From an optimization exercise on the open Yosys and OpenROAD flow, aimed at small area; shortcuts taken in it are not production practice.
RTL that was checked went through simulation tests only; none was proved equivalent to the original.
Not every run is shown, and edits may drop behaviour that the tests do not exercise.
The RTL of runs 2 to 5 was laid out without a check of its function.

## flow/flow/run.sh

```bash
#!/bin/bash
# Own layout flow: the standard flow (standard.sh) with
#  - synthesis mapped by an area-oriented ABC script (flow/synth_area.tcl),
#  - port buffers of the smallest buffer cell,
#  - clock tree from mid-size clock buffers in larger sink clusters, without
#    dummy loads.
# Each tool's full output goes to the ORFS logs under orfs/logs; make's own
# output goes to flow_make.log in the work folder.
set -euo pipefail
W=$(pwd)
bash "$W/standard.sh" \
  "SYNTH_SCRIPT=$W/flow/synth_area.tcl" \
  "BUFFER_PORTS_ARGS=-buffer_cell sky130_fd_sc_hd__buf_1" \
  "CTS_ARGS=-sink_clustering_enable -repair_clock_nets -dont_use_dummy_load -buf_list sky130_fd_sc_hd__clkbuf_8 -sink_clustering_size 20 -sink_clustering_max_diameter 50" \
  finish > "$W/flow_make.log" 2>&1
```

## flow/flow/area.abc

```
&get -n
&st
&dch -f
&nf -R 1000 -F 8 -A 4 -p
&put
```

## flow/flow/synth_area.tcl

```tcl
# The standard synthesis (synth_recipe.tcl), with the technology mapping of
# the combinational logic done by an area-oriented ABC script (area.abc beside
# this file) in place of ORFS's delay-oriented one. Everything else, and so
# every register's name and cell type, is as in the standard synthesis.
set area_abc_script [file join [file dirname [file normalize [info script]]] area.abc]
proc synth {args} { yosys synth -nofsm -noshare {*}$args }
proc abc {args} {
  set i [lsearch -exact $args -script]
  if { $i >= 0 } {
    lset args [expr {$i + 1}] $::area_abc_script
  }
  yosys abc {*}$args
}
source $::env(SCRIPTS_DIR)/synth.tcl
# left out here: clear keep_hierarchy, flatten, clean up, hide names made inside functions, write 1_2_yosys.v
```

## flow/standard.sh

```bash
#!/bin/bash
# synth_recipe.tcl (not shown) runs the flow's synth.tcl, then flattens the netlist and writes it again
# the make line also repeats each setting of config.mk as NAME=value (left out here)
make -C /OpenROAD-flow-scripts/flow DESIGN_CONFIG=/design/flow/config.mk WORK_HOME=/design/flow/orfs CLKGATE_MAP_FILE= SYNTH_SCRIPT=/design/flow/synth_recipe.tcl "${@:-finish}"
```

## flow/config.mk

```make
export PLATFORM = sky130hd
export DESIGN_NAME = avr_core
export DESIGN_NICKNAME = avr_core
export VERILOG_FILES = /design/flow/design.v
export SDC_FILE = /design/flow/constraint.sdc
export NUM_CORES = 4
export LEC_CHECK = 0
export CAP_MARGIN = 20
export CORE_MARGIN = 2
export CORE_UTILIZATION = 40
export GPL_TIMING_DRIVEN = 0
export SLEW_MARGIN = 20
```

## flow/constraint.sdc

```tcl
create_clock -name core_clock -period 20.0 [get_ports {clk}]
set_input_delay 4.0000 -clock core_clock [delete_from_list [all_inputs] [get_ports {clk}]]
set_output_delay 4.0000 -clock core_clock [all_outputs]
set_load 0.01 [all_outputs]
```

## flow/design.v

```verilog
`timescale 1ns / 1ps
module mega_rca #(
	parameter W = 8
	)(
	input [W-1:0]a,
	input [W-1:0]b,
	input ci,
	output [W-1:0]s,
	output [W:0]c
	);
assign c[0] = ci;
genvar i;
generate
for (i = 0; i < W; i = i + 1)
begin : bit_
	assign s[i] = a[i] ^ b[i] ^ c[i];
	assign c[i + 1] = (a[i] & b[i]) | (c[i] & (a[i] ^ b[i]));
end
endgenerate
endmodule
module mega_alu (
	input [15:0]inst,
	input [15:0]rd,
	input [15:0]rr,
	output reg [15:0]R,
	input [7:0]sreg_in,
	output reg [7:0]sreg_out
);
wire [7:0]a = rd[7:0];
wire [7:0]b = rr[7:0];
wire [7:0]K = {inst[11:8], inst[3:0]};
wire i_movw   = inst[15:8] == 8'b00000001;
wire i_muls   = inst[15:8] == 8'b00000010;
wire i_mulx   = inst[15:8] == 8'b00000011;	 
wire i_mul    = inst[15:10] == 6'b100111;
wire i_cpc    = inst[15:10] == 6'b000001;
wire i_sbc    = inst[15:10] == 6'b000010;
wire i_add    = inst[15:10] == 6'b000011;
wire i_cp     = inst[15:10] == 6'b000101;
wire i_sub    = inst[15:10] == 6'b000110;
wire i_adc    = inst[15:10] == 6'b000111;
wire i_and    = inst[15:10] == 6'b001000;
wire i_eor    = inst[15:10] == 6'b001001;
wire i_or     = inst[15:10] == 6'b001010;
wire i_mov    = inst[15:10] == 6'b001011;
wire i_cpi    = inst[15:12] == 4'b0011;
wire i_sbci   = inst[15:12] == 4'b0100;
wire i_subi   = inst[15:12] == 4'b0101;
wire i_ori    = inst[15:12] == 4'b0110;
wire i_andi   = inst[15:12] == 4'b0111;
wire i_ldi    = inst[15:12] == 4'b1110;
wire g1op     = inst[15:9] == 7'b1001010;
wire i_com    = g1op & inst[3:0] == 4'b0000;
wire i_neg    = g1op & inst[3:0] == 4'b0001;
wire i_swap   = g1op & inst[3:0] == 4'b0010;
wire i_inc    = g1op & inst[3:0] == 4'b0011;
wire i_asr    = g1op & inst[3:0] == 4'b0101;
wire i_lsr    = g1op & inst[3:0] == 4'b0110;
wire i_ror    = g1op & inst[3:0] == 4'b0111;
wire i_dec    = g1op & inst[3:0] == 4'b1010;
wire i_sex    = inst[15:8] == 8'b10010100 & inst[3:0] == 4'b1000;
wire i_adiw   = inst[15:8] == 8'b10010110;
wire i_sbiw   = inst[15:8] == 8'b10010111;
wire i_bld    = inst[15:9] == 7'b1111100 & ~inst[3];
wire i_bst    = inst[15:9] == 7'b1111101 & ~inst[3];
wire i_mulall = i_muls | i_mulx | i_mul;
wire i_frac   = i_mulx & (inst[7] | inst[3]);
wire sgn_a    = i_muls | i_mulx & (inst[7] | ~inst[3]);
wire sgn_b    = i_muls | i_mulx & inst[7] & ~inst[3];
wire i_w      = i_adiw | i_sbiw;
wire [7:0]corr_a = b & {8{sgn_a & a[7]}};
wire [7:0]corr_b = a & {8{sgn_b & b[7]}};
wire [15:0]mrow[0:10];
genvar i;
generate
for (i = 0; i < 8; i = i + 1)
begin : pp
	assign mrow[i] = {8'h00, a & {8{b[i]}}} << i;
end
endgenerate
assign mrow[8] = {~corr_a, 8'h00};
assign mrow[9] = {~corr_b, 8'h00};
assign mrow[10] = 16'h0200;
wire [15:0]l1as = ((mrow[0]) ^ (mrow[1]) ^ (mrow[2]));
wire [15:0]l1ac = ({(((mrow[0]) & (mrow[1])) | ((mrow[2]) & ((mrow[0]) ^ (mrow[1])))), 1'b0});
wire [15:0]l1bs = ((mrow[3]) ^ (mrow[4]) ^ (mrow[5]));
wire [15:0]l1bc = ({(((mrow[3]) & (mrow[4])) | ((mrow[5]) & ((mrow[3]) ^ (mrow[4])))), 1'b0});
wire [15:0]l1cs = ((mrow[6]) ^ (mrow[7]) ^ (mrow[8]));
wire [15:0]l1cc = ({(((mrow[6]) & (mrow[7])) | ((mrow[8]) & ((mrow[6]) ^ (mrow[7])))), 1'b0});
wire [15:0]l2ds = ((l1as) ^ (l1ac) ^ (l1bs));
wire [15:0]l2dc = ({(((l1as) & (l1ac)) | ((l1bs) & ((l1as) ^ (l1ac)))), 1'b0});
wire [15:0]l2es = ((l1bc) ^ (l1cs) ^ (l1cc));
wire [15:0]l2ec = ({(((l1bc) & (l1cs)) | ((l1cc) & ((l1bc) ^ (l1cs)))), 1'b0});
wire [15:0]l3fs = ((l2ds) ^ (l2dc) ^ (l2es));
wire [15:0]l3fc = ({(((l2ds) & (l2dc)) | ((l2es) & ((l2ds) ^ (l2dc)))), 1'b0});
wire [15:0]l3gs = ((l2ec) ^ (mrow[9]) ^ (mrow[10]));
wire [15:0]l3gc = ({(((l2ec) & (mrow[9])) | ((mrow[10]) & ((l2ec) ^ (mrow[9])))), 1'b0});
wire [15:0]l4hs = ((l3fs) ^ (l3fc) ^ (l3gs));
wire [15:0]l4hc = ({(((l3fs) & (l3fc)) | ((l3gs) & ((l3fs) ^ (l3fc)))), 1'b0});
wire [15:0]l5s = ((l4hs) ^ (l4hc) ^ (l3gc));
wire [15:0]l5c = ({(((l4hs) & (l4hc)) | ((l3gc) & ((l4hs) ^ (l4hc)))), 1'b0});
wire [15:0]prod;
wire [16:0]prod_c;
mega_rca #(.W(16)) mcpa (.a(l5s), .b(l5c), .ci(1'b0), .s(prod), .c(prod_c));
wire [15:0]mres = i_frac ? {prod[14:0], 1'b0} : prod;
wire imm   = i_cpi | i_sbci | i_subi;
wire sub   = i_sub | i_sbc | i_cp | i_cpc | imm | i_neg | i_dec | i_sbiw;
wire usec  = i_adc | i_sbc | i_cpc | i_sbci;
wire cin   = usec & sreg_in[0];
wire [7:0]x = i_neg ? 8'h00 : a;
wire [7:0]y = imm ? K : i_w ? {2'b00, inst[7:6], inst[3:0]} : (i_inc | i_dec) ? 8'h01 : i_neg ? a : b;
wire [7:0]s8;
wire [8:0]c8;
mega_rca #(.W(8)) addsub (.a(x), .b(sub ? ~y : y), .ci(cin ^ sub), .s(s8), .c(c8));
wire aC = sub ^ c8[8];
wire aH = sub ^ c8[4];
wire aV = c8[8] ^ c8[7];
wire [7:0]wh;
wire [8:0]whc;
mega_rca #(.W(8)) addw (.a(rd[15:8]), .b({8{i_sbiw}}), .ci(c8[8]), .s(wh), .c(whc));
wire [15:0]w16 = {wh, s8};
wire [7:0]bmask = 8'h01 << inst[2:0];
wire arith = i_sub | i_sbc | i_cp | i_cpc | imm | i_add | i_adc | i_neg | i_inc | i_dec;
wire logic_op = i_and | i_eor | i_or | i_ori | i_andi;
wire shift = i_asr | i_lsr | i_ror;
always @ *
begin
	R = 16'h0000;
	if (arith) R[7:0] = s8;
	if (i_and) R[7:0] = a & b;
	if (i_eor) R[7:0] = a ^ b;
	if (i_or) R[7:0] = a | b;
	if (i_ori) R[7:0] = a | K;
	if (i_andi) R[7:0] = a & K;
	if (i_com) R[7:0] = ~a;
	if (i_mov) R[7:0] = b;
	if (i_movw) R = rr;
	if (i_ldi) R[7:0] = K;
	if (i_swap) R[7:0] = {a[3:0], a[7:4]};
	if (shift) R[7:0] = {i_asr ? a[7] : i_ror ? sreg_in[0] : 1'b0, a[7:1]};
	if (i_bld) R[7:0] = sreg_in[6] ? (a | bmask) : (a & ~bmask);
	if (i_mulall) R = mres;
	if (i_w) R = w16;
end
wire z8 = R[7:0] == 8'h00;
wire z16 = z8 & (R[15:8] == 8'h00);
always @ *
begin
	sreg_out = sreg_in;
	if (arith) begin
		sreg_out[2] = R[7];
		sreg_out[1] = z8 & (~(i_sbc | i_cpc | i_sbci) | sreg_in[1]);
		sreg_out[3] = aV;
		sreg_out[4] = R[7] ^ aV;
		if (~(i_inc | i_dec)) begin
			sreg_out[0] = aC;
			sreg_out[5] = i_neg ? (R[3] | ~a[3]) : aH;
		end
	end
	if (logic_op | i_com) begin
		sreg_out[3] = 1'b0;
		sreg_out[2] = R[7];
		sreg_out[4] = R[7];
		sreg_out[1] = z8;
		if (i_com) sreg_out[0] = 1'b1;
	end
	if (shift) begin
		sreg_out[0] = a[0];
		sreg_out[2] = R[7];
		sreg_out[3] = R[7] ^ a[0];
		sreg_out[4] = a[0];
		sreg_out[1] = z8;
	end
	if (i_mulall) begin
		sreg_out[0] = prod[15];
		sreg_out[1] = (a == 8'h00) | (b == 8'h00);
	end
	if (i_w) begin
		sreg_out[0] = i_sbiw ? (R[15] & ~rd[15]) : (~R[15] & rd[15]);
		sreg_out[3] = i_sbiw ? (~R[15] & rd[15]) : (R[15] & ~rd[15]);
		sreg_out[2] = R[15];
		sreg_out[4] = R[15] ^ (i_sbiw ? (~R[15] & rd[15]) : (R[15] & ~rd[15]));
		sreg_out[1] = z16;
	end
	if (i_sex) sreg_out[inst[6:4]] = ~inst[7];
	if (i_bst) sreg_out[6] = a[inst[2:0]];
end
endmodule
`timescale 1ns / 1ps
module mega_regs (
	input clk,
	input [4:0]rs1a,
	output [15:0]rs1,
	input rs1m,
	input [4:0]rs2a,
	output [15:0]rs2,
	input rs2m,
	input [4:0]rda,
	input [15:0]rd,
	input rdw,
	input rdm
	);
reg [7:0]REGL[0:15];
reg [7:0]REGH[0:15];
wire [3:0]rda_int = rdm ? rda[3:0] : rda[4:1];
wire [3:0]rs1a_int = rs1m ? rs1a[3:0] : rs1a[4:1];
wire [3:0]rs2a_int = rs2m ? rs2a[3:0] : rs2a[4:1];
wire wl = rdw & (rdm | ~rda[0]);
wire wh = rdw & (rdm | rda[0]);
wire [7:0]dh = rdm ? rd[15:8] : rd[7:0];
genvar k;
generate
for (k = 0; k < 16; k = k + 1)
begin : pair
	always @ (posedge clk)
	begin
		if(wl && rda_int == k) REGL[k] <= rd[7:0];
		if(wh && rda_int == k) REGH[k] <= dh;
	end
end
endgenerate
reg [7:0]l1, h1, l2, h2;
integer i;
always @ *
begin
	l1 = 8'h00; h1 = 8'h00; l2 = 8'h00; h2 = 8'h00;
	for (i = 0; i < 16; i = i + 1)
	begin
		l1 = l1 | (REGL[i] & {8{rs1a_int == i}});
		h1 = h1 | (REGH[i] & {8{rs1a_int == i}});
		l2 = l2 | (REGL[i] & {8{rs2a_int == i}});
		h2 = h2 | (REGH[i] & {8{rs2a_int == i}});
	end
end
assign rs1 = {rs1m ? h1 : 8'h00, (rs1m | ~rs1a[0]) ? l1 : h1};
assign rs2 = {rs2m ? h2 : 8'h00, (rs2m | ~rs2a[0]) ? l2 : h2};
endmodule
`timescale 1ns / 1ps
module mega (
	input rst,
	input clk,
	output [15:0]pgm_addr,
	input [15:0]pgm_data,
	output [15:0]data_addr,
	output [7:0]data_out,
	output data_write,
	input [7:0]data_in,
	output data_read,
	output [5:0]io_addr,
	output [7:0]io_out,
	output io_write,
	input [7:0]io_in,
	output io_read
	);
reg cnt_rst;
reg [15:0]PC;
reg [1:0]state_cnt;
reg skip_next_clock;
reg [15:0]pgm_data_registered;
reg [4:0]rs1a;
reg [4:0]rs2a;
reg [4:0]rda;
reg reg_rs1m;
reg reg_rs2m;
reg reg_rdm;
reg reg_rdw;
reg [15:0]data_addr_int;
reg [7:0]data_out_int;
reg data_write_int;
reg data_read_int;
reg [5:0]io_addr_int;
reg [7:0]io_out_int;
reg io_write_int;
reg io_read_int;
reg [7:0]SREG;
reg [15:0]SP;
reg [7:0]PC_TMP_H;
reg lsb_lpm_r_p_reg;
wire [15:0]reg_rs1;
wire [15:0]reg_rs2;
reg [15:0]reg_rd;
wire [15:0]alu_rd;
wire [7:0]sreg_out;
assign data_addr = data_addr_int;
assign data_out = data_out_int;
assign data_write = data_write_int;
assign data_read = data_read_int;
assign io_addr = io_addr_int;
assign io_out = io_out_int;
assign io_write = io_write_int;
assign io_read = io_read_int;
wire [7:0]data_in_int = (data_addr_int == 16'h005D) ? SP[7:0] :
			(data_addr_int == 16'h005E) ? SP[15:8] :
			(data_addr_int == 16'h005F) ? SREG : data_in;
wire [7:0]io_in_int = (io_addr_int == 6'h3D) ? SP[7:0] :
			(io_addr_int == 6'h3E) ? SP[15:8] :
			(io_addr_int == 6'h3F) ? SREG : io_in;
wire execute = ~skip_next_clock & ~cnt_rst;
wire st0 = state_cnt == 2'd0;
wire st1 = state_cnt == 2'd1;
wire st2 = state_cnt == 2'd2;
wire st3 = state_cnt == 2'd3;
wire [15:0]I = (st0 & ~skip_next_clock) ? pgm_data : pgm_data_registered;
wire gld  = I[15:9] == 7'b1001000;
wire gst  = I[15:9] == 7'b1001001;
wire g1op = I[15:9] == 7'b1001010;
wire movw  = I[15:8] == 8'b00000001;
wire muls  = I[15:8] == 8'b00000010;
wire mulx  = I[15:8] == 8'b00000011;
wire mul   = I[15:10] == 6'b100111;
wire cpse  = I[15:10] == 6'b000100;
wire cpi   = I[15:12] == 4'b0011;
wire immop = (I[15:12] == 4'b0011) | (I[15:12] == 4'b0100) | (I[15:12] == 4'b0101) | (I[15:12] == 4'b0110) | (I[15:12] == 4'b0111);
wire ldi   = I[15:12] == 4'b1110;
wire ldd   = I[15:14] == 2'b10 & ~I[12] & ~I[9];
wire std   = I[15:14] == 2'b10 & ~I[12] & I[9];
wire lds   = gld & I[3:0] == 4'b0000;
wire sts   = gst & I[3:0] == 4'b0000;
wire ld_yzp = gld & I[2:0] == 3'b001;
wire st_yzp = gst & I[2:0] == 3'b001;
wire ld_yzn = gld & I[2:0] == 3'b010;
wire st_yzn = gst & I[2:0] == 3'b010;
wire lpm_r  = gld & I[3:2] == 2'b01 & ~I[0];
wire lpm_rp = gld & I[3:2] == 2'b01 & I[0];
wire ld_x   = gld & I[3:0] == 4'b1100;
wire st_x   = gst & I[3:0] == 4'b1100;
wire ld_xp  = gld & I[3:0] == 4'b1101;
wire st_xp  = gst & I[3:0] == 4'b1101;
wire ld_xn  = gld & I[3:0] == 4'b1110;
wire st_xn  = gst & I[3:0] == 4'b1110;
wire pop    = gld & I[3:0] == 4'b1111;
wire push   = gst & I[3:0] == 4'b1111;
wire alu1   = g1op & (I[3:0] == 4'b0000 | I[3:0] == 4'b0001 | I[3:0] == 4'b0010 | I[3:0] == 4'b0011 |
		I[3:0] == 4'b0101 | I[3:0] == 4'b0110 | I[3:0] == 4'b0111 | I[3:0] == 4'b1010);
wire ret    = I == 16'b1001010100001000;
wire reti   = I == 16'b1001010100011000;
wire lpm_e  = I[15:5] == 11'b10010101110 & I[3:0] == 4'b1000;
wire ijmp   = I[15:5] == 11'b10010100000 & I[3:0] == 4'b1001;
wire icall  = I[15:5] == 11'b10010101000 & I[3:0] == 4'b1001;
wire jmp    = g1op & I[3:1] == 3'b110;
wire call   = g1op & I[3:1] == 3'b111;
wire adiw   = I[15:9] == 7'b1001011;
wire cbi    = I[15:10] == 6'b100110 & ~I[8];
wire sbic   = I[15:10] == 6'b100110 & I[8];
wire in_    = I[15:11] == 5'b10110;
wire out_   = I[15:11] == 5'b10111;
wire rjmp   = I[15:12] == 4'b1100;
wire rcall  = I[15:12] == 4'b1101;
wire brch   = I[15:11] == 5'b11110;
wire bld    = I[15:9] == 7'b1111100 & ~I[3];
wire sbrc   = I[15:10] == 6'b111111 & ~I[3];
wire alu2   = I[15:10] == 6'b000010 | I[15:10] == 6'b000011 | I[15:10] == 6'b000110 |
		I[15:10] == 6'b000111 | I[15:12] == 4'b0010;	 
wire mulall = muls | mulx | mul;
wire lpm_any = lpm_r | lpm_rp | lpm_e;
wire ptr_yz = ld_yzp | st_yzp | ld_yzn | st_yzn;
wire ptr_x = ld_x | st_x | ld_xp | st_xp | ld_xn | st_xn;
wire ptr_n = ld_yzn | st_yzn | ld_xn | st_xn;
wire stack = rcall | call | icall | push | ret | reti | pop;
wire e0 = execute & st0;
wire e1 = execute & st1;
wire e2 = execute & st2;
wire e3 = execute & st3;
wire [5:0]io_a = {I[10:9], I[3:0]};
wire next2w = (pgm_data[15:10] == 6'b100100 & pgm_data[3:0] == 4'b0000) |
		(pgm_data[15:9] == 7'b1001010 & pgm_data[3:2] == 2'b11);
wire skip_cond = (cpse & (reg_rs1[7:0] == reg_rs2[7:0])) |
		(sbrc & (reg_rs1[I[2:0]] == I[9])) |
		(sbic & (io_in_int[I[2:0]] == I[9]));
wire br_take = sreg_out[I[2:0]] == ~I[10];
wire pc_abs = e1 & (jmp | call | ijmp | icall);
wire pc_ret = e3 & (ret | reti);
wire pc_rel12 = (e0 & rjmp) | (e1 & rcall);
wire pc_rel7 = e0 & brch & br_take;
wire pc_hold = (e0 & (rcall | push | ret | reti | cpse | sbrc | pop | ldd | std | ptr_yz | ptr_x |
		out_ | in_ | cbi | sbic | lpm_any)) |
	(e1 & (ret | reti | lds | ldd | ld_yzp | ld_yzn | st_yzn | ld_x | ld_xp | ld_xn | st_xn | lpm_any)) |
	(e2 & (ret | reti));
wire [15:0]pc_base = (e1 & (jmp | call)) ? pgm_data :
			(e1 & (ijmp | icall)) ? reg_rs1 :
			pc_ret ? {PC_TMP_H, data_in_int} : PC;
wire [15:0]pc_off = pc_rel12 ? {{4{I[11]}}, I[11:0]} :
			pc_rel7 ? {{9{I[9]}}, I[9:3]} :
			(pc_ret & reti) ? 16'hFFFF :
			(pc_abs | pc_ret | pc_hold) ? 16'h0000 : 16'h0001;
wire [15:0]pc_next;
wire [16:0]pc_c;
mega_rca #(.W(16)) pc_add (.a(pc_base), .b(pc_off), .ci(1'b0), .s(pc_next), .c(pc_c));
wire sp_dec = ((e0 | e1) & (rcall | call | icall)) | (e1 & push);
wire sp_inc = ((e0 | e1) & (ret | reti)) | (e0 & pop);
wire ptr_disp = st1 & (ldd | std);
wire ptr_dec = (st1 | st2) & ptr_n;
wire [15:0]ad_a = stack ? SP : reg_rs2;
wire [15:0]ad_off = stack ? (sp_dec ? 16'hFFFF : 16'h0001) :
			ptr_disp ? {10'h000, I[13], I[11:10], I[2:0]} :
			ptr_dec ? 16'hFFFF : 16'h0001;
wire [15:0]ad_sum;
wire [16:0]ad_c;
mega_rca #(.W(16)) ad_add (.a(ad_a), .b(ad_off), .ci(1'b0), .s(ad_sum), .c(ad_c));
wire [15:0]P = pgm_data_registered;
wire p_gld = P[15:9] == 7'b1001000;
wire p_ldmem = (p_gld & (P[3:0] == 4'b0000 | P[2:0] == 3'b001 | P[2:0] == 3'b010 | P[3:0] == 4'b1100 |
		P[3:0] == 4'b1101 | P[3:0] == 4'b1110 | P[3:0] == 4'b1111)) |
		(P[15:14] == 2'b10 & ~P[12] & ~P[9]);
wire p_in = P[15:11] == 5'b10110;
wire p_lpm = (p_gld & P[3:2] == 2'b01) | (P[15:5] == 11'b10010101110 & P[3:0] == 4'b1000);
wire p_lpm_p = p_gld & P[3:2] == 2'b01 & P[0];
wire [7:0]pgm_byte_sel = (p_lpm_p ? lsb_lpm_r_p_reg : reg_rs2[0]) ? pgm_data[15:8] : pgm_data[7:0];
always @ *
begin
	reg_rd = alu_rd;
	if (st0 & p_ldmem) reg_rd = {8'h00, data_in_int};
	if (st0 & p_in) reg_rd = {8'h00, io_in_int};
	if (st1 | st2) reg_rd = ad_sum;
	if (st2 & p_lpm) reg_rd = {8'h00, pgm_byte_sel};
end
assign pgm_addr = (execute & st1 & p_lpm) ? {1'b0, reg_rs2[15:1]} : PC;
always @ (posedge clk or posedge rst)
begin
	if(rst)
	begin
		cnt_rst <= 1'b1;
		PC <= 16'h0000;
		state_cnt <= 2'd0;
	end
	else
	begin
		cnt_rst <= 1'b0;
		PC <= pc_next;
		if (e0 & (jmp | ijmp | stack | cpse | sbrc | lds | sts | ldd | std | ptr_yz | ptr_x |
				out_ | in_ | cbi | sbic | lpm_any))
			state_cnt <= 2'd1;
		else if ((e1 & (ret | reti | lds | ldd | ld_yzp | ld_yzn | st_yzn | ld_x | ld_xp | ld_xn | st_xn |
				lpm_any)) |
			 (e1 & (cpse | sbrc | sbic) & skip_cond & next2w))
			state_cnt <= 2'd2;
		else if (e2 & (ret | reti | cpse | sbrc | sbic))
			state_cnt <= 2'd3;
		else
			state_cnt <= 2'd0;
	end
end
always @ (posedge clk)
begin
	pgm_data_registered <= I;
	skip_next_clock <= (e0 & brch & br_take) |
		(e1 & (cpse | sbrc | sbic) & skip_cond & ~next2w) |
		(e0 & rjmp) | (e1 & (jmp | ijmp | rcall | call | icall)) | (e3 & (ret | reti));
	rs1a <= I[8:4];
	if (e0 & (muls | immop)) rs1a[4] <= 1'b1;
	if (e0 & mulx) rs1a[4:3] <= 2'b10;
	if (e0 & adiw) rs1a[4:2] <= 3'b111;
	if (e0 & (ijmp | icall)) rs1a <= 5'b01111;
	rs2a <= {I[9], I[3:0]};
	if (e0 & muls) rs2a[4] <= 1'b1;
	if (e0 & mulx) rs2a[4:3] <= 2'b10;
	if ((e0 & (ldd | std)) | ((e0 | e1) & ptr_yz)) rs2a <= {2'b01, 2'b11, ~I[3]};
	if ((e0 | e1) & ptr_x) rs2a <= 5'b01101;
	if ((e0 | e1) & lpm_any) rs2a <= 5'b01111;
	rda <= I[8:4];
	if (e0 & (ldi | (immop & ~cpi))) rda[4] <= 1'b1;
	if ((e0 & mulall) | (e1 & lpm_e)) rda <= 5'h00;
	if (e0 & adiw) rda[4:2] <= 3'b111;
	if ((e1 & (ld_yzp | ld_yzn | st_yzn)) | (e0 & st_yzp)) rda <= {2'b01, 2'b11, ~I[3]};
	if ((e1 & (ld_xp | ld_xn | st_xn)) | (e0 & st_xp)) rda <= 5'b01101;
	if (e0 & lpm_rp) rda <= 5'b01111;
	reg_rs1m <= e0 & (adiw | ijmp | icall);
	reg_rs2m <= (e0 & (movw | ldd | std)) | ((e0 | e1) & (ptr_yz | ptr_x | lpm_any));
	reg_rdm <= (e0 & (movw | mulall | adiw | st_yzp | st_xp | lpm_rp)) |
		(e1 & (ld_yzp | ld_yzn | st_yzn | ld_xp | ld_xn | st_xn));
	reg_rdw <= (e0 & (ldi | movw | mulall | alu1 | alu2 | bld | (immop & ~cpi) | adiw | st_yzp | st_xp | lpm_rp)) |
		(e1 & (pop | ld_yzp | ld_yzn | st_yzn | ld_xp | ld_xn | st_xn | in_ | lpm_any)) |
		(e2 & (lds | ldd | ld_yzp | ld_yzn | ld_x | ld_xp | ld_xn));
	data_write_int <= sp_dec | (e1 & (std | st_yzp | st_x | st_xp | sts)) | (e2 & (st_yzn | st_xn));
	data_read_int <= ((e1 | e2) & (ret | reti)) | (e1 & pop) |
		(e2 & (ldd | ld_yzp | ld_yzn | ld_x | ld_xp | ld_xn | lds));
	io_write_int <= e1 & (out_ | cbi);
	io_read_int <= (e1 & in_) | (e0 & cbi) | ((e0 | e1) & sbic);
	if ((e0 & (rcall | icall)))
		data_out_int <= PC[7:0];
	else if (e1 & rcall)
		data_out_int <= PC[15:8];
	else if (e0 & call)
		data_out_int <= pc_next[7:0];
	else if (e1 & call)
		data_out_int <= PC[15:8];	 
	else if (e1 & icall)
		data_out_int <= PC_TMP_H;
	else
		data_out_int <= reg_rs1[7:0];
	io_addr_int <= (cbi | sbic) ? {1'b0, I[7:3]} : io_a;
	io_out_int <= out_ ? reg_rs1[7:0] : I[9] ? (io_in | (8'h01 << I[2:0])) : (io_in & ~(8'h01 << I[2:0]));
	lsb_lpm_r_p_reg <= reg_rs2[0];
end
always @ (posedge clk)
begin
	if (sp_dec | (e1 & pop) | (e2 & (ret | reti)) | (e1 & (ld_yzp | st_yzp | ld_x | st_x | ld_xp | st_xp)))
		data_addr_int <= ad_a;
	else if (sp_inc | (e1 & (ldd | std | ld_yzn | st_yzn | ld_xn | st_xn)))
		data_addr_int <= ad_sum;
	else if (e1 & (lds | sts))
		data_addr_int <= pgm_data;
	if (~skip_next_clock)
	begin
		if ((e1 & sts & (data_addr_int == 16'h005F)) | (e1 & out_ & (io_a == 6'h3F)))
			SREG <= reg_rs1[7:0];
		else if (e3 & reti)
			SREG <= {1'b1, sreg_out[6:0]};
		else
			SREG <= sreg_out;
	end
	if (sp_dec | sp_inc)
		SP <= ad_sum;
	else if ((e1 & sts & (pgm_data == 16'h005D)) | (e1 & out_ & (io_a == 6'h3D)))
		SP[7:0] <= reg_rs1[7:0];
	else if ((e1 & sts & (pgm_data == 16'h005E)) | (e1 & out_ & (io_a == 6'h3E)))
		SP[15:8] <= reg_rs1[7:0];
	if (e0 & icall)
		PC_TMP_H <= PC[15:8];
	else if (e2 & (ret | reti))
		PC_TMP_H <= data_in_int;
end
mega_alu alu (
	.inst(pgm_data_registered),
	.rd(reg_rs1),
	.rr(reg_rs2),
	.R(alu_rd),
	.sreg_in(SREG),
	.sreg_out(sreg_out)
);
mega_regs regs (
	.clk(clk),
	.rs1a(rs1a),
	.rs1(reg_rs1),
	.rs1m(reg_rs1m),
	.rs2a(rs2a),
	.rs2(reg_rs2),
	.rs2m(reg_rs2m),
	.rda(rda),
	.rd(reg_rd),
	.rdw(reg_rdw),
	.rdm(reg_rdm)
);
endmodule
`timescale 1ns / 1ps
module avr_core (
	input clk,
	input rst,
	output [15:0]pgm_addr,
	input [15:0]pgm_data,
	output [15:0]data_addr,
	output [7:0]data_out,
	output data_write,
	input [7:0]data_in,
	output data_read,
	output [5:0]io_addr,
	output [7:0]io_out,
	output io_write,
	input [7:0]io_in,
	output io_read
	);
mega core(
	.rst(rst),
	.clk(clk),
	.pgm_addr(pgm_addr),
	.pgm_data(pgm_data),
	.data_addr(data_addr),
	.data_out(data_out),
	.data_write(data_write),
	.data_in(data_in),
	.data_read(data_read),
	.io_addr(io_addr),
	.io_out(io_out),
	.io_write(io_write),
	.io_in(io_in),
	.io_read(io_read)
	);
endmodule
```

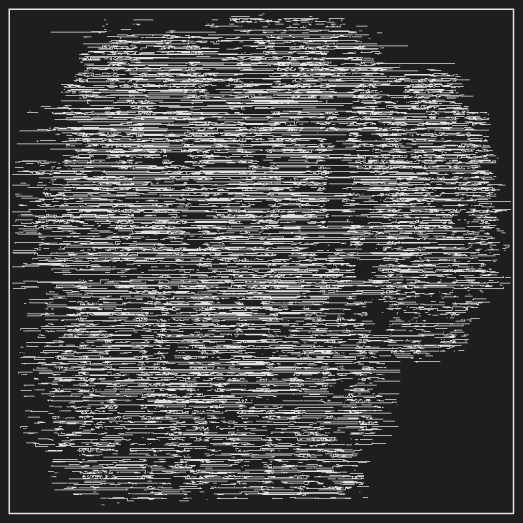
run_1/layer_met1.png
Drawn at 2 px/um.
share of all routed wire	39%
nets with wire on the layer	2679
main direction	horizontal
longest straight run	113 um
wire length on this layer	42.2 mm

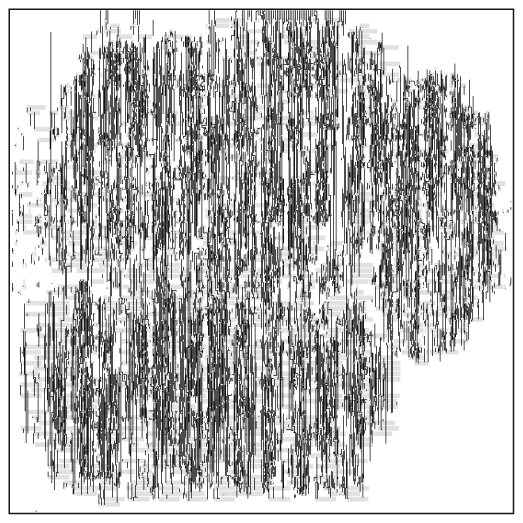
run_1/layer_met2.png
Drawn at 2 px/um. Cells faint in the background.
nets with wire on the layer	2448
wire length on this layer	46.0 mm
main direction	vertical
longest straight run	96.9 um
Post-Route WL: 108400 um
count of vias placed by the detailed router: 23620
M2 GR Usage: 0.4980

==> summary.txt, run 1 <==
Worst setup path
  • Endpoint required time on the critical path: 20.44 ns
  • Critical Path Slowest Stage Cell: fa_1
  • Reg2reg end: core.PC[15]
  • Register-to-register setup slack: 0.64 ns
  • Category of the worst setup path launch point: register
  • Family with the most delay on the worst path: adder cells
  • Arrival time worst endpoint: 19.80 ns
  • Worst stage delay on the critical path: 0.56 ns
  • Most numerous cell on the critical path: fa_1
  • Depth of the worst register-to-register path: 66
  • Critical path type: register to register
  • Startpoint of the worst register-to-register path: core.reg_rs1m
  • Worst Setup End Kind: register
  • Number of buffers and inverters on the critical path: 7
  • Critical path peak fanout: 15

GRT
  • Remaining global-route overflow: 0
  • Maximum number of pins on one net before global-route repair: 34
  • Global-route wire length before repair: 155500 um
  • Global Route met1 Usage: 0.4682
  • Total global routing track utilization: 0.3371
  • Global routing's busiest layer: met2
  • Number of global-route vias before repair: 22510
  • Initial antenna violation count: 5

Layout
  • Register Area: 10870 um^2
  • Fraction of layout cells with a size suffix above 1: 0.08861
  • Net count reported at finish: 2844
  • Fraction of area in multi-input gates: 0.4903
  • Count of non-CTS buffers in the layout: 168
  • Largest registers: core.regs.REGH (128), core.regs.REGL (128)
  • Clock buffer cells: 40
  • Clock buf/inv share: 0.01977
  • Share of the final layout cell area in sequential cells: 0.3903
  • Multi-input comb cells: 1930
  • Dominant class by area: multi-input gates
  • Signal buf overhead: 0.04659
  • Inverters: 128
  • Most common cell after layout, fill and taps aside: edfxtp_1
  • Final sequential cell count: 386
  • Count of inserted antenna diode cells: 2
  • Highest-count cells in the layout ignoring fill and taps: 304 x edfxtp_1, 301 x nand2_1, 244 x nor2_1, 180 x a21oi_1, 153 x o21ai_0
  • Area occupied by multi-input gates: 13660 um^2
  • Final-layout fill cell count: 5678
  • Relative area change from synthesis to final layout: 13.83%

Clock network
  • Clk pin slew, worst setup/hold paths: 0.10 ns
  • Clock sink count: 386
  • Clk buf depth: 3
  • Total CTS buffers: 40
  • H-Tree Depth: 2
  • Worst-Skew Late Latency: 0.69 ns
  • Number of gates given a new drive strength after cts: 5
  • Cell at the root of the clock tree: clkbuf_8
  • Clock tree from TritonCTS: built
  • Hold bufs inserted after CTS: 0
  • Setup Buffers After CTS: 0

Run status
  • Outcome: no timing/DRC/antenna violations

Logic synthesis
  • Number of storage elements in the synthesis netlist: 386
  • Largest family of logic cells by synthesized area: compound AO/OA/AOI/OAI gates
  • Synthesized-area fraction occupied by adder cells: 0.1105
  • Syn Nets: 2634
  • Most frequent cell after synthesis: edfxtp_1
  • Cell area after technology mapping: 24470 um^2
  • Cell taking the most area after synthesis: edfxtp_1
  • Count of yosys warnings during synthesis: 5
  • Area share of the leading cell type in the synthesized netlist: 0.3731
  • Leading register cell type out of synthesis: edfxtp_1
  • Syn Area/Cell: 10.01 um^2
  • Post-synth cell types: 64
  • Compound-gate portion of the synthesized area: 0.2107
  • Sequential share of the synthesized area: 0.4441
  • Post-synthesis mux area share: 0.03769
  • EDFF count, synth: 304
  • Ys async rst share: 0.04922
  • Synthesized-area fraction occupied by and/or/nand/nor cells: 0.1680
  • Top cell types by occurrence after synthesis: 304 x edfxtp_1, 302 x nand2_1, 280 x nor2_1, 186 x a21oi_1, 172 x o21ai_0
  • Fraction of synthesized cell area in xor and xnor cells: 0.009307
  • Gate Count Post-Synth: 2444
  • Cell types occupying the most area after synthesis: edfxtp_1 37%, fa_1 8.2%, dfxtp_1 5.2%

Worst hold path
  • Class of the most critical hold timing path: register to register
  • Endpoint of the worst hold path: core.data_out_int[7]
  • Number of cells on the worst hold path: 2
  • Startpoint of the most critical hold path: core.PC[7]

Detailed routing
  • Post-route antenna net violation count: 0
  • Wirelength per Cell: 31.55 um
  • Starting DRC count in detailed routing: 4327
  • First-pass DRT Iterations: 12
  • Post-detailed-route via-to-cell ratio: 6.873
  • DRC viols: 0

STA
  • Final Cycle Share: 0.9680
  • Final hold viol count: 0
  • Pins Over Slew Limit: 0
  • RSZ-0062 raised after global routing: false
  • Setup total negative slack: 0 ns
  • Fin crit period: 19.36 ns
  • Final Setup Violations: 0
  • Worst Max-Slew Pin Slew: 1.287 ns
  • Setup WS post-layout: 0.6400 ns
  • Post-route clock skew: 0.1456 ns
  • Fmax achieved: 0.05165 GHz
  • Worst-case headroom to the max-slew limit: 0.1330

Place
  • Placer congestion estimate: 1.021
  • Number of I/O port buffers: 91
  • Final HPWL DP: 81380 um
  • DP Worst Slack: -0.3289 ns

Floorplanning
  • Die Wd: 251.3 um
  • Number of well-tap cells placed: 782
  • Initial core utilization: 0.4046
  • Total I/O pin count: 92
  • Die area: 63170 um^2
  • Core box area: 60470 um^2
  • Standard-cell rows: 90
  • Die Ht: 251.3 um

Job
  • Max_cap viols: 0
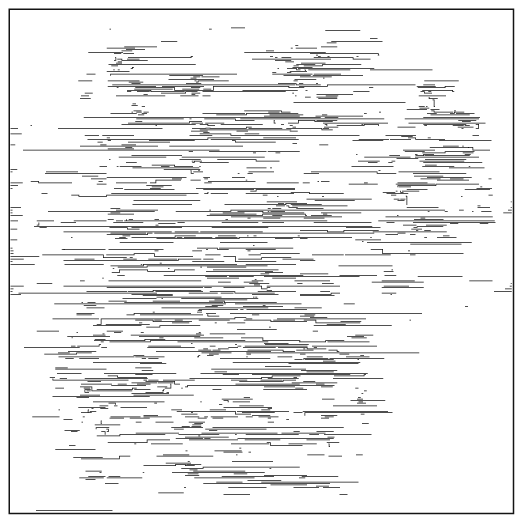
run_1/layer_met3.png
Drawn at 2 px/um.
share of all routed wire	13%
nets with wire on the layer	584
wire length on this layer	14500 um
met3 track utilization from global routing: 0.07962

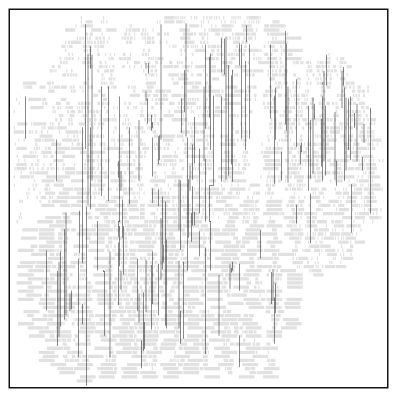
run_1/layer_met4.png
Drawn at 1.5 px/um. Cells faint in the background.
nets with wire on the layer	115
wire length on this layer	5590 um

-- run 1: stage by stage --
stage / hold WS, ns / utilization / area, um^2 / cells
6_report: 0.5399 / 0.4606 / 27850 / 3436
5_1_grt: 0.5749 / 0.4605 / 27850 / 3435
4_1_cts: 0.5378 / 0.4595 / 27790 / 3432
3_5_place_dp: 0.5095 / 0.4501 / 27210 / 3392
3_3_place_gp: 0.5036 / 0.4265 / 25790 / 3317
2_1_floorplan: 0.4637 / - / 24470 / 2444
-- run 1: routing by layer --
layer,vias to the layer above,share of wire
li1,9911,-
met1,11490,0.39
met2,1894,0.42
met3,318,0.13
met4,2,0.052
met5,-,0.00045
-- run 1: how the worst max path moves through the flow --
stage	start	endpoint	slack, ns	cells past startpoint
3_3_place_gp	core.reg_rs1m	core.PC[15]	-3.83	63
5_1_grt	core.reg_rs1m	core.PC[15]	0.008	66
4_1_cts	core.reg_rs1m	core.PC[15]	0.12	66
2_1_floorplan	core.reg_rs1m	core.PC[15]	2.46	63
6_report	core.reg_rs1m	core.PC[15]	0.64	66
3_5_place_dp	core.reg_rs1m	core.PC[15]	-0.33	60
==> run 1 -> run 2 <==
--- a/flow/design.v
+++ b/flow/design.v
@@ -69,38 +69,22 @@
 wire sgn_b    = i_muls | i_mulx & inst[7] & ~inst[3];
 wire i_w      = i_adiw | i_sbiw;
-wire [7:0]corr_a = b & {8{sgn_a & a[7]}};
-wire [7:0]corr_b = a & {8{sgn_b & b[7]}};
-wire [15:0]mrow[0:10];
+wire [7:0]row_s[0:7];
+wire [8:0]row_c[1:7];
+assign row_s[0] = a & {8{b[0]}};
 genvar i;
 generate
-for (i = 0; i < 8; i = i + 1)
-begin : pp
-	assign mrow[i] = {8'h00, a & {8{b[i]}}} << i;
+for (i = 1; i < 8; i = i + 1)
+begin : mrow
+	wire [7:0]acc = {(i == 1) ? 1'b0 : row_c[i - 1][8], row_s[i - 1][7:1]};
+	mega_rca #(.W(8)) add (.a(acc), .b(a & {8{b[i]}}), .ci(1'b0), .s(row_s[i]), .c(row_c[i]));
 end
 endgenerate
-assign mrow[8] = {~corr_a, 8'h00};
-assign mrow[9] = {~corr_b, 8'h00};
-assign mrow[10] = 16'h0200;
-wire [15:0]l1as = ((mrow[0]) ^ (mrow[1]) ^ (mrow[2]));
-wire [15:0]l1ac = ({(((mrow[0]) & (mrow[1])) | ((mrow[2]) & ((mrow[0]) ^ (mrow[1])))), 1'b0});
-wire [15:0]l1bs = ((mrow[3]) ^ (mrow[4]) ^ (mrow[5]));
-wire [15:0]l1bc = ({(((mrow[3]) & (mrow[4])) | ((mrow[5]) & ((mrow[3]) ^ (mrow[4])))), 1'b0});
-wire [15:0]l1cs = ((mrow[6]) ^ (mrow[7]) ^ (mrow[8]));
-wire [15:0]l1cc = ({(((mrow[6]) & (mrow[7])) | ((mrow[8]) & ((mrow[6]) ^ (mrow[7])))), 1'b0});
-wire [15:0]l2ds = ((l1as) ^ (l1ac) ^ (l1bs));
-wire [15:0]l2dc = ({(((l1as) & (l1ac)) | ((l1bs) & ((l1as) ^ (l1ac)))), 1'b0});
-wire [15:0]l2es = ((l1bc) ^ (l1cs) ^ (l1cc));
-wire [15:0]l2ec = ({(((l1bc) & (l1cs)) | ((l1cc) & ((l1bc) ^ (l1cs)))), 1'b0});
-wire [15:0]l3fs = ((l2ds) ^ (l2dc) ^ (l2es));
-wire [15:0]l3fc = ({(((l2ds) & (l2dc)) | ((l2es) & ((l2ds) ^ (l2dc)))), 1'b0});
-wire [15:0]l3gs = ((l2ec) ^ (mrow[9]) ^ (mrow[10]));
-wire [15:0]l3gc = ({(((l2ec) & (mrow[9])) | ((mrow[10]) & ((l2ec) ^ (mrow[9])))), 1'b0});
-wire [15:0]l4hs = ((l3fs) ^ (l3fc) ^ (l3gs));
-wire [15:0]l4hc = ({(((l3fs) & (l3fc)) | ((l3gs) & ((l3fs) ^ (l3fc)))), 1'b0});
-wire [15:0]l5s = ((l4hs) ^ (l4hc) ^ (l3gc));
-wire [15:0]l5c = ({(((l4hs) & (l4hc)) | ((l3gc) & ((l4hs) ^ (l4hc)))), 1'b0});
-wire [15:0]prod;
-wire [16:0]prod_c;
-mega_rca #(.W(16)) mcpa (.a(l5s), .b(l5c), .ci(1'b0), .s(prod), .c(prod_c));
+wire [15:0]umul = {row_c[7][8], row_s[7], row_s[6][0], row_s[5][0], row_s[4][0], row_s[3][0],
+		row_s[2][0], row_s[1][0], row_s[0][0]};
+wire [7:0]hi1, hi2;
+wire [8:0]hc1, hc2;
+mega_rca #(.W(8)) corra (.a(umul[15:8]), .b(~(b & {8{sgn_a & a[7]}})), .ci(1'b1), .s(hi1), .c(hc1));
+mega_rca #(.W(8)) corrb (.a(hi1), .b(~(a & {8{sgn_b & b[7]}})), .ci(1'b1), .s(hi2), .c(hc2));
+wire [15:0]prod = {hi2, umul[7:0]};
 wire [15:0]mres = i_frac ? {prod[14:0], 1'b0} : prod;
 wire imm   = i_cpi | i_sbci | i_subi;
@@ -174,5 +158,5 @@
 	if (i_mulall) begin
 		sreg_out[0] = prod[15];
-		sreg_out[1] = (a == 8'h00) | (b == 8'h00);
+		sreg_out[1] = z16;
 	end
 	if (i_w) begin
@@ -483,7 +467,5 @@
 	else if (e0 & call)
 		data_out_int <= pc_next[7:0];
-	else if (e1 & call)
-		data_out_int <= PC[15:8];	 
-	else if (e1 & icall)
+	else if (e1 & (call | icall))
 		data_out_int <= PC_TMP_H;
 	else
@@ -516,5 +498,7 @@
 	else if ((e1 & sts & (pgm_data == 16'h005E)) | (e1 & out_ & (io_a == 6'h3E)))
 		SP[15:8] <= reg_rs1[7:0];
-	if (e0 & icall)
+	if (e0 & call)
+		PC_TMP_H <= pc_next[15:8];
+	else if (e0 & icall)
 		PC_TMP_H <= PC[15:8];
 	else if (e2 & (ret | reti))
==> flow/flow/run.sh (replaced) <==
#!/bin/bash
# Own layout flow: the standard flow (standard.sh) with
#  - synthesis mapped by an area-oriented ABC script (flow/synth_area.tcl),
#  - port buffers of the smallest buffer cell,
#  - clock tree from small clock buffers, without dummy loads.
# Each tool's full output goes to the ORFS logs under orfs/logs; make's own
# output goes to flow_make.log in the work folder.
set -euo pipefail
W=$(pwd)
bash "$W/standard.sh" \
  "SYNTH_SCRIPT=$W/flow/synth_area.tcl" \
  "BUFFER_PORTS_ARGS=-buffer_cell sky130_fd_sc_hd__buf_1" \
  "CTS_ARGS=-sink_clustering_enable -repair_clock_nets -dont_use_dummy_load -buf_list sky130_fd_sc_hd__clkbuf_4" \
  finish > "$W/flow_make.log" 2>&1
--- a/flow/config.mk
+++ b/flow/config.mk
@@ -9,4 +9,3 @@
 export CORE_MARGIN = 2
 export CORE_UTILIZATION = 40
-export GPL_TIMING_DRIVEN = 0
 export SLEW_MARGIN = 20
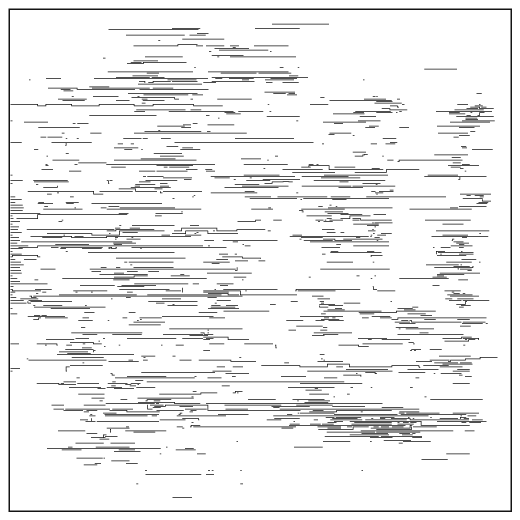
run_2/layer_met3.png
Drawn at 2 px/um.
longest straight run	104 um
main direction	horizontal

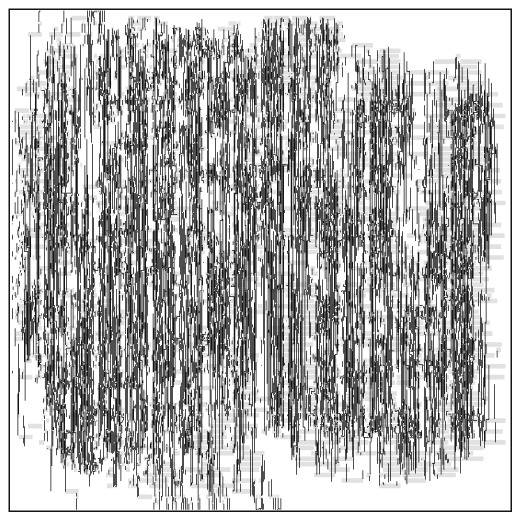
run_2/layer_met2.png
Drawn at 2 px/um. Cells faint in the background.
nets with wire on the layer	2677
main direction	vertical
longest straight run	104 um
wire length on this layer	53.1 mm

==> run 2 against run 1 <==
The layout now fails its checks (negative setup slack). Critical path depth increased by 11. Clock skew decreased by 0.041 ns.
==> summary.txt, run 2 <==
Layout
  • Inverters: 141 (was 128)
  • Multi-input comb cells: 1921 (was 1930)
  • Final-layout fill cell count: 5761 (was 5678)
  • Fraction of area in multi-input gates: 0.4598 (was 0.4903)
  • Fraction of layout cells with a size suffix above 1: 0.2012 (was 0.08861)
  • Signal buf overhead: 0.09412 (was 0.04659)
  • Dominant class by area: multi-input gates (unchanged)
  • Area occupied by multi-input gates: 13610 um^2 (was 13660 um^2)
  • Share of the final layout cell area in sequential cells: 0.3674 (was 0.3903)
  • Finished layout cell area: 29610 um^2 (was 27850 um^2)
  • Clock buf/inv share: 0.02612 (was 0.01977)
  • Net count reported at finish: 3126 (was 2844)
  • Highest-count cells in the layout ignoring fill and taps: 309 x nand2_1, 304 x edfxtp_1, 295 x buf_4, 230 x nor2_1, 189 x o21ai_0 (was 304 x edfxtp_1, 301 x nand2_1, 244 x nor2_1, 180 x a21oi_1, 153 x o21ai_0)
  • Count of inserted antenna diode cells: 9 (was 2)
  • Clock buffer cells: 103 (was 40)
  • Largest registers: core.regs.REGH (128), core.regs.REGL (128) (unchanged)
  • Most common cell after layout, fill and taps aside: nand2_1 (was edfxtp_1)
  • Relative area change from synthesis to final layout: 22.10% (was 13.83%)
  • Count of non-CTS buffers in the layout: 401 (was 168)
  • Final sequential cell count: 386 (unchanged)
  • Register Area: 10880 um^2 (was 10870 um^2)
  • Final cell count without fillers: 3743 (was 3436)

GRT
  • Met3 track utilization from global routing: 0.07950 (was 0.07962)
  • Initial antenna violation count: 10 (was 5)
  • M2 GR Usage: 0.5820 (was 0.4980)
  • Maximum number of pins on one net before global-route repair: 35 (was 34)
  • Total global routing track utilization: 0.3534 (was 0.3371)
  • Global routing's busiest layer: met2 (unchanged)
  • Global-route wire length before repair: 162600 um (was 155500 um)
  • Global Route met1 Usage: 0.4337 (was 0.4682)
  • Remaining global-route overflow: 0 (unchanged)
  • Number of global-route vias before repair: 24010 (was 22510)

STA
  • Fin crit period: 20.14 ns (was 19.36 ns)
  • Pins Over Slew Limit: 0 (unchanged)
  • Final Cycle Share: 1.007 (was 0.9680)
  • Fmax achieved: 0.04965 GHz (was 0.05165 GHz)
  • Final hold viol count: 0 (unchanged)
  • Worst-case headroom to the max-slew limit: 0.2179 (was 0.1330)
  • Post-route clock skew: 0.1048 ns (was 0.1456 ns)
  • Setup WS post-layout: -0.1397 ns (was 0.6400 ns)
  • Final Setup Violations: 3 (was 0)
  • Worst Max-Slew Pin Slew: 1.168 ns (was 1.287 ns)
  • RSZ-0062 raised after global routing: true (was false)
  • Worst Hold Slack: 0.5272 ns (was 0.5399 ns)

Detailed routing
  • DRC viols: 0 (unchanged)
  • Starting DRC count in detailed routing: 3764 (was 4327)
  • Met2 Wirelength: 53100 um (was 46020 um)
  • Post-Route WL: 113400 um (was 108400 um)
  • Max Used Layer: met5 (unchanged)
  • First-pass DRT Iterations: 11 (was 12)
  • Wirelength per Cell: 30.29 um (was 31.55 um)
  • Post-route antenna net violation count: 0 (unchanged)
  • Post-detailed-route via-to-cell ratio: 6.631 (was 6.873)
  • Wl on met1: 42010 um (was 42200 um)
  • Detail Route met3 WL: 11290 um (was 14540 um)
  • Count of vias placed by the detailed router: 24820 (was 23620)

Logic synthesis
  • Syn Nets: 2620 (was 2634)
  • Largest family of logic cells by synthesized area: compound AO/OA/AOI/OAI gates (unchanged)
  • Cell taking the most area after synthesis: edfxtp_1 (unchanged)
  • Post-synthesis mux area share: 0.03519 (was 0.03769)
  • Cell area after technology mapping: 24250 um^2 (was 24470 um^2)
  • Sequential share of the synthesized area: 0.4482 (was 0.4441)
  • Post-synth cell types: 63 (was 64)
  • Fraction of synthesized cell area in xor and xnor cells: 0.009030 (was 0.009307)
  • Syn Area/Cell: 9.905 um^2 (was 10.01 um^2)
  • Count of yosys warnings during synthesis: 5 (unchanged)
  • Cell types occupying the most area after synthesis: edfxtp_1 38%, fa_1 8.5%, dfxtp_1 5.2% (was edfxtp_1 37%, fa_1 8.2%, dfxtp_1 5.2%)
  • EDFF count, synth: 304 (unchanged)
  • Ys async rst share: 0.04922 (unchanged)
  • Gate Count Post-Synth: 2448 (was 2444)
  • Compound-gate portion of the synthesized area: 0.2048 (was 0.2107)
  • Area share of the leading cell type in the synthesized netlist: 0.3765 (was 0.3731)
  • Synthesized-area fraction occupied by and/or/nand/nor cells: 0.1778 (was 0.1680)
  • Most frequent cell after synthesis: nand2_1 (was edfxtp_1)
  • Top cell types by occurrence after synthesis: 313 x nand2_1, 304 x edfxtp_1, 262 x nor2_1, 210 x o21ai_0, 152 x a21oi_1 (was 304 x edfxtp_1, 302 x nand2_1, 280 x nor2_1, 186 x a21oi_1, 172 x o21ai_0)
  • Leading register cell type out of synthesis: edfxtp_1 (unchanged)
  • Synthesized-area fraction occupied by adder cells: 0.1031 (was 0.1105)
  • Number of storage elements in the synthesis netlist: 386 (unchanged)

Clock network
  • Number of gates given a new drive strength after cts: 96 (was 5)
  • Clk buf depth: 3 (unchanged)
  • Hold bufs inserted after CTS: 0 (unchanged)
  • Clock tree from TritonCTS: built (unchanged)
  • Total CTS buffers: 103 (was 40)
  • Clock sink count: 386 (unchanged)
  • H-Tree Depth: 3 (was 2)
  • Cell at the root of the clock tree: clkbuf_4 (was clkbuf_8)
  • Worst-Skew Late Latency: 0.92 ns (was 0.69 ns)
  • Setup Buffers After CTS: 16 (was 0)
  • Clk pin slew, worst setup/hold paths: 0.05 ns (was 0.10 ns)

Worst setup path
  • Critical Path Slowest Stage Cell: fa_2 (was fa_1)
  • Worst Setup End Kind: register (unchanged)
  • Number of buffers and inverters on the critical path: 14 (was 7)
  • Family with the most delay on the worst path: adder cells (unchanged)
  • Critical path type: register to register (unchanged)
  • Endpoint required time on the critical path: 20.57 ns (was 20.44 ns)
  • Worst stage delay on the critical path: 0.60 ns (was 0.56 ns)
  • Arrival time worst endpoint: 20.71 ns (was 19.80 ns)
  • Critical path peak fanout: 6 (was 15)
  • Most numerous cell on the critical path: fa_2 (was fa_1)
  • Category of the worst setup path launch point: register (unchanged)
  • Register-to-register setup slack: -0.14 ns (was 0.64 ns)

Place
  • Placed cells: 3606 (was 3392)
  • Placer congestion estimate: 1.030 (was 1.021)
  • Final HPWL DP: 86980 um (was 81380 um)
  • Number of I/O port buffers: 91 (unchanged)
  • Placed cell areas: 28200 um^2 (was 27210 um^2)

Floorplanning
  • Number of well-tap cells placed: 782 (unchanged)
  • Initial core utilization: 0.4032 (was 0.4046)
  • Total I/O pin count: 92 (unchanged)
  • Die Ht: 250.2 um (was 251.3 um)
  • Core box area: 60130 um^2 (was 60470 um^2)
  • Standard-cell rows: 90 (unchanged)
  • Die Wd: 250.2 um (was 251.3 um)
  • Die area: 62600 um^2 (was 63170 um^2)

Job
  • Max_cap viols: 0 (unchanged)

Run status
  • Outcome: finished with violations (was no timing/DRC/antenna violations)
  • Layout check faults: negative setup slack

Worst hold path
  • Class of the most critical hold timing path: register to register (unchanged)
[run 2: cell count changes after synthesis, moves of 8 or more]
cell / previous run / this run
clkinv_1: 128 / 141
nand2b_1: 26 / 35
a221o_1: 22 / 0
ha_1: 56 / 35
nand3_1: 57 / 68
a21oi_1: 186 / 152
a22oi_1: 44 / 65
nand2_1: 302 / 313
o21ai_0: 172 / 210
nand4_1: 44 / 54
nor2_1: 280 / 262
or2_0: 15 / 7
[run 2: path summary, 6_finish.rpt]
kind,depth (start not counted),from,to
max in group asynchronous,2,rst,core.PC[2]
min in group asynchronous,2,rst,core.PC[9]
min reg2reg,1,core.PC[3],core.data_out_int[3]
min,1,core.PC[3],core.data_out_int[3]
max reg2reg,77,core.reg_rs2m,core.PC_TMP_H[6]
max,77,core.reg_rs2m,core.PC_TMP_H[6]
[run 2: metrics by stage]
step           worst slack [ns]    util  setup TNS [ns]
2_1_floorplan           0.01405       -               0
3_3_place_gp            -0.9306  0.4686          -5.428
3_5_place_dp             -1.148  0.4689          -7.137
4_1_cts                -0.01211  0.4883        -0.01404
5_1_grt                 -0.7885  0.4921          -3.813
6_report                -0.1397  0.4923         -0.3180
==> run 2 -> run 3 <==
--- a/flow/design.v
+++ b/flow/design.v
@@ -69,22 +69,6 @@
 wire sgn_b    = i_muls | i_mulx & inst[7] & ~inst[3];
 wire i_w      = i_adiw | i_sbiw;
-wire [7:0]row_s[0:7];
-wire [8:0]row_c[1:7];
-assign row_s[0] = a & {8{b[0]}};
-genvar i;
-generate
-for (i = 1; i < 8; i = i + 1)
-begin : mrow
-	wire [7:0]acc = {(i == 1) ? 1'b0 : row_c[i - 1][8], row_s[i - 1][7:1]};
-	mega_rca #(.W(8)) add (.a(acc), .b(a & {8{b[i]}}), .ci(1'b0), .s(row_s[i]), .c(row_c[i]));
-end
-endgenerate
-wire [15:0]umul = {row_c[7][8], row_s[7], row_s[6][0], row_s[5][0], row_s[4][0], row_s[3][0],
-		row_s[2][0], row_s[1][0], row_s[0][0]};
-wire [7:0]hi1, hi2;
-wire [8:0]hc1, hc2;
-mega_rca #(.W(8)) corra (.a(umul[15:8]), .b(~(b & {8{sgn_a & a[7]}})), .ci(1'b1), .s(hi1), .c(hc1));
-mega_rca #(.W(8)) corrb (.a(hi1), .b(~(a & {8{sgn_b & b[7]}})), .ci(1'b1), .s(hi2), .c(hc2));
-wire [15:0]prod = {hi2, umul[7:0]};
+wire [15:0]prod;
+mega_mul mul (.a(a), .b(b), .sa(sgn_a), .sb(sgn_b), .p(prod));
 wire [15:0]mres = i_frac ? {prod[14:0], 1'b0} : prod;
 wire imm   = i_cpi | i_sbci | i_subi;
@@ -158,5 +142,5 @@
 	if (i_mulall) begin
 		sreg_out[0] = prod[15];
-		sreg_out[1] = z16;
+		sreg_out[1] = (a == 8'h00) | (b == 8'h00);
 	end
 	if (i_w) begin
@@ -171,4 +155,126 @@
 end
 endmodule
+module mega_mul (
+	input [7:0]a,
+	input [7:0]b,
+	input sa,
+	input sb,
+	output [15:0]p
+	);
+wire s1 = (a[6] & b[0]) ^ (a[5] & b[1]);
+wire c2 = (a[6] & b[0]) & (a[5] & b[1]);
+wire s3 = ((a[7] & b[0]) ^ sa) ^ (a[6] & b[1]) ^ (a[5] & b[2]);
+wire c4 = (((a[7] & b[0]) ^ sa) & (a[6] & b[1])) | ((a[5] & b[2]) & (((a[7] & b[0]) ^ sa) ^ (a[6] & b[1])));
+wire s5 = (a[4] & b[3]) ^ (a[3] & b[4]) ^ (a[2] & b[5]);
+wire c6 = ((a[4] & b[3]) & (a[3] & b[4])) | ((a[2] & b[5]) & ((a[4] & b[3]) ^ (a[3] & b[4])));
+wire s7 = ((a[7] & b[1]) ^ sa) ^ (a[6] & b[2]) ^ (a[5] & b[3]);
+wire c8 = (((a[7] & b[1]) ^ sa) & (a[6] & b[2])) | ((a[5] & b[3]) & (((a[7] & b[1]) ^ sa) ^ (a[6] & b[2])));
+wire s9 = (a[4] & b[4]) ^ (a[3] & b[5]) ^ (a[2] & b[6]);
+wire c10 = ((a[4] & b[4]) & (a[3] & b[5])) | ((a[2] & b[6]) & ((a[4] & b[4]) ^ (a[3] & b[5])));
+wire s11 = ((a[7] & b[2]) ^ sa) ^ (a[6] & b[3]) ^ (a[5] & b[4]);
+wire c12 = (((a[7] & b[2]) ^ sa) & (a[6] & b[3])) | ((a[5] & b[4]) & (((a[7] & b[2]) ^ sa) ^ (a[6] & b[3])));
+wire s13 = (a[4] & b[0]) ^ (a[3] & b[1]);
+wire c14 = (a[4] & b[0]) & (a[3] & b[1]);
+wire s15 = (a[5] & b[0]) ^ (a[4] & b[1]) ^ (a[3] & b[2]);
+wire c16 = ((a[5] & b[0]) & (a[4] & b[1])) | ((a[3] & b[2]) & ((a[5] & b[0]) ^ (a[4] & b[1])));
+wire s17 = (a[2] & b[3]) ^ (a[1] & b[4]);
+wire c18 = (a[2] & b[3]) & (a[1] & b[4]);
+wire s19 = (a[4] & b[2]) ^ (a[3] & b[3]) ^ (a[2] & b[4]);
+wire c20 = ((a[4] & b[2]) & (a[3] & b[3])) | ((a[2] & b[4]) & ((a[4] & b[2]) ^ (a[3] & b[3])));
+wire s21 = (a[1] & b[5]) ^ (a[0] & b[6]) ^ s1;
+wire c22 = ((a[1] & b[5]) & (a[0] & b[6])) | (s1 & ((a[1] & b[5]) ^ (a[0] & b[6])));
+wire s23 = (a[1] & b[6]) ^ ((a[0] & b[7]) ^ sb) ^ (sa & ~sb);
+wire c24 = ((a[1] & b[6]) & ((a[0] & b[7]) ^ sb)) | ((sa & ~sb) & ((a[1] & b[6]) ^ ((a[0] & b[7]) ^ sb)));
+wire s25 = s3 ^ s5 ^ c2;
+wire c26 = (s3 & s5) | (c2 & (s3 ^ s5));
+wire s27 = ((a[1] & b[7]) ^ sb) ^ (sa & sb) ^ s7;
+wire c28 = (((a[1] & b[7]) ^ sb) & (sa & sb)) | (s7 & (((a[1] & b[7]) ^ sb) ^ (sa & sb)));
+wire s29 = s9 ^ c4 ^ c6;
+wire c30 = (s9 & c4) | (c6 & (s9 ^ c4));
+wire s31 = (a[4] & b[5]) ^ (a[3] & b[6]) ^ ((a[2] & b[7]) ^ sb);
+wire c32 = ((a[4] & b[5]) & (a[3] & b[6])) | (((a[2] & b[7]) ^ sb) & ((a[4] & b[5]) ^ (a[3] & b[6])));
+wire s33 = s11 ^ c8 ^ c10;
+wire c34 = (s11 & c8) | (c10 & (s11 ^ c8));
+wire s35 = ((a[7] & b[3]) ^ sa) ^ (a[6] & b[4]) ^ (a[5] & b[5]);
+wire c36 = (((a[7] & b[3]) ^ sa) & (a[6] & b[4])) | ((a[5] & b[5]) & (((a[7] & b[3]) ^ sa) ^ (a[6] & b[4])));
+wire s37 = (a[4] & b[6]) ^ ((a[3] & b[7]) ^ sb) ^ c12;
+wire c38 = ((a[4] & b[6]) & ((a[3] & b[7]) ^ sb)) | (c12 & ((a[4] & b[6]) ^ ((a[3] & b[7]) ^ sb)));
+wire s39 = ((a[7] & b[4]) ^ sa) ^ (a[6] & b[5]) ^ (a[5] & b[6]);
+wire c40 = (((a[7] & b[4]) ^ sa) & (a[6] & b[5])) | ((a[5] & b[6]) & (((a[7] & b[4]) ^ sa) ^ (a[6] & b[5])));
+wire s41 = (a[3] & b[0]) ^ (a[2] & b[1]);
+wire c42 = (a[3] & b[0]) & (a[2] & b[1]);
+wire s43 = (a[2] & b[2]) ^ (a[1] & b[3]) ^ (a[0] & b[4]);
+wire c44 = ((a[2] & b[2]) & (a[1] & b[3])) | ((a[0] & b[4]) & ((a[2] & b[2]) ^ (a[1] & b[3])));
+wire s45 = (a[0] & b[5]) ^ s15 ^ s17;
+wire c46 = ((a[0] & b[5]) & s15) | (s17 & ((a[0] & b[5]) ^ s15));
+wire s47 = s19 ^ s21 ^ c16;
+wire c48 = (s19 & s21) | (c16 & (s19 ^ s21));
+wire s49 = s23 ^ s25 ^ c20;
+wire c50 = (s23 & s25) | (c20 & (s23 ^ s25));
+wire s51 = s27 ^ s29 ^ c24;
+wire c52 = (s27 & s29) | (c24 & (s27 ^ s29));
+wire s53 = s31 ^ s33 ^ c28;
+wire c54 = (s31 & s33) | (c28 & (s31 ^ s33));
+wire s55 = s35 ^ s37 ^ c32;
+wire c56 = (s35 & s37) | (c32 & (s35 ^ s37));
+wire s57 = ((a[4] & b[7]) ^ sb) ^ s39 ^ c36;
+wire c58 = (((a[4] & b[7]) ^ sb) & s39) | (c36 & (((a[4] & b[7]) ^ sb) ^ s39));
+wire s59 = ((a[7] & b[5]) ^ sa) ^ (a[6] & b[6]) ^ ((a[5] & b[7]) ^ sb);
+wire c60 = (((a[7] & b[5]) ^ sa) & (a[6] & b[6])) | (((a[5] & b[7]) ^ sb) & (((a[7] & b[5]) ^ sa) ^ (a[6] & b[6])));
+wire s61 = (a[2] & b[0]) ^ (a[1] & b[1]);
+wire c62 = (a[2] & b[0]) & (a[1] & b[1]);
+wire s63 = (a[1] & b[2]) ^ (a[0] & b[3]) ^ s41;
+wire c64 = ((a[1] & b[2]) & (a[0] & b[3])) | (s41 & ((a[1] & b[2]) ^ (a[0] & b[3])));
+wire s65 = s13 ^ s43 ^ c42;
+wire c66 = (s13 & s43) | (c42 & (s13 ^ s43));
+wire s67 = c14 ^ s45 ^ c44;
+wire c68 = (c14 & s45) | (c44 & (c14 ^ s45));
+wire s69 = c18 ^ s47 ^ c46;
+wire c70 = (c18 & s47) | (c46 & (c18 ^ s47));
+wire s71 = c22 ^ s49 ^ c48;
+wire c72 = (c22 & s49) | (c48 & (c22 ^ s49));
+wire s73 = c26 ^ s51 ^ c50;
+wire c74 = (c26 & s51) | (c50 & (c26 ^ s51));
+wire s75 = c30 ^ s53 ^ c52;
+wire c76 = (c30 & s53) | (c52 & (c30 ^ s53));
+wire s77 = c34 ^ s55 ^ c54;
+wire c78 = (c34 & s55) | (c54 & (c34 ^ s55));
+wire s79 = c38 ^ s57 ^ c56;
+wire c80 = (c38 & s57) | (c56 & (c38 ^ s57));
+wire s81 = c40 ^ s59 ^ c58;
+wire c82 = (c40 & s59) | (c58 & (c40 ^ s59));
+wire s83 = ((a[7] & b[6]) ^ sa) ^ ((a[6] & b[7]) ^ sb) ^ c60;
+wire c84 = (((a[7] & b[6]) ^ sa) & ((a[6] & b[7]) ^ sb)) | (c60 & (((a[7] & b[6]) ^ sa) ^ ((a[6] & b[7]) ^ sb)));
+wire s85 = (a[1] & b[0]) ^ (a[0] & b[1]);
+wire c86 = (a[1] & b[0]) & (a[0] & b[1]);
+wire s87 = (a[0] & b[2]) ^ s61 ^ c86;
+wire c88 = ((a[0] & b[2]) & s61) | (c86 & ((a[0] & b[2]) ^ s61));
+wire s89 = s63 ^ c62 ^ c88;
+wire c90 = (s63 & c62) | (c88 & (s63 ^ c62));
+wire s91 = s65 ^ c64 ^ c90;
+wire c92 = (s65 & c64) | (c90 & (s65 ^ c64));
+wire s93 = s67 ^ c66 ^ c92;
+wire c94 = (s67 & c66) | (c92 & (s67 ^ c66));
+wire s95 = s69 ^ c68 ^ c94;
+wire c96 = (s69 & c68) | (c94 & (s69 ^ c68));
+wire s97 = s71 ^ c70 ^ c96;
+wire c98 = (s71 & c70) | (c96 & (s71 ^ c70));
+wire s99 = s73 ^ c72 ^ c98;
+wire c100 = (s73 & c72) | (c98 & (s73 ^ c72));
+wire s101 = s75 ^ c74 ^ c100;
+wire c102 = (s75 & c74) | (c100 & (s75 ^ c74));
+wire s103 = s77 ^ c76 ^ c102;
+wire c104 = (s77 & c76) | (c102 & (s77 ^ c76));
+wire s105 = s79 ^ c78 ^ c104;
+wire c106 = (s79 & c78) | (c104 & (s79 ^ c78));
+wire s107 = s81 ^ c80 ^ c106;
+wire c108 = (s81 & c80) | (c106 & (s81 ^ c80));
+wire s109 = s83 ^ c82 ^ c108;
+wire c110 = (s83 & c82) | (c108 & (s83 ^ c82));
+wire s111 = ((a[7] & b[7]) ^ sa ^ sb) ^ c84 ^ c110;
+wire c112 = (((a[7] & b[7]) ^ sa ^ sb) & c84) | (c110 & (((a[7] & b[7]) ^ sa ^ sb) ^ c84));
+wire s113 = sa ^ c112;
+assign p = {s113, s111, s109, s107, s105, s103, s101, s99, s97, s95, s93, s91, s89, s87, s85, (a[0] & b[0])};
+endmodule
 `timescale 1ns / 1ps
 module mega_regs (
@@ -467,5 +573,7 @@
 	else if (e0 & call)
 		data_out_int <= pc_next[7:0];
-	else if (e1 & (call | icall))
+	else if (e1 & call)
+		data_out_int <= PC[15:8];	 
+	else if (e1 & icall)
 		data_out_int <= PC_TMP_H;
 	else
@@ -498,7 +606,5 @@
 	else if ((e1 & sts & (pgm_data == 16'h005E)) | (e1 & out_ & (io_a == 6'h3E)))
 		SP[15:8] <= reg_rs1[7:0];
-	if (e0 & call)
-		PC_TMP_H <= pc_next[15:8];
-	else if (e0 & icall)
+	if (e0 & icall)
 		PC_TMP_H <= PC[15:8];
 	else if (e2 & (ret | reti))
==> flow/flow/run.sh (replaced) <==
#!/bin/bash
# Own layout flow: the standard flow (standard.sh) with
#  - synthesis mapped by an area-oriented ABC script (flow/synth_area.tcl),
#  - port buffers of the smallest buffer cell,
#  - clock tree from mid-size clock buffers in larger sink clusters, without
#    dummy loads.
# Each tool's full output goes to the ORFS logs under orfs/logs; make's own
# output goes to flow_make.log in the work folder.
set -euo pipefail
W=$(pwd)
bash "$W/standard.sh" \
  "SYNTH_SCRIPT=$W/flow/synth_area.tcl" \
  "BUFFER_PORTS_ARGS=-buffer_cell sky130_fd_sc_hd__buf_1" \
  "CTS_ARGS=-sink_clustering_enable -repair_clock_nets -dont_use_dummy_load -buf_list sky130_fd_sc_hd__clkbuf_8 -sink_clustering_size 16 -sink_clustering_max_diameter 50" \
  finish > "$W/flow_make.log" 2>&1
--- a/flow/config.mk
+++ b/flow/config.mk
@@ -6,6 +6,7 @@
 export NUM_CORES = 4
 export LEC_CHECK = 0
-export CAP_MARGIN = 20
+export CAP_MARGIN = 10
 export CORE_MARGIN = 2
 export CORE_UTILIZATION = 40
-export SLEW_MARGIN = 20
+export GPL_TIMING_DRIVEN = 0
+export SLEW_MARGIN = 10
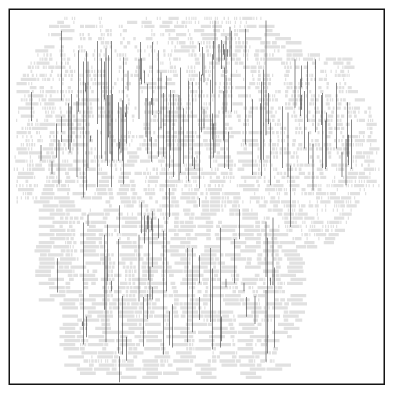
run_3/layer_met4.png
Drawn at 1.5 px/um. Cells faint in the background.
wire length on this layer	5750 um
nets with wire on the layer	129
share of all routed wire	5.6%

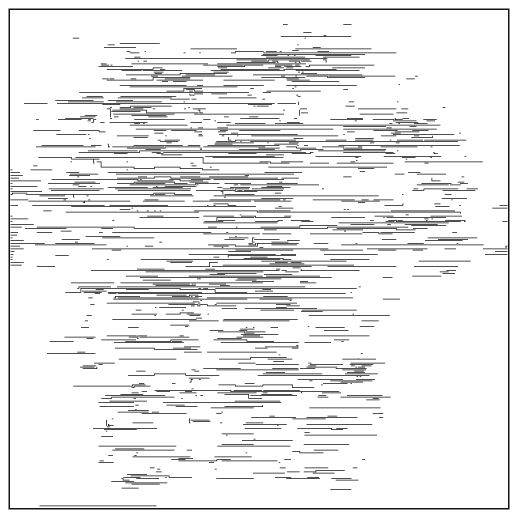
run_3/layer_met3.png
Drawn at 2 px/um.
wire length on this layer	14000 um
share of all routed wire	13%
longest straight run	118 um
count of vias placed by the detailed router: 23160
Post-Route WL: 103600 um
met3 track utilization from global routing: 0.09049

==> run 3 against run 2 <==
Now clean on timing, DRC and antenna. Non-clock buffer count decreased by 250. Wire length fell by 8.6%. Global-route usage shrank 2.9 points.
==> summary.txt, run 3 <==
STA
  • Final Cycle Share: 0.9721 (was 1.007)
  • Final hold viol count: 0 (unchanged)
  • Fin crit period: 19.44 ns (was 20.14 ns)
  • Setup total negative slack: 0 ns (was -0.3180 ns)
  • Worst Max-Slew Pin Slew: 1.294 ns (was 1.168 ns)
  • RSZ-0062 raised after global routing: false (was true)
  • Final Setup Violations: 0 (was 3)
  • Worst Hold Slack: 0.5708 ns (was 0.5272 ns)
  • Post-route clock skew: 0.1189 ns (was 0.1048 ns)
  • Fmax achieved: 0.05144 GHz (was 0.04965 GHz)
  • Setup WS post-layout: 0.5585 ns (was -0.1397 ns)
  • Pins Over Slew Limit: 0 (unchanged)
  • Worst-case headroom to the max-slew limit: 0.1374 (was 0.2179)

Detailed routing
  • Starting DRC count in detailed routing: 3797 (was 3764)
  • Post-detailed-route via-to-cell ratio: 6.847 (was 6.631)
  • Wirelength per Cell: 30.63 um (was 30.29 um)
  • Met2 Wirelength: 44500 um (was 53100 um)
  • Detail Route met3 WL: 13960 um (was 11290 um)
  • Post-route antenna net violation count: 0 (unchanged)
  • First-pass DRT Iterations: 8 (was 11)
  • Wl on met1: 39400 um (was 42010 um)
  • DRC viols: 0 (unchanged)
  • Max Used Layer: met5 (unchanged)

Clock network
  • H-Tree Depth: 2 (was 3)
  • Worst-Skew Late Latency: 0.69 ns (was 0.92 ns)
  • Cell at the root of the clock tree: clkbuf_8 (was clkbuf_4)
  • Number of gates given a new drive strength after cts: 0 (was 96)
  • Setup Buffers After CTS: 0 (was 16)
  • Clock tree from TritonCTS: built (unchanged)
  • Clk buf depth: 3 (unchanged)
  • Clk pin slew, worst setup/hold paths: 0.11 ns (was 0.05 ns)
  • Total CTS buffers: 41 (was 103)
  • Hold bufs inserted after CTS: 0 (unchanged)
  • Clock sink count: 386 (unchanged)

GRT
  • M2 GR Usage: 0.4885 (was 0.5820)
  • Global routing's busiest layer: met2 (unchanged)
  • Remaining global-route overflow: 0 (unchanged)
  • Number of global-route vias before repair: 22240 (was 24010)
  • Total global routing track utilization: 0.3243 (was 0.3534)
  • Maximum number of pins on one net before global-route repair: 34 (was 35)
  • Global-route wire length before repair: 149400 um (was 162600 um)
  • Initial antenna violation count: 6 (was 10)
  • Global Route met1 Usage: 0.4320 (was 0.4337)

Layout
  • Final core area utilization: 0.4588 (was 0.4923)
  • Multi-input comb cells: 1891 (was 1921)
  • Final sequential cell count: 386 (unchanged)
  • Final cell count without fillers: 3383 (was 3743)
  • Final-layout fill cell count: 5663 (was 5761)
  • Net count reported at finish: 2766 (was 3126)
  • Fraction of area in multi-input gates: 0.4835 (was 0.4598)
  • Share of the final layout cell area in sequential cells: 0.4006 (was 0.3674)
  • Inverters: 137 (was 141)
  • Highest-count cells in the layout ignoring fill and taps: 304 x edfxtp_1, 297 x nand2_1, 230 x nor2_1, 199 x a21oi_1, 145 x o21ai_0 (was 309 x nand2_1, 304 x edfxtp_1, 295 x buf_4, 230 x nor2_1, 189 x o21ai_0)
  • Largest registers: core.regs.REGH (128), core.regs.REGL (128) (unchanged)
  • Finished layout cell area: 27130 um^2 (was 29610 um^2)
  • Count of non-CTS buffers in the layout: 151 (was 401)
  • Clock buffer cells: 41 (was 103)
  • Dominant class by area: multi-input gates (unchanged)
  • Signal buf overhead: 0.04008 (was 0.09412)
  • Clock buf/inv share: 0.02080 (was 0.02612)
  • Relative area change from synthesis to final layout: 13.03% (was 22.10%)
  • Register Area: 10870 um^2 (was 10880 um^2)
  • Count of inserted antenna diode cells: 4 (was 9)
  • Fraction of layout cells with a size suffix above 1: 0.08173 (was 0.2012)
  • Most common cell after layout, fill and taps aside: edfxtp_1 (was nand2_1)

Floorplanning
  • Die area: 61980 um^2 (was 62600 um^2)
  • Initial core utilization: 0.4059 (was 0.4032)
  • Total I/O pin count: 92 (unchanged)
  • Core box area: 59130 um^2 (was 60130 um^2)
  • Number of well-tap cells placed: 773 (was 782)
  • Die Ht: 249.0 um (was 250.2 um)
  • Standard-cell rows: 89 (was 90)

Worst hold path
  • Class of the most critical hold timing path: register to register (unchanged)

Worst setup path
  • Critical Path Slowest Stage Cell: nor2_2 (was fa_2)
  • Arrival time worst endpoint: 19.95 ns (was 20.71 ns)
  • Worst stage delay on the critical path: 0.82 ns (was 0.60 ns)
  • Family with the most delay on the worst path: adder cells (unchanged)
  • Endpoint required time on the critical path: 20.51 ns (was 20.57 ns)
  • Critical path peak fanout: 16 (was 6)
  • Category of the worst setup path launch point: register (unchanged)
  • Number of buffers and inverters on the critical path: 7 (was 14)
  • Critical path type: register to register (unchanged)
  • Most numerous cell on the critical path: fa_1 (was fa_2)
  • Worst Setup End Kind: register (unchanged)

Logic synthesis
  • Area share of the leading cell type in the synthesized netlist: 0.3803 (was 0.3765)
  • Cell types occupying the most area after synthesis: edfxtp_1 38%, fa_1 7.8%, dfxtp_1 5.3% (was edfxtp_1 38%, fa_1 8.5%, dfxtp_1 5.2%)
  • Top cell types by occurrence after synthesis: 304 x edfxtp_1, 297 x nand2_1, 265 x nor2_1, 204 x a21oi_1, 157 x o21ai_0 (was 313 x nand2_1, 304 x edfxtp_1, 262 x nor2_1, 210 x o21ai_0, 152 x a21oi_1)
  • Gate Count Post-Synth: 2414 (was 2448)
  • Post-synth cell types: 60 (was 63)
  • Cell area after technology mapping: 24000 um^2 (was 24250 um^2)
  • Cell taking the most area after synthesis: edfxtp_1 (unchanged)
  • EDFF count, synth: 304 (unchanged)
  • Most frequent cell after synthesis: edfxtp_1 (was nand2_1)
  • Leading register cell type out of synthesis: edfxtp_1 (unchanged)
  • Ys async rst share: 0.04922 (unchanged)
  • Syn Area/Cell: 9.943 um^2 (was 9.905 um^2)
  • Count of yosys warnings during synthesis: 5 (unchanged)
  • Sequential share of the synthesized area: 0.4527 (was 0.4482)
  • Number of storage elements in the synthesis netlist: 386 (unchanged)
  • Syn Nets: 2572 (was 2620)

Place
  • Final HPWL DP: 77400 um (was 86980 um)
  • Placed cells: 3334 (was 3606)
  • DP Worst Slack: 0.9204 ns (was -1.148 ns)
  • Number of I/O port buffers: 91 (unchanged)
  • Placer congestion estimate: 1.042 (was 1.030)
  • Placed cell areas: 26470 um^2 (was 28200 um^2)

Job
  • Max_cap viols: 0 (unchanged)

Run status
  • Outcome: no timing/DRC/antenna violations (was finished with violations)
==> run 3: kinds of logic (layout without fill, tap and decap cells) <==
| family | after synthesis | count (layout) | share of synthesized area |
|---|---|---|---|
| AO/OA/AOI/OAI | 757 | 757 | 0.2145 |
| XOR/XNOR | 35 | 35 | 0.01277 |
| adder cells (fa/ha/maj) | 124 | 124 | 0.09373 |
| buffers and inverters | 137 | 329 | 0.02143 |
| flip-flops | 386 | 386 | 0.4527 |
| multiplexers | 87 | 87 | 0.03701 |
| other | 1 | 5 | 0.0001562 |
| AND/OR/NAND/NOR | 887 | 887 | 0.1677 |
==> run 3: path summary, 6_finish.rpt <==
kind / startpoint / end / slack (ns) / cells after the start
setup / recovery: core.reg_rs1m / core.PC[15] / 0.56 / 58
hold / removal: core.PC[5] / core.data_out_int[5] / 0.57 / 2
setup reg to reg: core.reg_rs1m / core.PC[15] / 0.56 / 58
hold reg to reg: core.PC[5] / core.data_out_int[5] / 0.57 / 2
max in group asynchronous: rst / core.state_cnt[0] / 16.15 / 2
min in group asynchronous: rst / core.PC[7] / 3.38 / 2
==> run 3 -> run 4 <==
--- a/flow/design.v
+++ b/flow/design.v
@@ -365,5 +365,4 @@
 reg [7:0]SREG;
 reg [15:0]SP;
-reg [7:0]PC_TMP_H;
 reg lsb_lpm_r_p_reg;
 wire [15:0]reg_rs1;
@@ -380,10 +379,11 @@
 assign io_write = io_write_int;
 assign io_read = io_read_int;
-wire [7:0]data_in_int = (data_addr_int == 16'h005D) ? SP[7:0] :
-			(data_addr_int == 16'h005E) ? SP[15:8] :
-			(data_addr_int == 16'h005F) ? SREG : data_in;
-wire [7:0]io_in_int = (io_addr_int == 6'h3D) ? SP[7:0] :
-			(io_addr_int == 6'h3E) ? SP[15:8] :
-			(io_addr_int == 6'h3F) ? SREG : io_in;
+wire [15:0]P = pgm_data_registered;
+wire p_in = P[15:11] == 5'b10110;
+wire [7:0]bus_ext = p_in ? io_in : data_in;
+wire bus_spl = p_in ? (io_addr_int == 6'h3D) : (data_addr_int == 16'h005D);
+wire bus_sph = p_in ? (io_addr_int == 6'h3E) : (data_addr_int == 16'h005E);
+wire bus_sreg = p_in ? (io_addr_int == 6'h3F) : (data_addr_int == 16'h005F);
+wire [7:0]bus_in = bus_spl ? SP[7:0] : bus_sph ? SP[15:8] : bus_sreg ? SREG : bus_ext;
 wire execute = ~skip_next_clock & ~cnt_rst;
 wire st0 = state_cnt == 2'd0;
@@ -457,5 +457,5 @@
 wire skip_cond = (cpse & (reg_rs1[7:0] == reg_rs2[7:0])) |
 		(sbrc & (reg_rs1[I[2:0]] == I[9])) |
-		(sbic & (io_in_int[I[2:0]] == I[9]));
+		(sbic & (io_in[I[2:0]] == I[9]));	 
 wire br_take = sreg_out[I[2:0]] == ~I[10];
 wire pc_abs = e1 & (jmp | call | ijmp | icall);
@@ -469,5 +469,5 @@
 wire [15:0]pc_base = (e1 & (jmp | call)) ? pgm_data :
 			(e1 & (ijmp | icall)) ? reg_rs1 :
-			pc_ret ? {PC_TMP_H, data_in_int} : PC;
+			pc_ret ? {io_out_int, bus_in} : PC;
 wire [15:0]pc_off = pc_rel12 ? {{4{I[11]}}, I[11:0]} :
 			pc_rel7 ? {{9{I[9]}}, I[9:3]} :
@@ -488,10 +488,8 @@
 wire [16:0]ad_c;
 mega_rca #(.W(16)) ad_add (.a(ad_a), .b(ad_off), .ci(1'b0), .s(ad_sum), .c(ad_c));
-wire [15:0]P = pgm_data_registered;
 wire p_gld = P[15:9] == 7'b1001000;
 wire p_ldmem = (p_gld & (P[3:0] == 4'b0000 | P[2:0] == 3'b001 | P[2:0] == 3'b010 | P[3:0] == 4'b1100 |
 		P[3:0] == 4'b1101 | P[3:0] == 4'b1110 | P[3:0] == 4'b1111)) |
 		(P[15:14] == 2'b10 & ~P[12] & ~P[9]);
-wire p_in = P[15:11] == 5'b10110;
 wire p_lpm = (p_gld & P[3:2] == 2'b01) | (P[15:5] == 11'b10010101110 & P[3:0] == 4'b1000);
 wire p_lpm_p = p_gld & P[3:2] == 2'b01 & P[0];
@@ -500,6 +498,5 @@
 begin
 	reg_rd = alu_rd;
-	if (st0 & p_ldmem) reg_rd = {8'h00, data_in_int};
-	if (st0 & p_in) reg_rd = {8'h00, io_in_int};
+	if (st0 & (p_ldmem | p_in)) reg_rd = {8'h00, bus_in};
 	if (st1 | st2) reg_rd = ad_sum;
 	if (st2 & p_lpm) reg_rd = {8'h00, pgm_byte_sel};
@@ -576,9 +573,10 @@
 		data_out_int <= PC[15:8];	 
 	else if (e1 & icall)
-		data_out_int <= PC_TMP_H;
+		data_out_int <= io_out_int;
 	else
 		data_out_int <= reg_rs1[7:0];
 	io_addr_int <= (cbi | sbic) ? {1'b0, I[7:3]} : io_a;
-	io_out_int <= out_ ? reg_rs1[7:0] : I[9] ? (io_in | (8'h01 << I[2:0])) : (io_in & ~(8'h01 << I[2:0]));
+	io_out_int <= (ret | reti) ? bus_in : icall ? PC[15:8] : out_ ? reg_rs1[7:0] :
+		I[9] ? (io_in | (8'h01 << I[2:0])) : (io_in & ~(8'h01 << I[2:0]));
 	lsb_lpm_r_p_reg <= reg_rs2[0];
 end
@@ -606,8 +604,4 @@
 	else if ((e1 & sts & (pgm_data == 16'h005E)) | (e1 & out_ & (io_a == 6'h3E)))
 		SP[15:8] <= reg_rs1[7:0];
-	if (e0 & icall)
-		PC_TMP_H <= PC[15:8];
-	else if (e2 & (ret | reti))
-		PC_TMP_H <= data_in_int;
 end
 mega_alu alu (
--- a/flow/config.mk
+++ b/flow/config.mk
@@ -6,7 +6,7 @@
 export NUM_CORES = 4
 export LEC_CHECK = 0
-export CAP_MARGIN = 10
+export CAP_MARGIN = 0
 export CORE_MARGIN = 2
 export CORE_UTILIZATION = 40
 export GPL_TIMING_DRIVEN = 0
-export SLEW_MARGIN = 10
+export SLEW_MARGIN = 0
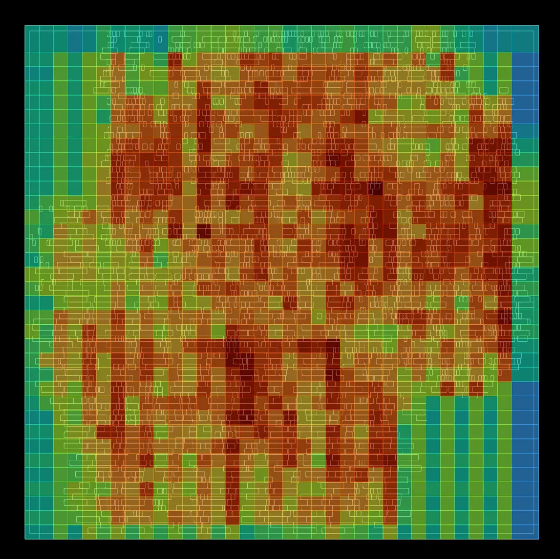
run_4/congestion.png
final core area utilization: 0.4509
total global routing track utilization: 0.3351
global routing's busiest layer: met2

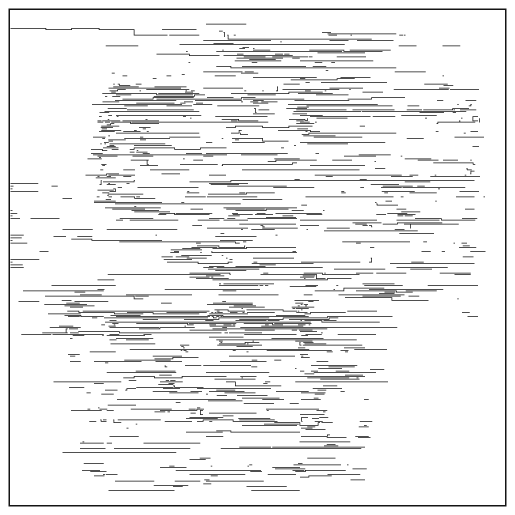
run_4/layer_met3.png
Drawn at 2 px/um.
wire length on this layer	12100 um
main direction	horizontal
nets with wire on the layer	513
count of vias placed by the detailed router: 22880
met3 track utilization from global routing: 0.06315
Post-Route WL: 104700 um

==> run 4 against run 3 <==
Now fails the layout checks on max-capacitance violations, max-slew violations. Worst setup slack lost 0.13 ns. Non-clock buffer count fell by 20. Global-route usage grew 1.1 points. Via count is 1.2% lower. Critical path depth increased by 3. Clock skew fell by 0.033 ns. Highest routed layer unchanged. Wire length up 1.0%. Critical path type unchanged. Fmax decreased by 0.65%.
==> summary.txt, run 4 <==
Logic synthesis
  • Cell types occupying the most area after synthesis: edfxtp_1 37%, fa_1 7.9%, dfxtp_1 5.3% (was edfxtp_1 38%, fa_1 7.8%, dfxtp_1 5.3%)
  • Number of storage elements in the synthesis netlist: 378 (was 386)
  • Post-synthesis mux area share: 0.03967 (was 0.03701)
  • Gate Count Post-Synth: 2395 (was 2414)
  • EDFF count, synth: 296 (was 304)
  • Syn Area/Cell: 9.903 um^2 (was 9.943 um^2)
  • Compound-gate portion of the synthesized area: 0.2088 (was 0.2145)
  • Leading register cell type out of synthesis: edfxtp_1 (unchanged)
  • Synthesized-area fraction occupied by adder cells: 0.09486 (was 0.09373)
  • Area share of the leading cell type in the synthesized netlist: 0.3748 (was 0.3803)
  • Cell area after technology mapping: 23720 um^2 (was 24000 um^2)
  • Synthesized-area fraction occupied by and/or/nand/nor cells: 0.1728 (was 0.1677)
  • Top cell types by occurrence after synthesis: 308 x nor2_1, 296 x edfxtp_1, 254 x nand2_1, 187 x a21oi_1, 147 x o21ai_0 (was 304 x edfxtp_1, 297 x nand2_1, 265 x nor2_1, 204 x a21oi_1, 157 x o21ai_0)
  • Cell taking the most area after synthesis: edfxtp_1 (unchanged)
  • Sequential share of the synthesized area: 0.4481 (was 0.4527)
  • Post-synth cell types: 69 (was 60)

Layout
  • Fraction of area in multi-input gates: 0.4904 (was 0.4835)
  • Final cell count without fillers: 3341 (was 3383)
  • Relative area change from synthesis to final layout: 11.78% (was 13.03%)
  • Share of the final layout cell area in sequential cells: 0.4009 (was 0.4006)
  • Highest-count cells in the layout ignoring fill and taps: 296 x edfxtp_1, 274 x nor2_1, 254 x nand2_1, 182 x a21oi_1, 138 x o21ai_0 (was 304 x edfxtp_1, 297 x nand2_1, 230 x nor2_1, 199 x a21oi_1, 145 x o21ai_0)
  • Fraction of layout cells with a size suffix above 1: 0.06817 (was 0.08173)
  • Signal buf overhead: 0.03129 (was 0.04008)
  • Multi-input comb cells: 1880 (was 1891)
  • Final-layout fill cell count: 5627 (was 5663)
  • Final sequential cell count: 378 (was 386)
  • Largest registers: core.regs.REGH (128), core.regs.REGL (128) (unchanged)
  • Net count reported at finish: 2727 (was 2766)
  • Count of inserted antenna diode cells: 1 (was 4)
  • Count of non-CTS buffers in the layout: 131 (was 151)

Detailed routing
  • Post-route antenna net violation count: 0 (unchanged)
  • Post-detailed-route via-to-cell ratio: 6.849 (was 6.847)
  • Wirelength per Cell: 31.34 um (was 30.63 um)
  • Starting DRC count in detailed routing: 4139 (was 3797)
  • First-pass DRT Iterations: 12 (was 8)
  • DRC viols: 0 (unchanged)

STA
  • Final hold viol count: 0 (unchanged)
  • Worst Max-Slew Pin Slew: 1.595 ns (was 1.294 ns)
  • Setup total negative slack: 0 ns (unchanged)
  • Worst Hold Slack: 0.5732 ns (was 0.5708 ns)
  • Fmax achieved: 0.05110 GHz (was 0.05144 GHz)
  • Pins Over Slew Limit: 11 (was 0)
  • Final Setup Violations: 0 (unchanged)
  • Setup WS post-layout: 0.4310 ns (was 0.5585 ns)

Place
  • Number of I/O port buffers: 91 (unchanged)
  • Placer congestion estimate: 1.025 (was 1.042)
  • Placed cell areas: 25790 um^2 (was 26470 um^2)
  • DP Worst Slack: -0.5729 ns (was 0.9204 ns)

Worst setup path
  • Arrival time worst endpoint: 20.02 ns (was 19.95 ns)
  • Family with the most delay on the worst path: adder cells (unchanged)
  • Worst Setup End Kind: register (unchanged)
  • Category of the worst setup path launch point: register (unchanged)
  • Startpoint of the worst register-to-register path: core.reg_rs1m (unchanged)
  • Number of buffers and inverters on the critical path: 7 (unchanged)
  • Critical Path Slowest Stage Cell: nor2_2 (unchanged)

GRT
  • Number of global-route vias before repair: 21490 (was 22240)
  • Maximum number of pins on one net before global-route repair: 33 (was 34)
  • Remaining global-route overflow: 0 (unchanged)

Clock network
  • Setup Buffers After CTS: 0 (unchanged)
  • Cell at the root of the clock tree: clkbuf_8 (unchanged)
  • Clk pin slew, worst setup/hold paths: 0.08 ns (was 0.11 ns)
  • Clock tree from TritonCTS: built (unchanged)
  • Hold bufs inserted after CTS: 0 (unchanged)
  • Clock sink count: 378 (was 386)

Floorplanning
  • Die area: 61250 um^2 (was 61980 um^2)
  • Die Ht: 247.5 um (was 249.0 um)
  • Core box area: 58800 um^2 (was 59130 um^2)
  • Total I/O pin count: 92 (unchanged)

Job
  • Max_cap viols: 3 (was 0)

Run status
  • Outcome: finished with violations (was no timing/DRC/antenna violations)
  • Layout check faults: max-capacitance violations, max-slew violations
[run 4: cell types whose count changed after synthesis, moves of 10 or more]
cell / change
a21oi_1: -17
a22oi_1: +17
nand2_1: -43
nor2_1: +43
o211ai_1: -14
o21ai_0: -10
[run 4: per-layer routing]
metal / track usage / part of all wire / vias to the layer above / wire [um]
li1: - / - / 9626 / -
met1: 0.4699 / 0.40 / 11250 / 41630
met2: 0.4982 / 0.43 / 1678 / 45240
met3: 0.06315 / 0.12 / 328 / 12140
met4: 0.1615 / 0.054 / 4 / 5678
met5: 0 / 0.00026 / - / 27
[run 4: how the worst min path moves through the flow]
stage	start	end	slack, ns	depth (start not counted)
finish	core.PC[5]	core.data_out_int[5]	0.57	2
global placement	core.PC[7]	core.data_out_int[7]	0.55	2
detailed placement	core.PC[5]	core.data_out_int[5]	0.54	2
CTS	core.PC[5]	core.data_out_int[5]	0.57	2
global route	core.PC[7]	core.data_out_int[7]	0.62	2
floorplan	core.PC[5]	core.data_out_int[5]	0.50	2
[run 4: repair_timing]
| item | in CTS | in global routing |
|---|---|---|
| endpoints found under the setup margin | 2 | 3 |
| resized for setup | 2 | 9 |
| endpoints found under the hold margin | 0 | 0 |
==> run 4 -> run 5 <==
--- a/flow/design.v
+++ b/flow/design.v
@@ -280,22 +280,20 @@
 module mega_regs (
 	input clk,
-	input [4:0]rs1a,
+	input [3:0]rs1i,	 
+	input rs1h,		 
+	input rs1m,		 
 	output [15:0]rs1,
-	input rs1m,
-	input [4:0]rs2a,
-	output [15:0]rs2,
+	input [3:0]rs2i,
+	input rs2h,
 	input rs2m,
-	input [4:0]rda,
-	input [15:0]rd,
-	input rdw,
-	input rdm
+	output [15:0]rs2,
+	input [3:0]rdi,		 
+	input rdwl,		 
+	input rdwh,		 
+	input rdm,		 
+	input [15:0]rd
 	);
 reg [7:0]REGL[0:15];
 reg [7:0]REGH[0:15];
-wire [3:0]rda_int = rdm ? rda[3:0] : rda[4:1];
-wire [3:0]rs1a_int = rs1m ? rs1a[3:0] : rs1a[4:1];
-wire [3:0]rs2a_int = rs2m ? rs2a[3:0] : rs2a[4:1];
-wire wl = rdw & (rdm | ~rda[0]);
-wire wh = rdw & (rdm | rda[0]);
 wire [7:0]dh = rdm ? rd[15:8] : rd[7:0];
 genvar k;
@@ -305,6 +303,6 @@
 	always @ (posedge clk)
 	begin
-		if(wl && rda_int == k) REGL[k] <= rd[7:0];
-		if(wh && rda_int == k) REGH[k] <= dh;
+		if(rdwl && rdi == k) REGL[k] <= rd[7:0];
+		if(rdwh && rdi == k) REGH[k] <= dh;
 	end
 end
@@ -317,12 +315,12 @@
 	for (i = 0; i < 16; i = i + 1)
 	begin
-		l1 = l1 | (REGL[i] & {8{rs1a_int == i}});
-		h1 = h1 | (REGH[i] & {8{rs1a_int == i}});
-		l2 = l2 | (REGL[i] & {8{rs2a_int == i}});
-		h2 = h2 | (REGH[i] & {8{rs2a_int == i}});
+		l1 = l1 | (REGL[i] & {8{rs1i == i}});
+		h1 = h1 | (REGH[i] & {8{rs1i == i}});
+		l2 = l2 | (REGL[i] & {8{rs2i == i}});
+		h2 = h2 | (REGH[i] & {8{rs2i == i}});
 	end
 end
-assign rs1 = {rs1m ? h1 : 8'h00, (rs1m | ~rs1a[0]) ? l1 : h1};
-assign rs2 = {rs2m ? h2 : 8'h00, (rs2m | ~rs2a[0]) ? l2 : h2};
+assign rs1 = {rs1m ? h1 : 8'h00, rs1h ? h1 : l1};
+assign rs2 = {rs2m ? h2 : 8'h00, rs2h ? h2 : l2};
 endmodule
 `timescale 1ns / 1ps
@@ -348,11 +346,14 @@
 reg skip_next_clock;
 reg [15:0]pgm_data_registered;
-reg [4:0]rs1a;
-reg [4:0]rs2a;
-reg [4:0]rda;
+reg [3:0]rs1i;
+reg rs1h;
 reg reg_rs1m;
+reg [3:0]rs2i;
+reg rs2h;
 reg reg_rs2m;
+reg [3:0]rdi;
+reg rdwl;
+reg rdwh;
 reg reg_rdm;
-reg reg_rdw;
 reg [15:0]data_addr_int;
 reg [7:0]data_out_int;
@@ -360,5 +361,4 @@
 reg data_read_int;
 reg [5:0]io_addr_int;
-reg [7:0]io_out_int;
 reg io_write_int;
 reg io_read_int;
@@ -376,5 +376,5 @@
 assign data_read = data_read_int;
 assign io_addr = io_addr_int;
-assign io_out = io_out_int;
+assign io_out = data_out_int;	 
 assign io_write = io_write_int;
 assign io_read = io_read_int;
@@ -469,5 +469,5 @@
 wire [15:0]pc_base = (e1 & (jmp | call)) ? pgm_data :
 			(e1 & (ijmp | icall)) ? reg_rs1 :
-			pc_ret ? {io_out_int, bus_in} : PC;
+			pc_ret ? {data_out_int, bus_in} : PC;
 wire [15:0]pc_off = pc_rel12 ? {{4{I[11]}}, I[11:0]} :
 			pc_rel7 ? {{9{I[9]}}, I[9:3]} :
@@ -503,4 +503,34 @@
 end
 assign pgm_addr = (execute & st1 & p_lpm) ? {1'b0, reg_rs2[15:1]} : PC;
+reg [4:0]n_rs1a, n_rs2a, n_rda;
+reg n_reg_rs1m, n_reg_rs2m, n_reg_rdm, n_reg_rdw;
+always @ *
+begin
+	n_rs1a = I[8:4];
+	if (e0 & (muls | immop)) n_rs1a[4] = 1'b1;
+	if (e0 & mulx) n_rs1a[4:3] = 2'b10;
+	if (e0 & adiw) n_rs1a[4:2] = 3'b111;
+	if (e0 & (ijmp | icall)) n_rs1a = 5'b01111;
+	n_rs2a = {I[9], I[3:0]};
+	if (e0 & muls) n_rs2a[4] = 1'b1;
+	if (e0 & mulx) n_rs2a[4:3] = 2'b10;
+	if ((e0 & (ldd | std)) | ((e0 | e1) & ptr_yz)) n_rs2a = {2'b01, 2'b11, ~I[3]};
+	if ((e0 | e1) & ptr_x) n_rs2a = 5'b01101;
+	if ((e0 | e1) & lpm_any) n_rs2a = 5'b01111;
+	n_rda = I[8:4];
+	if (e0 & (ldi | (immop & ~cpi))) n_rda[4] = 1'b1;
+	if ((e0 & mulall) | (e1 & lpm_e)) n_rda = 5'h00;
+	if (e0 & adiw) n_rda[4:2] = 3'b111;
+	if ((e1 & (ld_yzp | ld_yzn | st_yzn)) | (e0 & st_yzp)) n_rda = {2'b01, 2'b11, ~I[3]};
+	if ((e1 & (ld_xp | ld_xn | st_xn)) | (e0 & st_xp)) n_rda = 5'b01101;
+	if (e0 & lpm_rp) n_rda = 5'b01111;
+	n_reg_rs1m = e0 & (adiw | ijmp | icall);
+	n_reg_rs2m = (e0 & (movw | ldd | std)) | ((e0 | e1) & (ptr_yz | ptr_x | lpm_any));
+	n_reg_rdm = (e0 & (movw | mulall | adiw | st_yzp | st_xp | lpm_rp)) |
+		(e1 & (ld_yzp | ld_yzn | st_yzn | ld_xp | ld_xn | st_xn));
+	n_reg_rdw = (e0 & (ldi | movw | mulall | alu1 | alu2 | bld | (immop & ~cpi) | adiw | st_yzp | st_xp | lpm_rp)) |
+		(e1 & (pop | ld_yzp | ld_yzn | st_yzn | ld_xp | ld_xn | st_xn | in_ | lpm_any)) |
+		(e2 & (lds | ldd | ld_yzp | ld_yzn | ld_x | ld_xp | ld_xn));
+end
 always @ (posedge clk or posedge rst)
 begin
@@ -534,29 +564,14 @@
 		(e1 & (cpse | sbrc | sbic) & skip_cond & ~next2w) |
 		(e0 & rjmp) | (e1 & (jmp | ijmp | rcall | call | icall)) | (e3 & (ret | reti));
-	rs1a <= I[8:4];
-	if (e0 & (muls | immop)) rs1a[4] <= 1'b1;
-	if (e0 & mulx) rs1a[4:3] <= 2'b10;
-	if (e0 & adiw) rs1a[4:2] <= 3'b111;
-	if (e0 & (ijmp | icall)) rs1a <= 5'b01111;
-	rs2a <= {I[9], I[3:0]};
-	if (e0 & muls) rs2a[4] <= 1'b1;
-	if (e0 & mulx) rs2a[4:3] <= 2'b10;
-	if ((e0 & (ldd | std)) | ((e0 | e1) & ptr_yz)) rs2a <= {2'b01, 2'b11, ~I[3]};
-	if ((e0 | e1) & ptr_x) rs2a <= 5'b01101;
-	if ((e0 | e1) & lpm_any) rs2a <= 5'b01111;
-	rda <= I[8:4];
-	if (e0 & (ldi | (immop & ~cpi))) rda[4] <= 1'b1;
-	if ((e0 & mulall) | (e1 & lpm_e)) rda <= 5'h00;
-	if (e0 & adiw) rda[4:2] <= 3'b111;
-	if ((e1 & (ld_yzp | ld_yzn | st_yzn)) | (e0 & st_yzp)) rda <= {2'b01, 2'b11, ~I[3]};
-	if ((e1 & (ld_xp | ld_xn | st_xn)) | (e0 & st_xp)) rda <= 5'b01101;
-	if (e0 & lpm_rp) rda <= 5'b01111;
-	reg_rs1m <= e0 & (adiw | ijmp | icall);
-	reg_rs2m <= (e0 & (movw | ldd | std)) | ((e0 | e1) & (ptr_yz | ptr_x | lpm_any));
-	reg_rdm <= (e0 & (movw | mulall | adiw | st_yzp | st_xp | lpm_rp)) |
-		(e1 & (ld_yzp | ld_yzn | st_yzn | ld_xp | ld_xn | st_xn));
-	reg_rdw <= (e0 & (ldi | movw | mulall | alu1 | alu2 | bld | (immop & ~cpi) | adiw | st_yzp | st_xp | lpm_rp)) |
-		(e1 & (pop | ld_yzp | ld_yzn | st_yzn | ld_xp | ld_xn | st_xn | in_ | lpm_any)) |
-		(e2 & (lds | ldd | ld_yzp | ld_yzn | ld_x | ld_xp | ld_xn));
+	rs1i <= n_reg_rs1m ? n_rs1a[3:0] : n_rs1a[4:1];
+	rs1h <= ~n_reg_rs1m & n_rs1a[0];
+	reg_rs1m <= n_reg_rs1m;
+	rs2i <= (e0 & icall) ? PC[11:8] : n_reg_rs2m ? n_rs2a[3:0] : n_rs2a[4:1];
+	rs2h <= ~n_reg_rs2m & n_rs2a[0];
+	reg_rs2m <= n_reg_rs2m;
+	rdi <= (e0 & icall) ? PC[15:12] : n_reg_rdm ? n_rda[3:0] : n_rda[4:1];
+	rdwl <= n_reg_rdw & (n_reg_rdm | ~n_rda[0]);
+	rdwh <= n_reg_rdw & (n_reg_rdm | n_rda[0]);
+	reg_rdm <= n_reg_rdm;
 	data_write_int <= sp_dec | (e1 & (std | st_yzp | st_x | st_xp | sts)) | (e2 & (st_yzn | st_xn));
 	data_read_int <= ((e1 | e2) & (ret | reti)) | (e1 & pop) |
@@ -566,17 +581,17 @@
 	if ((e0 & (rcall | icall)))
 		data_out_int <= PC[7:0];
-	else if (e1 & rcall)
-		data_out_int <= PC[15:8];
+	else if (e1 & (rcall | call))
+		data_out_int <= PC[15:8];	 
 	else if (e0 & call)
 		data_out_int <= pc_next[7:0];
-	else if (e1 & call)
-		data_out_int <= PC[15:8];	 
 	else if (e1 & icall)
-		data_out_int <= io_out_int;
+		data_out_int <= {rdi, rs2i};
+	else if (ret | reti)
+		data_out_int <= bus_in;
+	else if (cbi)
+		data_out_int <= I[9] ? (io_in | (8'h01 << I[2:0])) : (io_in & ~(8'h01 << I[2:0]));
 	else
 		data_out_int <= reg_rs1[7:0];
 	io_addr_int <= (cbi | sbic) ? {1'b0, I[7:3]} : io_a;
-	io_out_int <= (ret | reti) ? bus_in : icall ? PC[15:8] : out_ ? reg_rs1[7:0] :
-		I[9] ? (io_in | (8'h01 << I[2:0])) : (io_in & ~(8'h01 << I[2:0]));
 	lsb_lpm_r_p_reg <= reg_rs2[0];
 end
@@ -589,13 +604,10 @@
 	else if (e1 & (lds | sts))
 		data_addr_int <= pgm_data;
-	if (~skip_next_clock)
-	begin
-		if ((e1 & sts & (data_addr_int == 16'h005F)) | (e1 & out_ & (io_a == 6'h3F)))
-			SREG <= reg_rs1[7:0];
-		else if (e3 & reti)
-			SREG <= {1'b1, sreg_out[6:0]};
-		else
-			SREG <= sreg_out;
-	end
+	if ((e1 & sts & (data_addr_int == 16'h005F)) | (e1 & out_ & (io_a == 6'h3F)))
+		SREG <= reg_rs1[7:0];
+	else if (e3 & reti)
+		SREG <= {1'b1, sreg_out[6:0]};
+	else
+		SREG <= sreg_out;
 	if (sp_dec | sp_inc)
 		SP <= ad_sum;
@@ -615,13 +627,16 @@
 mega_regs regs (
 	.clk(clk),
-	.rs1a(rs1a),
+	.rs1i(rs1i),
+	.rs1h(rs1h),
 	.rs1(reg_rs1),
 	.rs1m(reg_rs1m),
-	.rs2a(rs2a),
+	.rs2i(rs2i),
+	.rs2h(rs2h),
 	.rs2(reg_rs2),
 	.rs2m(reg_rs2m),
-	.rda(rda),
+	.rdi(rdi),
+	.rdwl(rdwl),
+	.rdwh(rdwh),
 	.rd(reg_rd),
-	.rdw(reg_rdw),
 	.rdm(reg_rdm)
 );
--- a/flow/config.mk
+++ b/flow/config.mk
@@ -6,7 +6,7 @@
 export NUM_CORES = 4
 export LEC_CHECK = 0
-export CAP_MARGIN = 0
+export CAP_MARGIN = 10
 export CORE_MARGIN = 2
 export CORE_UTILIZATION = 40
 export GPL_TIMING_DRIVEN = 0
-export SLEW_MARGIN = 0
+export SLEW_MARGIN = 10
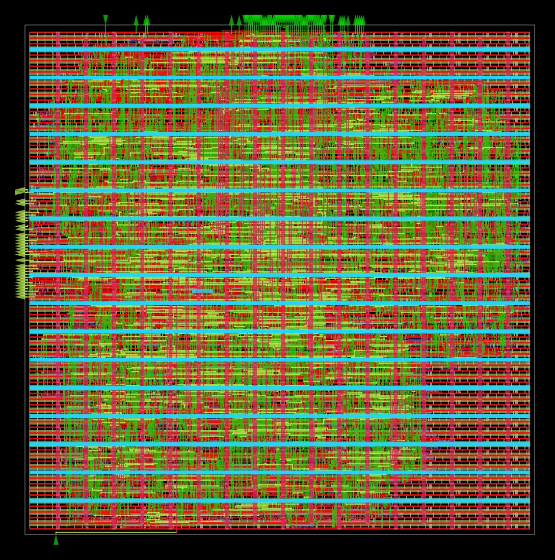
run_5/chip.png
die area: 60360 um^2
Post-Route WL: 104800 um
final core area utilization: 0.4573
Die Ht: 245.7 um
finished layout cell area: 26390 um^2

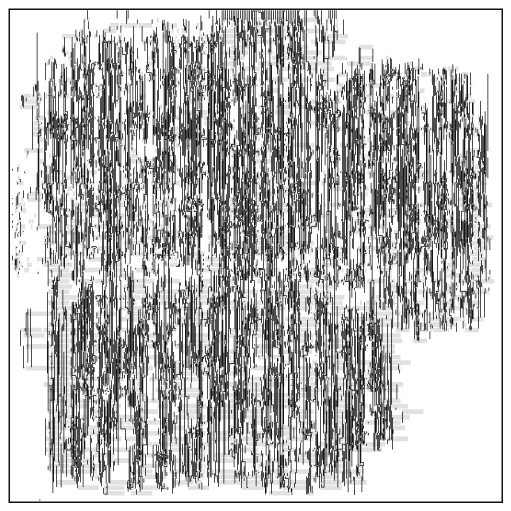
run_5/layer_met2.png
Drawn at 2 px/um. Cells faint in the background.
share of all routed wire	44%
nets with wire on the layer	2371
wire length on this layer	46.2 mm
main direction	vertical
count of vias placed by the detailed router: 23030
M2 GR Usage: 0.5239

==> run 5 against run 4 <==
The run now finishes clean. First-iteration DRC count is 8.1% lower. Clock-buffer cell count is 3 lower. Synthesized cell count is 0.54% lower. Wire length hardly changed. Hold slack worse by 0.0090 ns. Global-route usage is 0.59 points higher. Largest cell class unchanged. Via count is 0.66% higher. Register-to-register slack better by 0.69 ns.
==> summary.txt, run 5 <==
Worst setup path
  • End point of the critical path: core.PC[15] (unchanged)
  • Number of buffers and inverters on the critical path: 8 (was 7)
  • Beginning of the critical path: core.rs2i[1] (was core.reg_rs1m)
  • Worst stage delay on the critical path: 0.90 ns (was 0.84 ns)
  • Arrival time worst endpoint: 19.32 ns (was 20.02 ns)
  • Register-to-register setup slack: 1.12 ns (was 0.43 ns)
  • Category of the worst setup path launch point: register (unchanged)
  • Worst Setup End Kind: register (unchanged)
  • Startpoint of the worst register-to-register path: core.rs2i[1] (was core.reg_rs1m)
  • Family with the most delay on the worst path: adder cells (unchanged)
  • Reg2reg end: core.PC[15] (unchanged)
  • Endpoint required time on the critical path: 20.44 ns (was 20.45 ns)
  • Critical Path Slowest Stage Cell: a21oi_1 (was nor2_2)

Logic synthesis
  • Largest family of logic cells by synthesized area: compound AO/OA/AOI/OAI gates (unchanged)
  • Number of storage elements in the synthesis netlist: 370 (was 378)
  • Cell taking the most area after synthesis: edfxtp_1 (unchanged)
  • Post-synth cell types: 64 (was 69)
  • EDFF count, synth: 288 (was 296)
  • Area share of the leading cell type in the synthesized netlist: 0.3701 (was 0.3748)
  • Count of yosys warnings during synthesis: 5 (unchanged)
  • Cell area after technology mapping: 23370 um^2 (was 23720 um^2)
  • Compound-gate portion of the synthesized area: 0.2262 (was 0.2088)
  • Post-synthesis mux area share: 0.02452 (was 0.03967)
  • Syn Nets: 2540 (was 2553)
  • Leading register cell type out of synthesis: edfxtp_1 (unchanged)
  • Synthesized-area fraction occupied by and/or/nand/nor cells: 0.1699 (was 0.1728)
  • Fraction of synthesized cell area in xor and xnor cells: 0.01312 (was 0.01403)
  • Sequential share of the synthesized area: 0.4445 (was 0.4481)
  • Ys async rst share: 0.05135 (was 0.05026)

Clock network
  • H-Tree Depth: 2 (unchanged)
  • Clock sink count: 370 (was 378)
  • Clock tree from TritonCTS: built (unchanged)
  • Worst-Skew Late Latency: 0.68 ns (was 0.66 ns)
  • Total CTS buffers: 38 (was 41)
  • Number of gates given a new drive strength after cts: 0 (was 2)

GRT
  • Global-route wire length before repair: 150400 um (was 148600 um)
  • Initial antenna violation count: 4 (was 5)
  • Maximum number of pins on one net before global-route repair: 34 (was 33)
  • Remaining global-route overflow: 0 (unchanged)
  • Number of global-route vias before repair: 21740 (was 21490)

Layout
  • Final sequential cell count: 370 (was 378)
  • Inverters: 142 (was 137)
  • Register Area: 10390 um^2 (was 10630 um^2)
  • Relative area change from synthesis to final layout: 12.92% (was 11.78%)
  • Area occupied by multi-input gates: 12720 um^2 (was 13000 um^2)
  • Signal buf overhead: 0.04785 (was 0.03129)
  • Highest-count cells in the layout ignoring fill and taps: 317 x nand2_1, 288 x edfxtp_1, 236 x nor2_1, 176 x a21oi_1, 164 x o21ai_0 (was 296 x edfxtp_1, 274 x nor2_1, 254 x nand2_1, 182 x a21oi_1, 138 x o21ai_0)
  • Clock buffer cells: 38 (was 41)
  • Final-layout fill cell count: 5592 (was 5627)
  • Dominant class by area: multi-input gates (unchanged)
  • Largest registers: core.regs.REGH (128), core.regs.REGL (128) (unchanged)
  • Fraction of area in multi-input gates: 0.4821 (was 0.4904)
  • Clock buf/inv share: 0.01982 (was 0.02129)

Place
  • Placer congestion estimate: 1.003 (was 1.025)
  • Number of I/O port buffers: 91 (unchanged)
  • Final HPWL DP: 78380 um (was 76920 um)
  • Placed cells: 3314 (was 3296)

Detailed routing
  • DRC viols: 0 (unchanged)
  • Post-detailed-route via-to-cell ratio: 6.869 (was 6.849)
  • Wirelength per Cell: 31.24 um (was 31.34 um)

Floorplanning
  • Initial core utilization: 0.4050 (was 0.4034)
  • Number of well-tap cells placed: 765 (was 773)
  • Total I/O pin count: 92 (unchanged)

STA
  • Worst-case headroom to the max-slew limit: 0.09627 (was -0.07287)
  • Pins Over Slew Limit: 0 (was 11)
  • Worst Max-Slew Pin Slew: 1.356 ns (was 1.595 ns)
  • Setup WS post-layout: 1.123 ns (was 0.4310 ns)
  • Setup total negative slack: 0 ns (unchanged)
  • Fin crit period: 18.88 ns (was 19.57 ns)
  • Fmax achieved: 0.05297 GHz (was 0.05110 GHz)
  • Final Setup Violations: 0 (unchanged)
  • RSZ-0062 raised after global routing: false
  • Final hold viol count: 0 (unchanged)
  • Worst Hold Slack: 0.5642 ns (was 0.5732 ns)

Job
  • Max_cap viols: 0 (was 3)

Run status
  • Outcome: no timing/DRC/antenna violations (was finished with violations)
run 5: changes by cell type after synthesis, moves of 24 or more:
cell      change
o21ai_0      +35
nor3_1       -31
a22oi_1      -24
nor2_1       -52
and3_1       +27
nand2_1      +63
a221oi_1     +24
run 5: cell families after synthesis:
group	Yosys count
flip-flops	370
multiplexers	57
buffers and inverters	150
AND/OR/NAND/NOR	871
XOR/XNOR	35
other	1
AO/OA/AOI/OAI	774
adder cells (fa/ha/maj)	124
run 5: tightest hold or removal path, delay by kind of cell, from the launching register on:
| kind | cells | cell delay (ns) |
|---|---|---|
| and+or+nand+nor | 2 | 0.13 |
| DFF | 1 | 0.42 |
run 5: routing by layer:
metal  GRT usage  vias up  routed length [um]
met5           0        -                   8
met4      0.1362        2                4886
met3     0.07890      300               12870
met2      0.5239     1689               46190
met1      0.4643    11400               40810
li1            -     9645                   -
==> run 5 -> run 6 <==
--- a/flow/design.v
+++ b/flow/design.v
@@ -360,10 +360,8 @@
 reg data_write_int;
 reg data_read_int;
-reg [5:0]io_addr_int;
 reg io_write_int;
 reg io_read_int;
 reg [7:0]SREG;
 reg [15:0]SP;
-reg lsb_lpm_r_p_reg;
 wire [15:0]reg_rs1;
 wire [15:0]reg_rs2;
@@ -375,9 +373,11 @@
 assign data_write = data_write_int;
 assign data_read = data_read_int;
-assign io_addr = io_addr_int;
 assign io_out = data_out_int;	 
 assign io_write = io_write_int;
 assign io_read = io_read_int;
 wire [15:0]P = pgm_data_registered;
+wire p_iobit = P[15:10] == 6'b100110;
+wire [5:0]io_addr_int = p_iobit ? {1'b0, P[7:3]} : {P[10:9], P[3:0]};
+assign io_addr = io_addr_int;
 wire p_in = P[15:11] == 5'b10110;
 wire [7:0]bus_ext = p_in ? io_in : data_in;
@@ -494,5 +494,5 @@
 wire p_lpm = (p_gld & P[3:2] == 2'b01) | (P[15:5] == 11'b10010101110 & P[3:0] == 4'b1000);
 wire p_lpm_p = p_gld & P[3:2] == 2'b01 & P[0];
-wire [7:0]pgm_byte_sel = (p_lpm_p ? lsb_lpm_r_p_reg : reg_rs2[0]) ? pgm_data[15:8] : pgm_data[7:0];
+wire [7:0]pgm_byte_sel = (p_lpm_p ? rs1h : reg_rs2[0]) ? pgm_data[15:8] : pgm_data[7:0];
 always @ *
 begin
@@ -565,5 +565,5 @@
 		(e0 & rjmp) | (e1 & (jmp | ijmp | rcall | call | icall)) | (e3 & (ret | reti));
 	rs1i <= n_reg_rs1m ? n_rs1a[3:0] : n_rs1a[4:1];
-	rs1h <= ~n_reg_rs1m & n_rs1a[0];
+	rs1h <= (e1 & lpm_rp) ? reg_rs2[0] : ~n_reg_rs1m & n_rs1a[0];
 	reg_rs1m <= n_reg_rs1m;
 	rs2i <= (e0 & icall) ? PC[11:8] : n_reg_rs2m ? n_rs2a[3:0] : n_rs2a[4:1];
@@ -593,6 +593,4 @@
 	else
 		data_out_int <= reg_rs1[7:0];
-	io_addr_int <= (cbi | sbic) ? {1'b0, I[7:3]} : io_a;
-	lsb_lpm_r_p_reg <= reg_rs2[0];
 end
 always @ (posedge clk)
--- a/flow/flow/run.sh
+++ b/flow/flow/run.sh
@@ -12,4 +12,4 @@
   "SYNTH_SCRIPT=$W/flow/synth_area.tcl" \
   "BUFFER_PORTS_ARGS=-buffer_cell sky130_fd_sc_hd__buf_1" \
-  "CTS_ARGS=-sink_clustering_enable -repair_clock_nets -dont_use_dummy_load -buf_list sky130_fd_sc_hd__clkbuf_8 -sink_clustering_size 16 -sink_clustering_max_diameter 50" \
+  "CTS_ARGS=-sink_clustering_enable -repair_clock_nets -dont_use_dummy_load -buf_list sky130_fd_sc_hd__clkbuf_4 -sink_clustering_size 10 -sink_clustering_max_diameter 35" \
   finish > "$W/flow_make.log" 2>&1
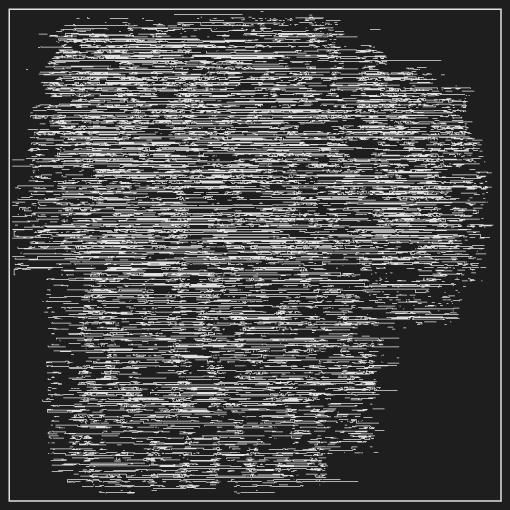
run_6/layer_met1.png
Drawn at 2 px/um.
share of all routed wire	39%
main direction	horizontal
longest straight run	72.7 um
Post-Route WL: 99680 um
Global Route met1 Usage: 0.4417
count of vias placed by the detailed router: 22900

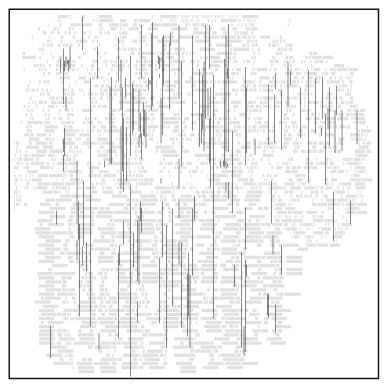
run_6/layer_met4.png
Drawn at 1.5 px/um. Cells faint in the background.
longest straight run	165 um
share of all routed wire	4.5%
nets with wire on the layer	115
main direction	vertical
wire length on this layer	4500 um

==> run 6 against run 5 <==
Die area shrank 0.46%. Sequential share of layout area is essentially flat. Global-route usage shrank 1.6 points. Critical endpoint unchanged. Clock-buffer cell count grew 29. Critical path depth shrank 2.
==> summary.txt, run 6 <==
Run status
  • Outcome: no timing/DRC/antenna violations (unchanged)

Worst setup path
  • Critical Path Slowest Stage Cell: o22ai_2 (was a21oi_1)
  • Critical path type: register to register (unchanged)
  • Logic depth of the worst setup path including buffers: 63 (was 65)
  • Category of the worst setup path launch point: register (unchanged)
  • Arrival time worst endpoint: 20.05 ns (was 19.32 ns)
  • Worst Setup End Kind: register (unchanged)
  • Family with the most delay on the worst path: adder cells (unchanged)
  • Startpoint of the worst register-to-register path: core.rs2i[1] (unchanged)
  • Worst stage delay on the critical path: 0.85 ns (was 0.90 ns)
  • Endpoint required time on the critical path: 20.65 ns (was 20.44 ns)
  • End point of the critical path: core.PC[15] (unchanged)
  • Beginning of the critical path: core.rs2i[1] (unchanged)
  • Depth of the worst register-to-register path: 63 (was 65)
  • Number of buffers and inverters on the critical path: 5 (was 8)
  • Most numerous cell on the critical path: fa_1 (unchanged)
  • Reg2reg end: core.PC[15] (unchanged)
  • Register-to-register setup slack: 0.60 ns (was 1.12 ns)
  • Critical path peak fanout: 9 (was 10)

Logic synthesis
  • Ys async rst share: 0.05234 (was 0.05135)
  • Synthesized-area fraction occupied by and/or/nand/nor cells: 0.1730 (was 0.1699)
  • Sequential share of the synthesized area: 0.4406 (was 0.4445)
  • Syn Area/Cell: 9.914 um^2 (was 9.809 um^2)
  • Count of yosys warnings during synthesis: 5 (unchanged)
  • Largest family of logic cells by synthesized area: compound AO/OA/AOI/OAI gates (unchanged)
  • Post-synthesis mux area share: 0.03303 (was 0.02452)
  • Fraction of synthesized cell area in xor and xnor cells: 0.01431 (was 0.01312)
  • EDFF count, synth: 288 (unchanged)
  • Most frequent cell after synthesis: nand2_1 (unchanged)
  • Syn Nets: 2504 (was 2540)
  • Cell taking the most area after synthesis: edfxtp_1 (unchanged)
  • Top cell types by occurrence after synthesis: 316 x nand2_1, 288 x edfxtp_1, 217 x nor2_1, 200 x o21ai_0, 139 x a21oi_1 (was 317 x nand2_1, 288 x edfxtp_1, 256 x nor2_1, 182 x o21ai_0, 179 x a21oi_1)
  • Gate Count Post-Synth: 2346 (was 2382)
  • Post-synth cell types: 67 (was 64)
  • Leading register cell type out of synthesis: edfxtp_1 (unchanged)
  • Number of storage elements in the synthesis netlist: 363 (was 370)
  • Cell area after technology mapping: 23260 um^2 (was 23370 um^2)
  • Area share of the leading cell type in the synthesized netlist: 0.3719 (was 0.3701)
  • Compound-gate portion of the synthesized area: 0.2183 (was 0.2262)
  • Synthesized-area fraction occupied by adder cells: 0.09673 (was 0.09628)
  • Cell types occupying the most area after synthesis: edfxtp_1 37%, fa_1 8.0%, nand2_1 5.1% (was edfxtp_1 37%, fa_1 8.0%, dfxtp_1 5.4%)

GRT
  • Met3 track utilization from global routing: 0.08922 (was 0.07890)
  • Global routing's busiest layer: met2 (unchanged)
  • Maximum number of pins on one net before global-route repair: 31 (was 34)
  • Global-route wire length before repair: 143500 um (was 150400 um)
  • Initial antenna violation count: 3 (was 4)
  • M2 GR Usage: 0.4845 (was 0.5239)
  • Remaining global-route overflow: 0 (unchanged)
  • Total global routing track utilization: 0.3251 (was 0.3409)
  • Number of global-route vias before repair: 21480 (was 21740)

Detailed routing
  • Starting DRC count in detailed routing: 3419 (was 3804)
  • DRC viols: 0 (unchanged)
  • Wirelength per Cell: 29.95 um (was 31.24 um)
  • Detail Route met3 WL: 12740 um (was 12870 um)
  • First-pass DRT Iterations: 9 (was 6)
  • Post-route antenna net violation count: 0 (unchanged)
  • Post-detailed-route via-to-cell ratio: 6.882 (was 6.869)
  • Max Used Layer: met5 (unchanged)
  • Wl on met1: 39200 um (was 40810 um)
  • Met2 Wirelength: 43200 um (was 46190 um)

Worst hold path
  • Number of cells on the worst hold path: 1 (was 2)
  • Endpoint of the worst hold path: core.rs2i[0] (was core.rs2i[3])
  • Startpoint of the most critical hold path: core.PC[8] (was core.PC[11])
  • Class of the most critical hold timing path: register to register (unchanged)

STA
  • RSZ-0062 raised after global routing: false (unchanged)
  • Worst Max-Slew Pin Slew: 1.363 ns (was 1.356 ns)
  • Setup total negative slack: 0 ns (unchanged)
  • Fmax achieved: 0.05155 GHz (was 0.05297 GHz)
  • Fin crit period: 19.40 ns (was 18.88 ns)
  • Post-route clock skew: 0.1015 ns (was 0.1219 ns)
  • Final Setup Violations: 0 (unchanged)
  • Final Cycle Share: 0.9700 (was 0.9439)
  • Final hold viol count: 0 (unchanged)
  • Setup WS post-layout: 0.6002 ns (was 1.123 ns)
  • Worst-case headroom to the max-slew limit: 0.08174 (was 0.09627)
  • Pins Over Slew Limit: 0 (unchanged)

Place
  • DP Worst Slack: 0.7265 ns (was 1.279 ns)
  • Final HPWL DP: 74800 um (was 78380 um)
  • Number of I/O port buffers: 91 (unchanged)
  • Placer congestion estimate: 0.9976 (was 1.003)

Floorplanning
  • Die Wd: 245.1 um (was 245.7 um)
  • Standard-cell rows: 88 (unchanged)
  • Die area: 60090 um^2 (was 60360 um^2)
  • Core box area: 57590 um^2 (was 57700 um^2)
  • Total I/O pin count: 92 (unchanged)
  • Initial core utilization: 0.4039 (was 0.4050)
  • Die Ht: 245.1 um (was 245.7 um)

Clock network
  • Worst-Skew Late Latency: 0.82 ns (was 0.68 ns)
  • Clock tree from TritonCTS: built (unchanged)
  • Setup Buffers After CTS: 0 (unchanged)
  • Number of gates given a new drive strength after cts: 0 (unchanged)
  • Clk buf depth: 3 (unchanged)
  • Clk pin slew, worst setup/hold paths: 0.10 ns (was 0.07 ns)
  • Cell at the root of the clock tree: clkbuf_4 (was clkbuf_8)
  • H-Tree Depth: 3 (was 2)
  • Clock sink count: 363 (was 370)
  • Hold bufs inserted after CTS: 0 (unchanged)
  • Total CTS buffers: 67 (was 38)

Layout
  • Final core area utilization: 0.4523 (was 0.4573)
  • Relative area change from synthesis to final layout: 11.99% (was 12.92%)
  • Fraction of layout cells with a size suffix above 1: 0.08119 (was 0.07306)
  • Final-layout fill cell count: 5518 (was 5592)
  • Most common cell after layout, fill and taps aside: nand2_1 (unchanged)
  • Net count reported at finish: 2722 (was 2747)
  • Largest registers: core.regs.REGH (128), core.regs.REGL (128) (unchanged)
  • Highest-count cells in the layout ignoring fill and taps: 316 x nand2_1, 288 x edfxtp_1, 197 x nor2_1, 185 x o21ai_0, 133 x a21oi_1 (was 317 x nand2_1, 288 x edfxtp_1, 236 x nor2_1, 176 x a21oi_1, 164 x o21ai_0)
  • Area occupied by multi-input gates: 12820 um^2 (was 12720 um^2)
  • Register Area: 10250 um^2 (was 10390 um^2)

Job
  • Max_cap viols: 0 (unchanged)
-- run 6: per-stage QoR --
stage	hold slack [ns]	instance area, um^2	cells
after floorplan	0.4636	23260	2346
after global placement	0.5211	24560	3202
after detailed placement	0.5236	25520	3258
after CTS	0.5455	26020	3325
after global routing	0.5867	26050	3328
final	0.5490	26050	3328
-- run 6: logic make-up (layout without fill, tap and decap cells) --
| logic type | after synthesis | in the layout |
|---|---|---|
| muxes | 75 | 75 |
| adders and majority gates | 124 | 124 |
| other | 1 | 2 |
| xor gates and xnor gates | 38 | 38 |
| DFF | 363 | 363 |
| and+or+nand+nor | 869 | 869 |
| AOI/OAI and AO/OA | 736 | 736 |
| buffers and inverters | 140 | 356 |
-- run 6: final cells by class --
type / instances / share of cell area
Antenna cell: 1 / 0.00009608
Buffer: 9 / 0.002450
Clock buffer: 67 / 0.01931
Inverter: 131 / 0.01888
Multi-Input combinational cell: 1843 / 0.4923
Sequential cell: 363 / 0.3934
Tap cell: 765 / 0.03675
Timing Repair Buffer: 149 / 0.03680

static timing again, ports no longer ideal:
How much do the figures lean on ideal ports? The routed layouts below were timed once more, with nothing changed but the port constraints. Step 1, drivers: a clkbuf_16 drives clk and a buf_2 each remaining input, both assumed. Step 2 also shifts input and output timing later by t, the mid clock arrival at the registers, as if the neighbouring blocks saw the same clock. Slacks: no drivers / after step 1 / after step 2; pairs: no drivers / after step 1.
run	shift t [ns]	setup WS [ns]	worst slew at a driven data input, ns
run 1	0.676	0.640 / 0.640 / 0.640	0.03
run 2	0.924	-0.140 / -0.140 / -0.140	0.05
run 3	0.685	0.559 / 0.559 / 0.559	0.04
run 4	0.675	0.431 / 0.431 / 0.431	0.04
run 5	0.676	1.123 / 1.123 / 1.123	0.03
run 6	0.822	0.600 / 0.600 / 0.600	0.03
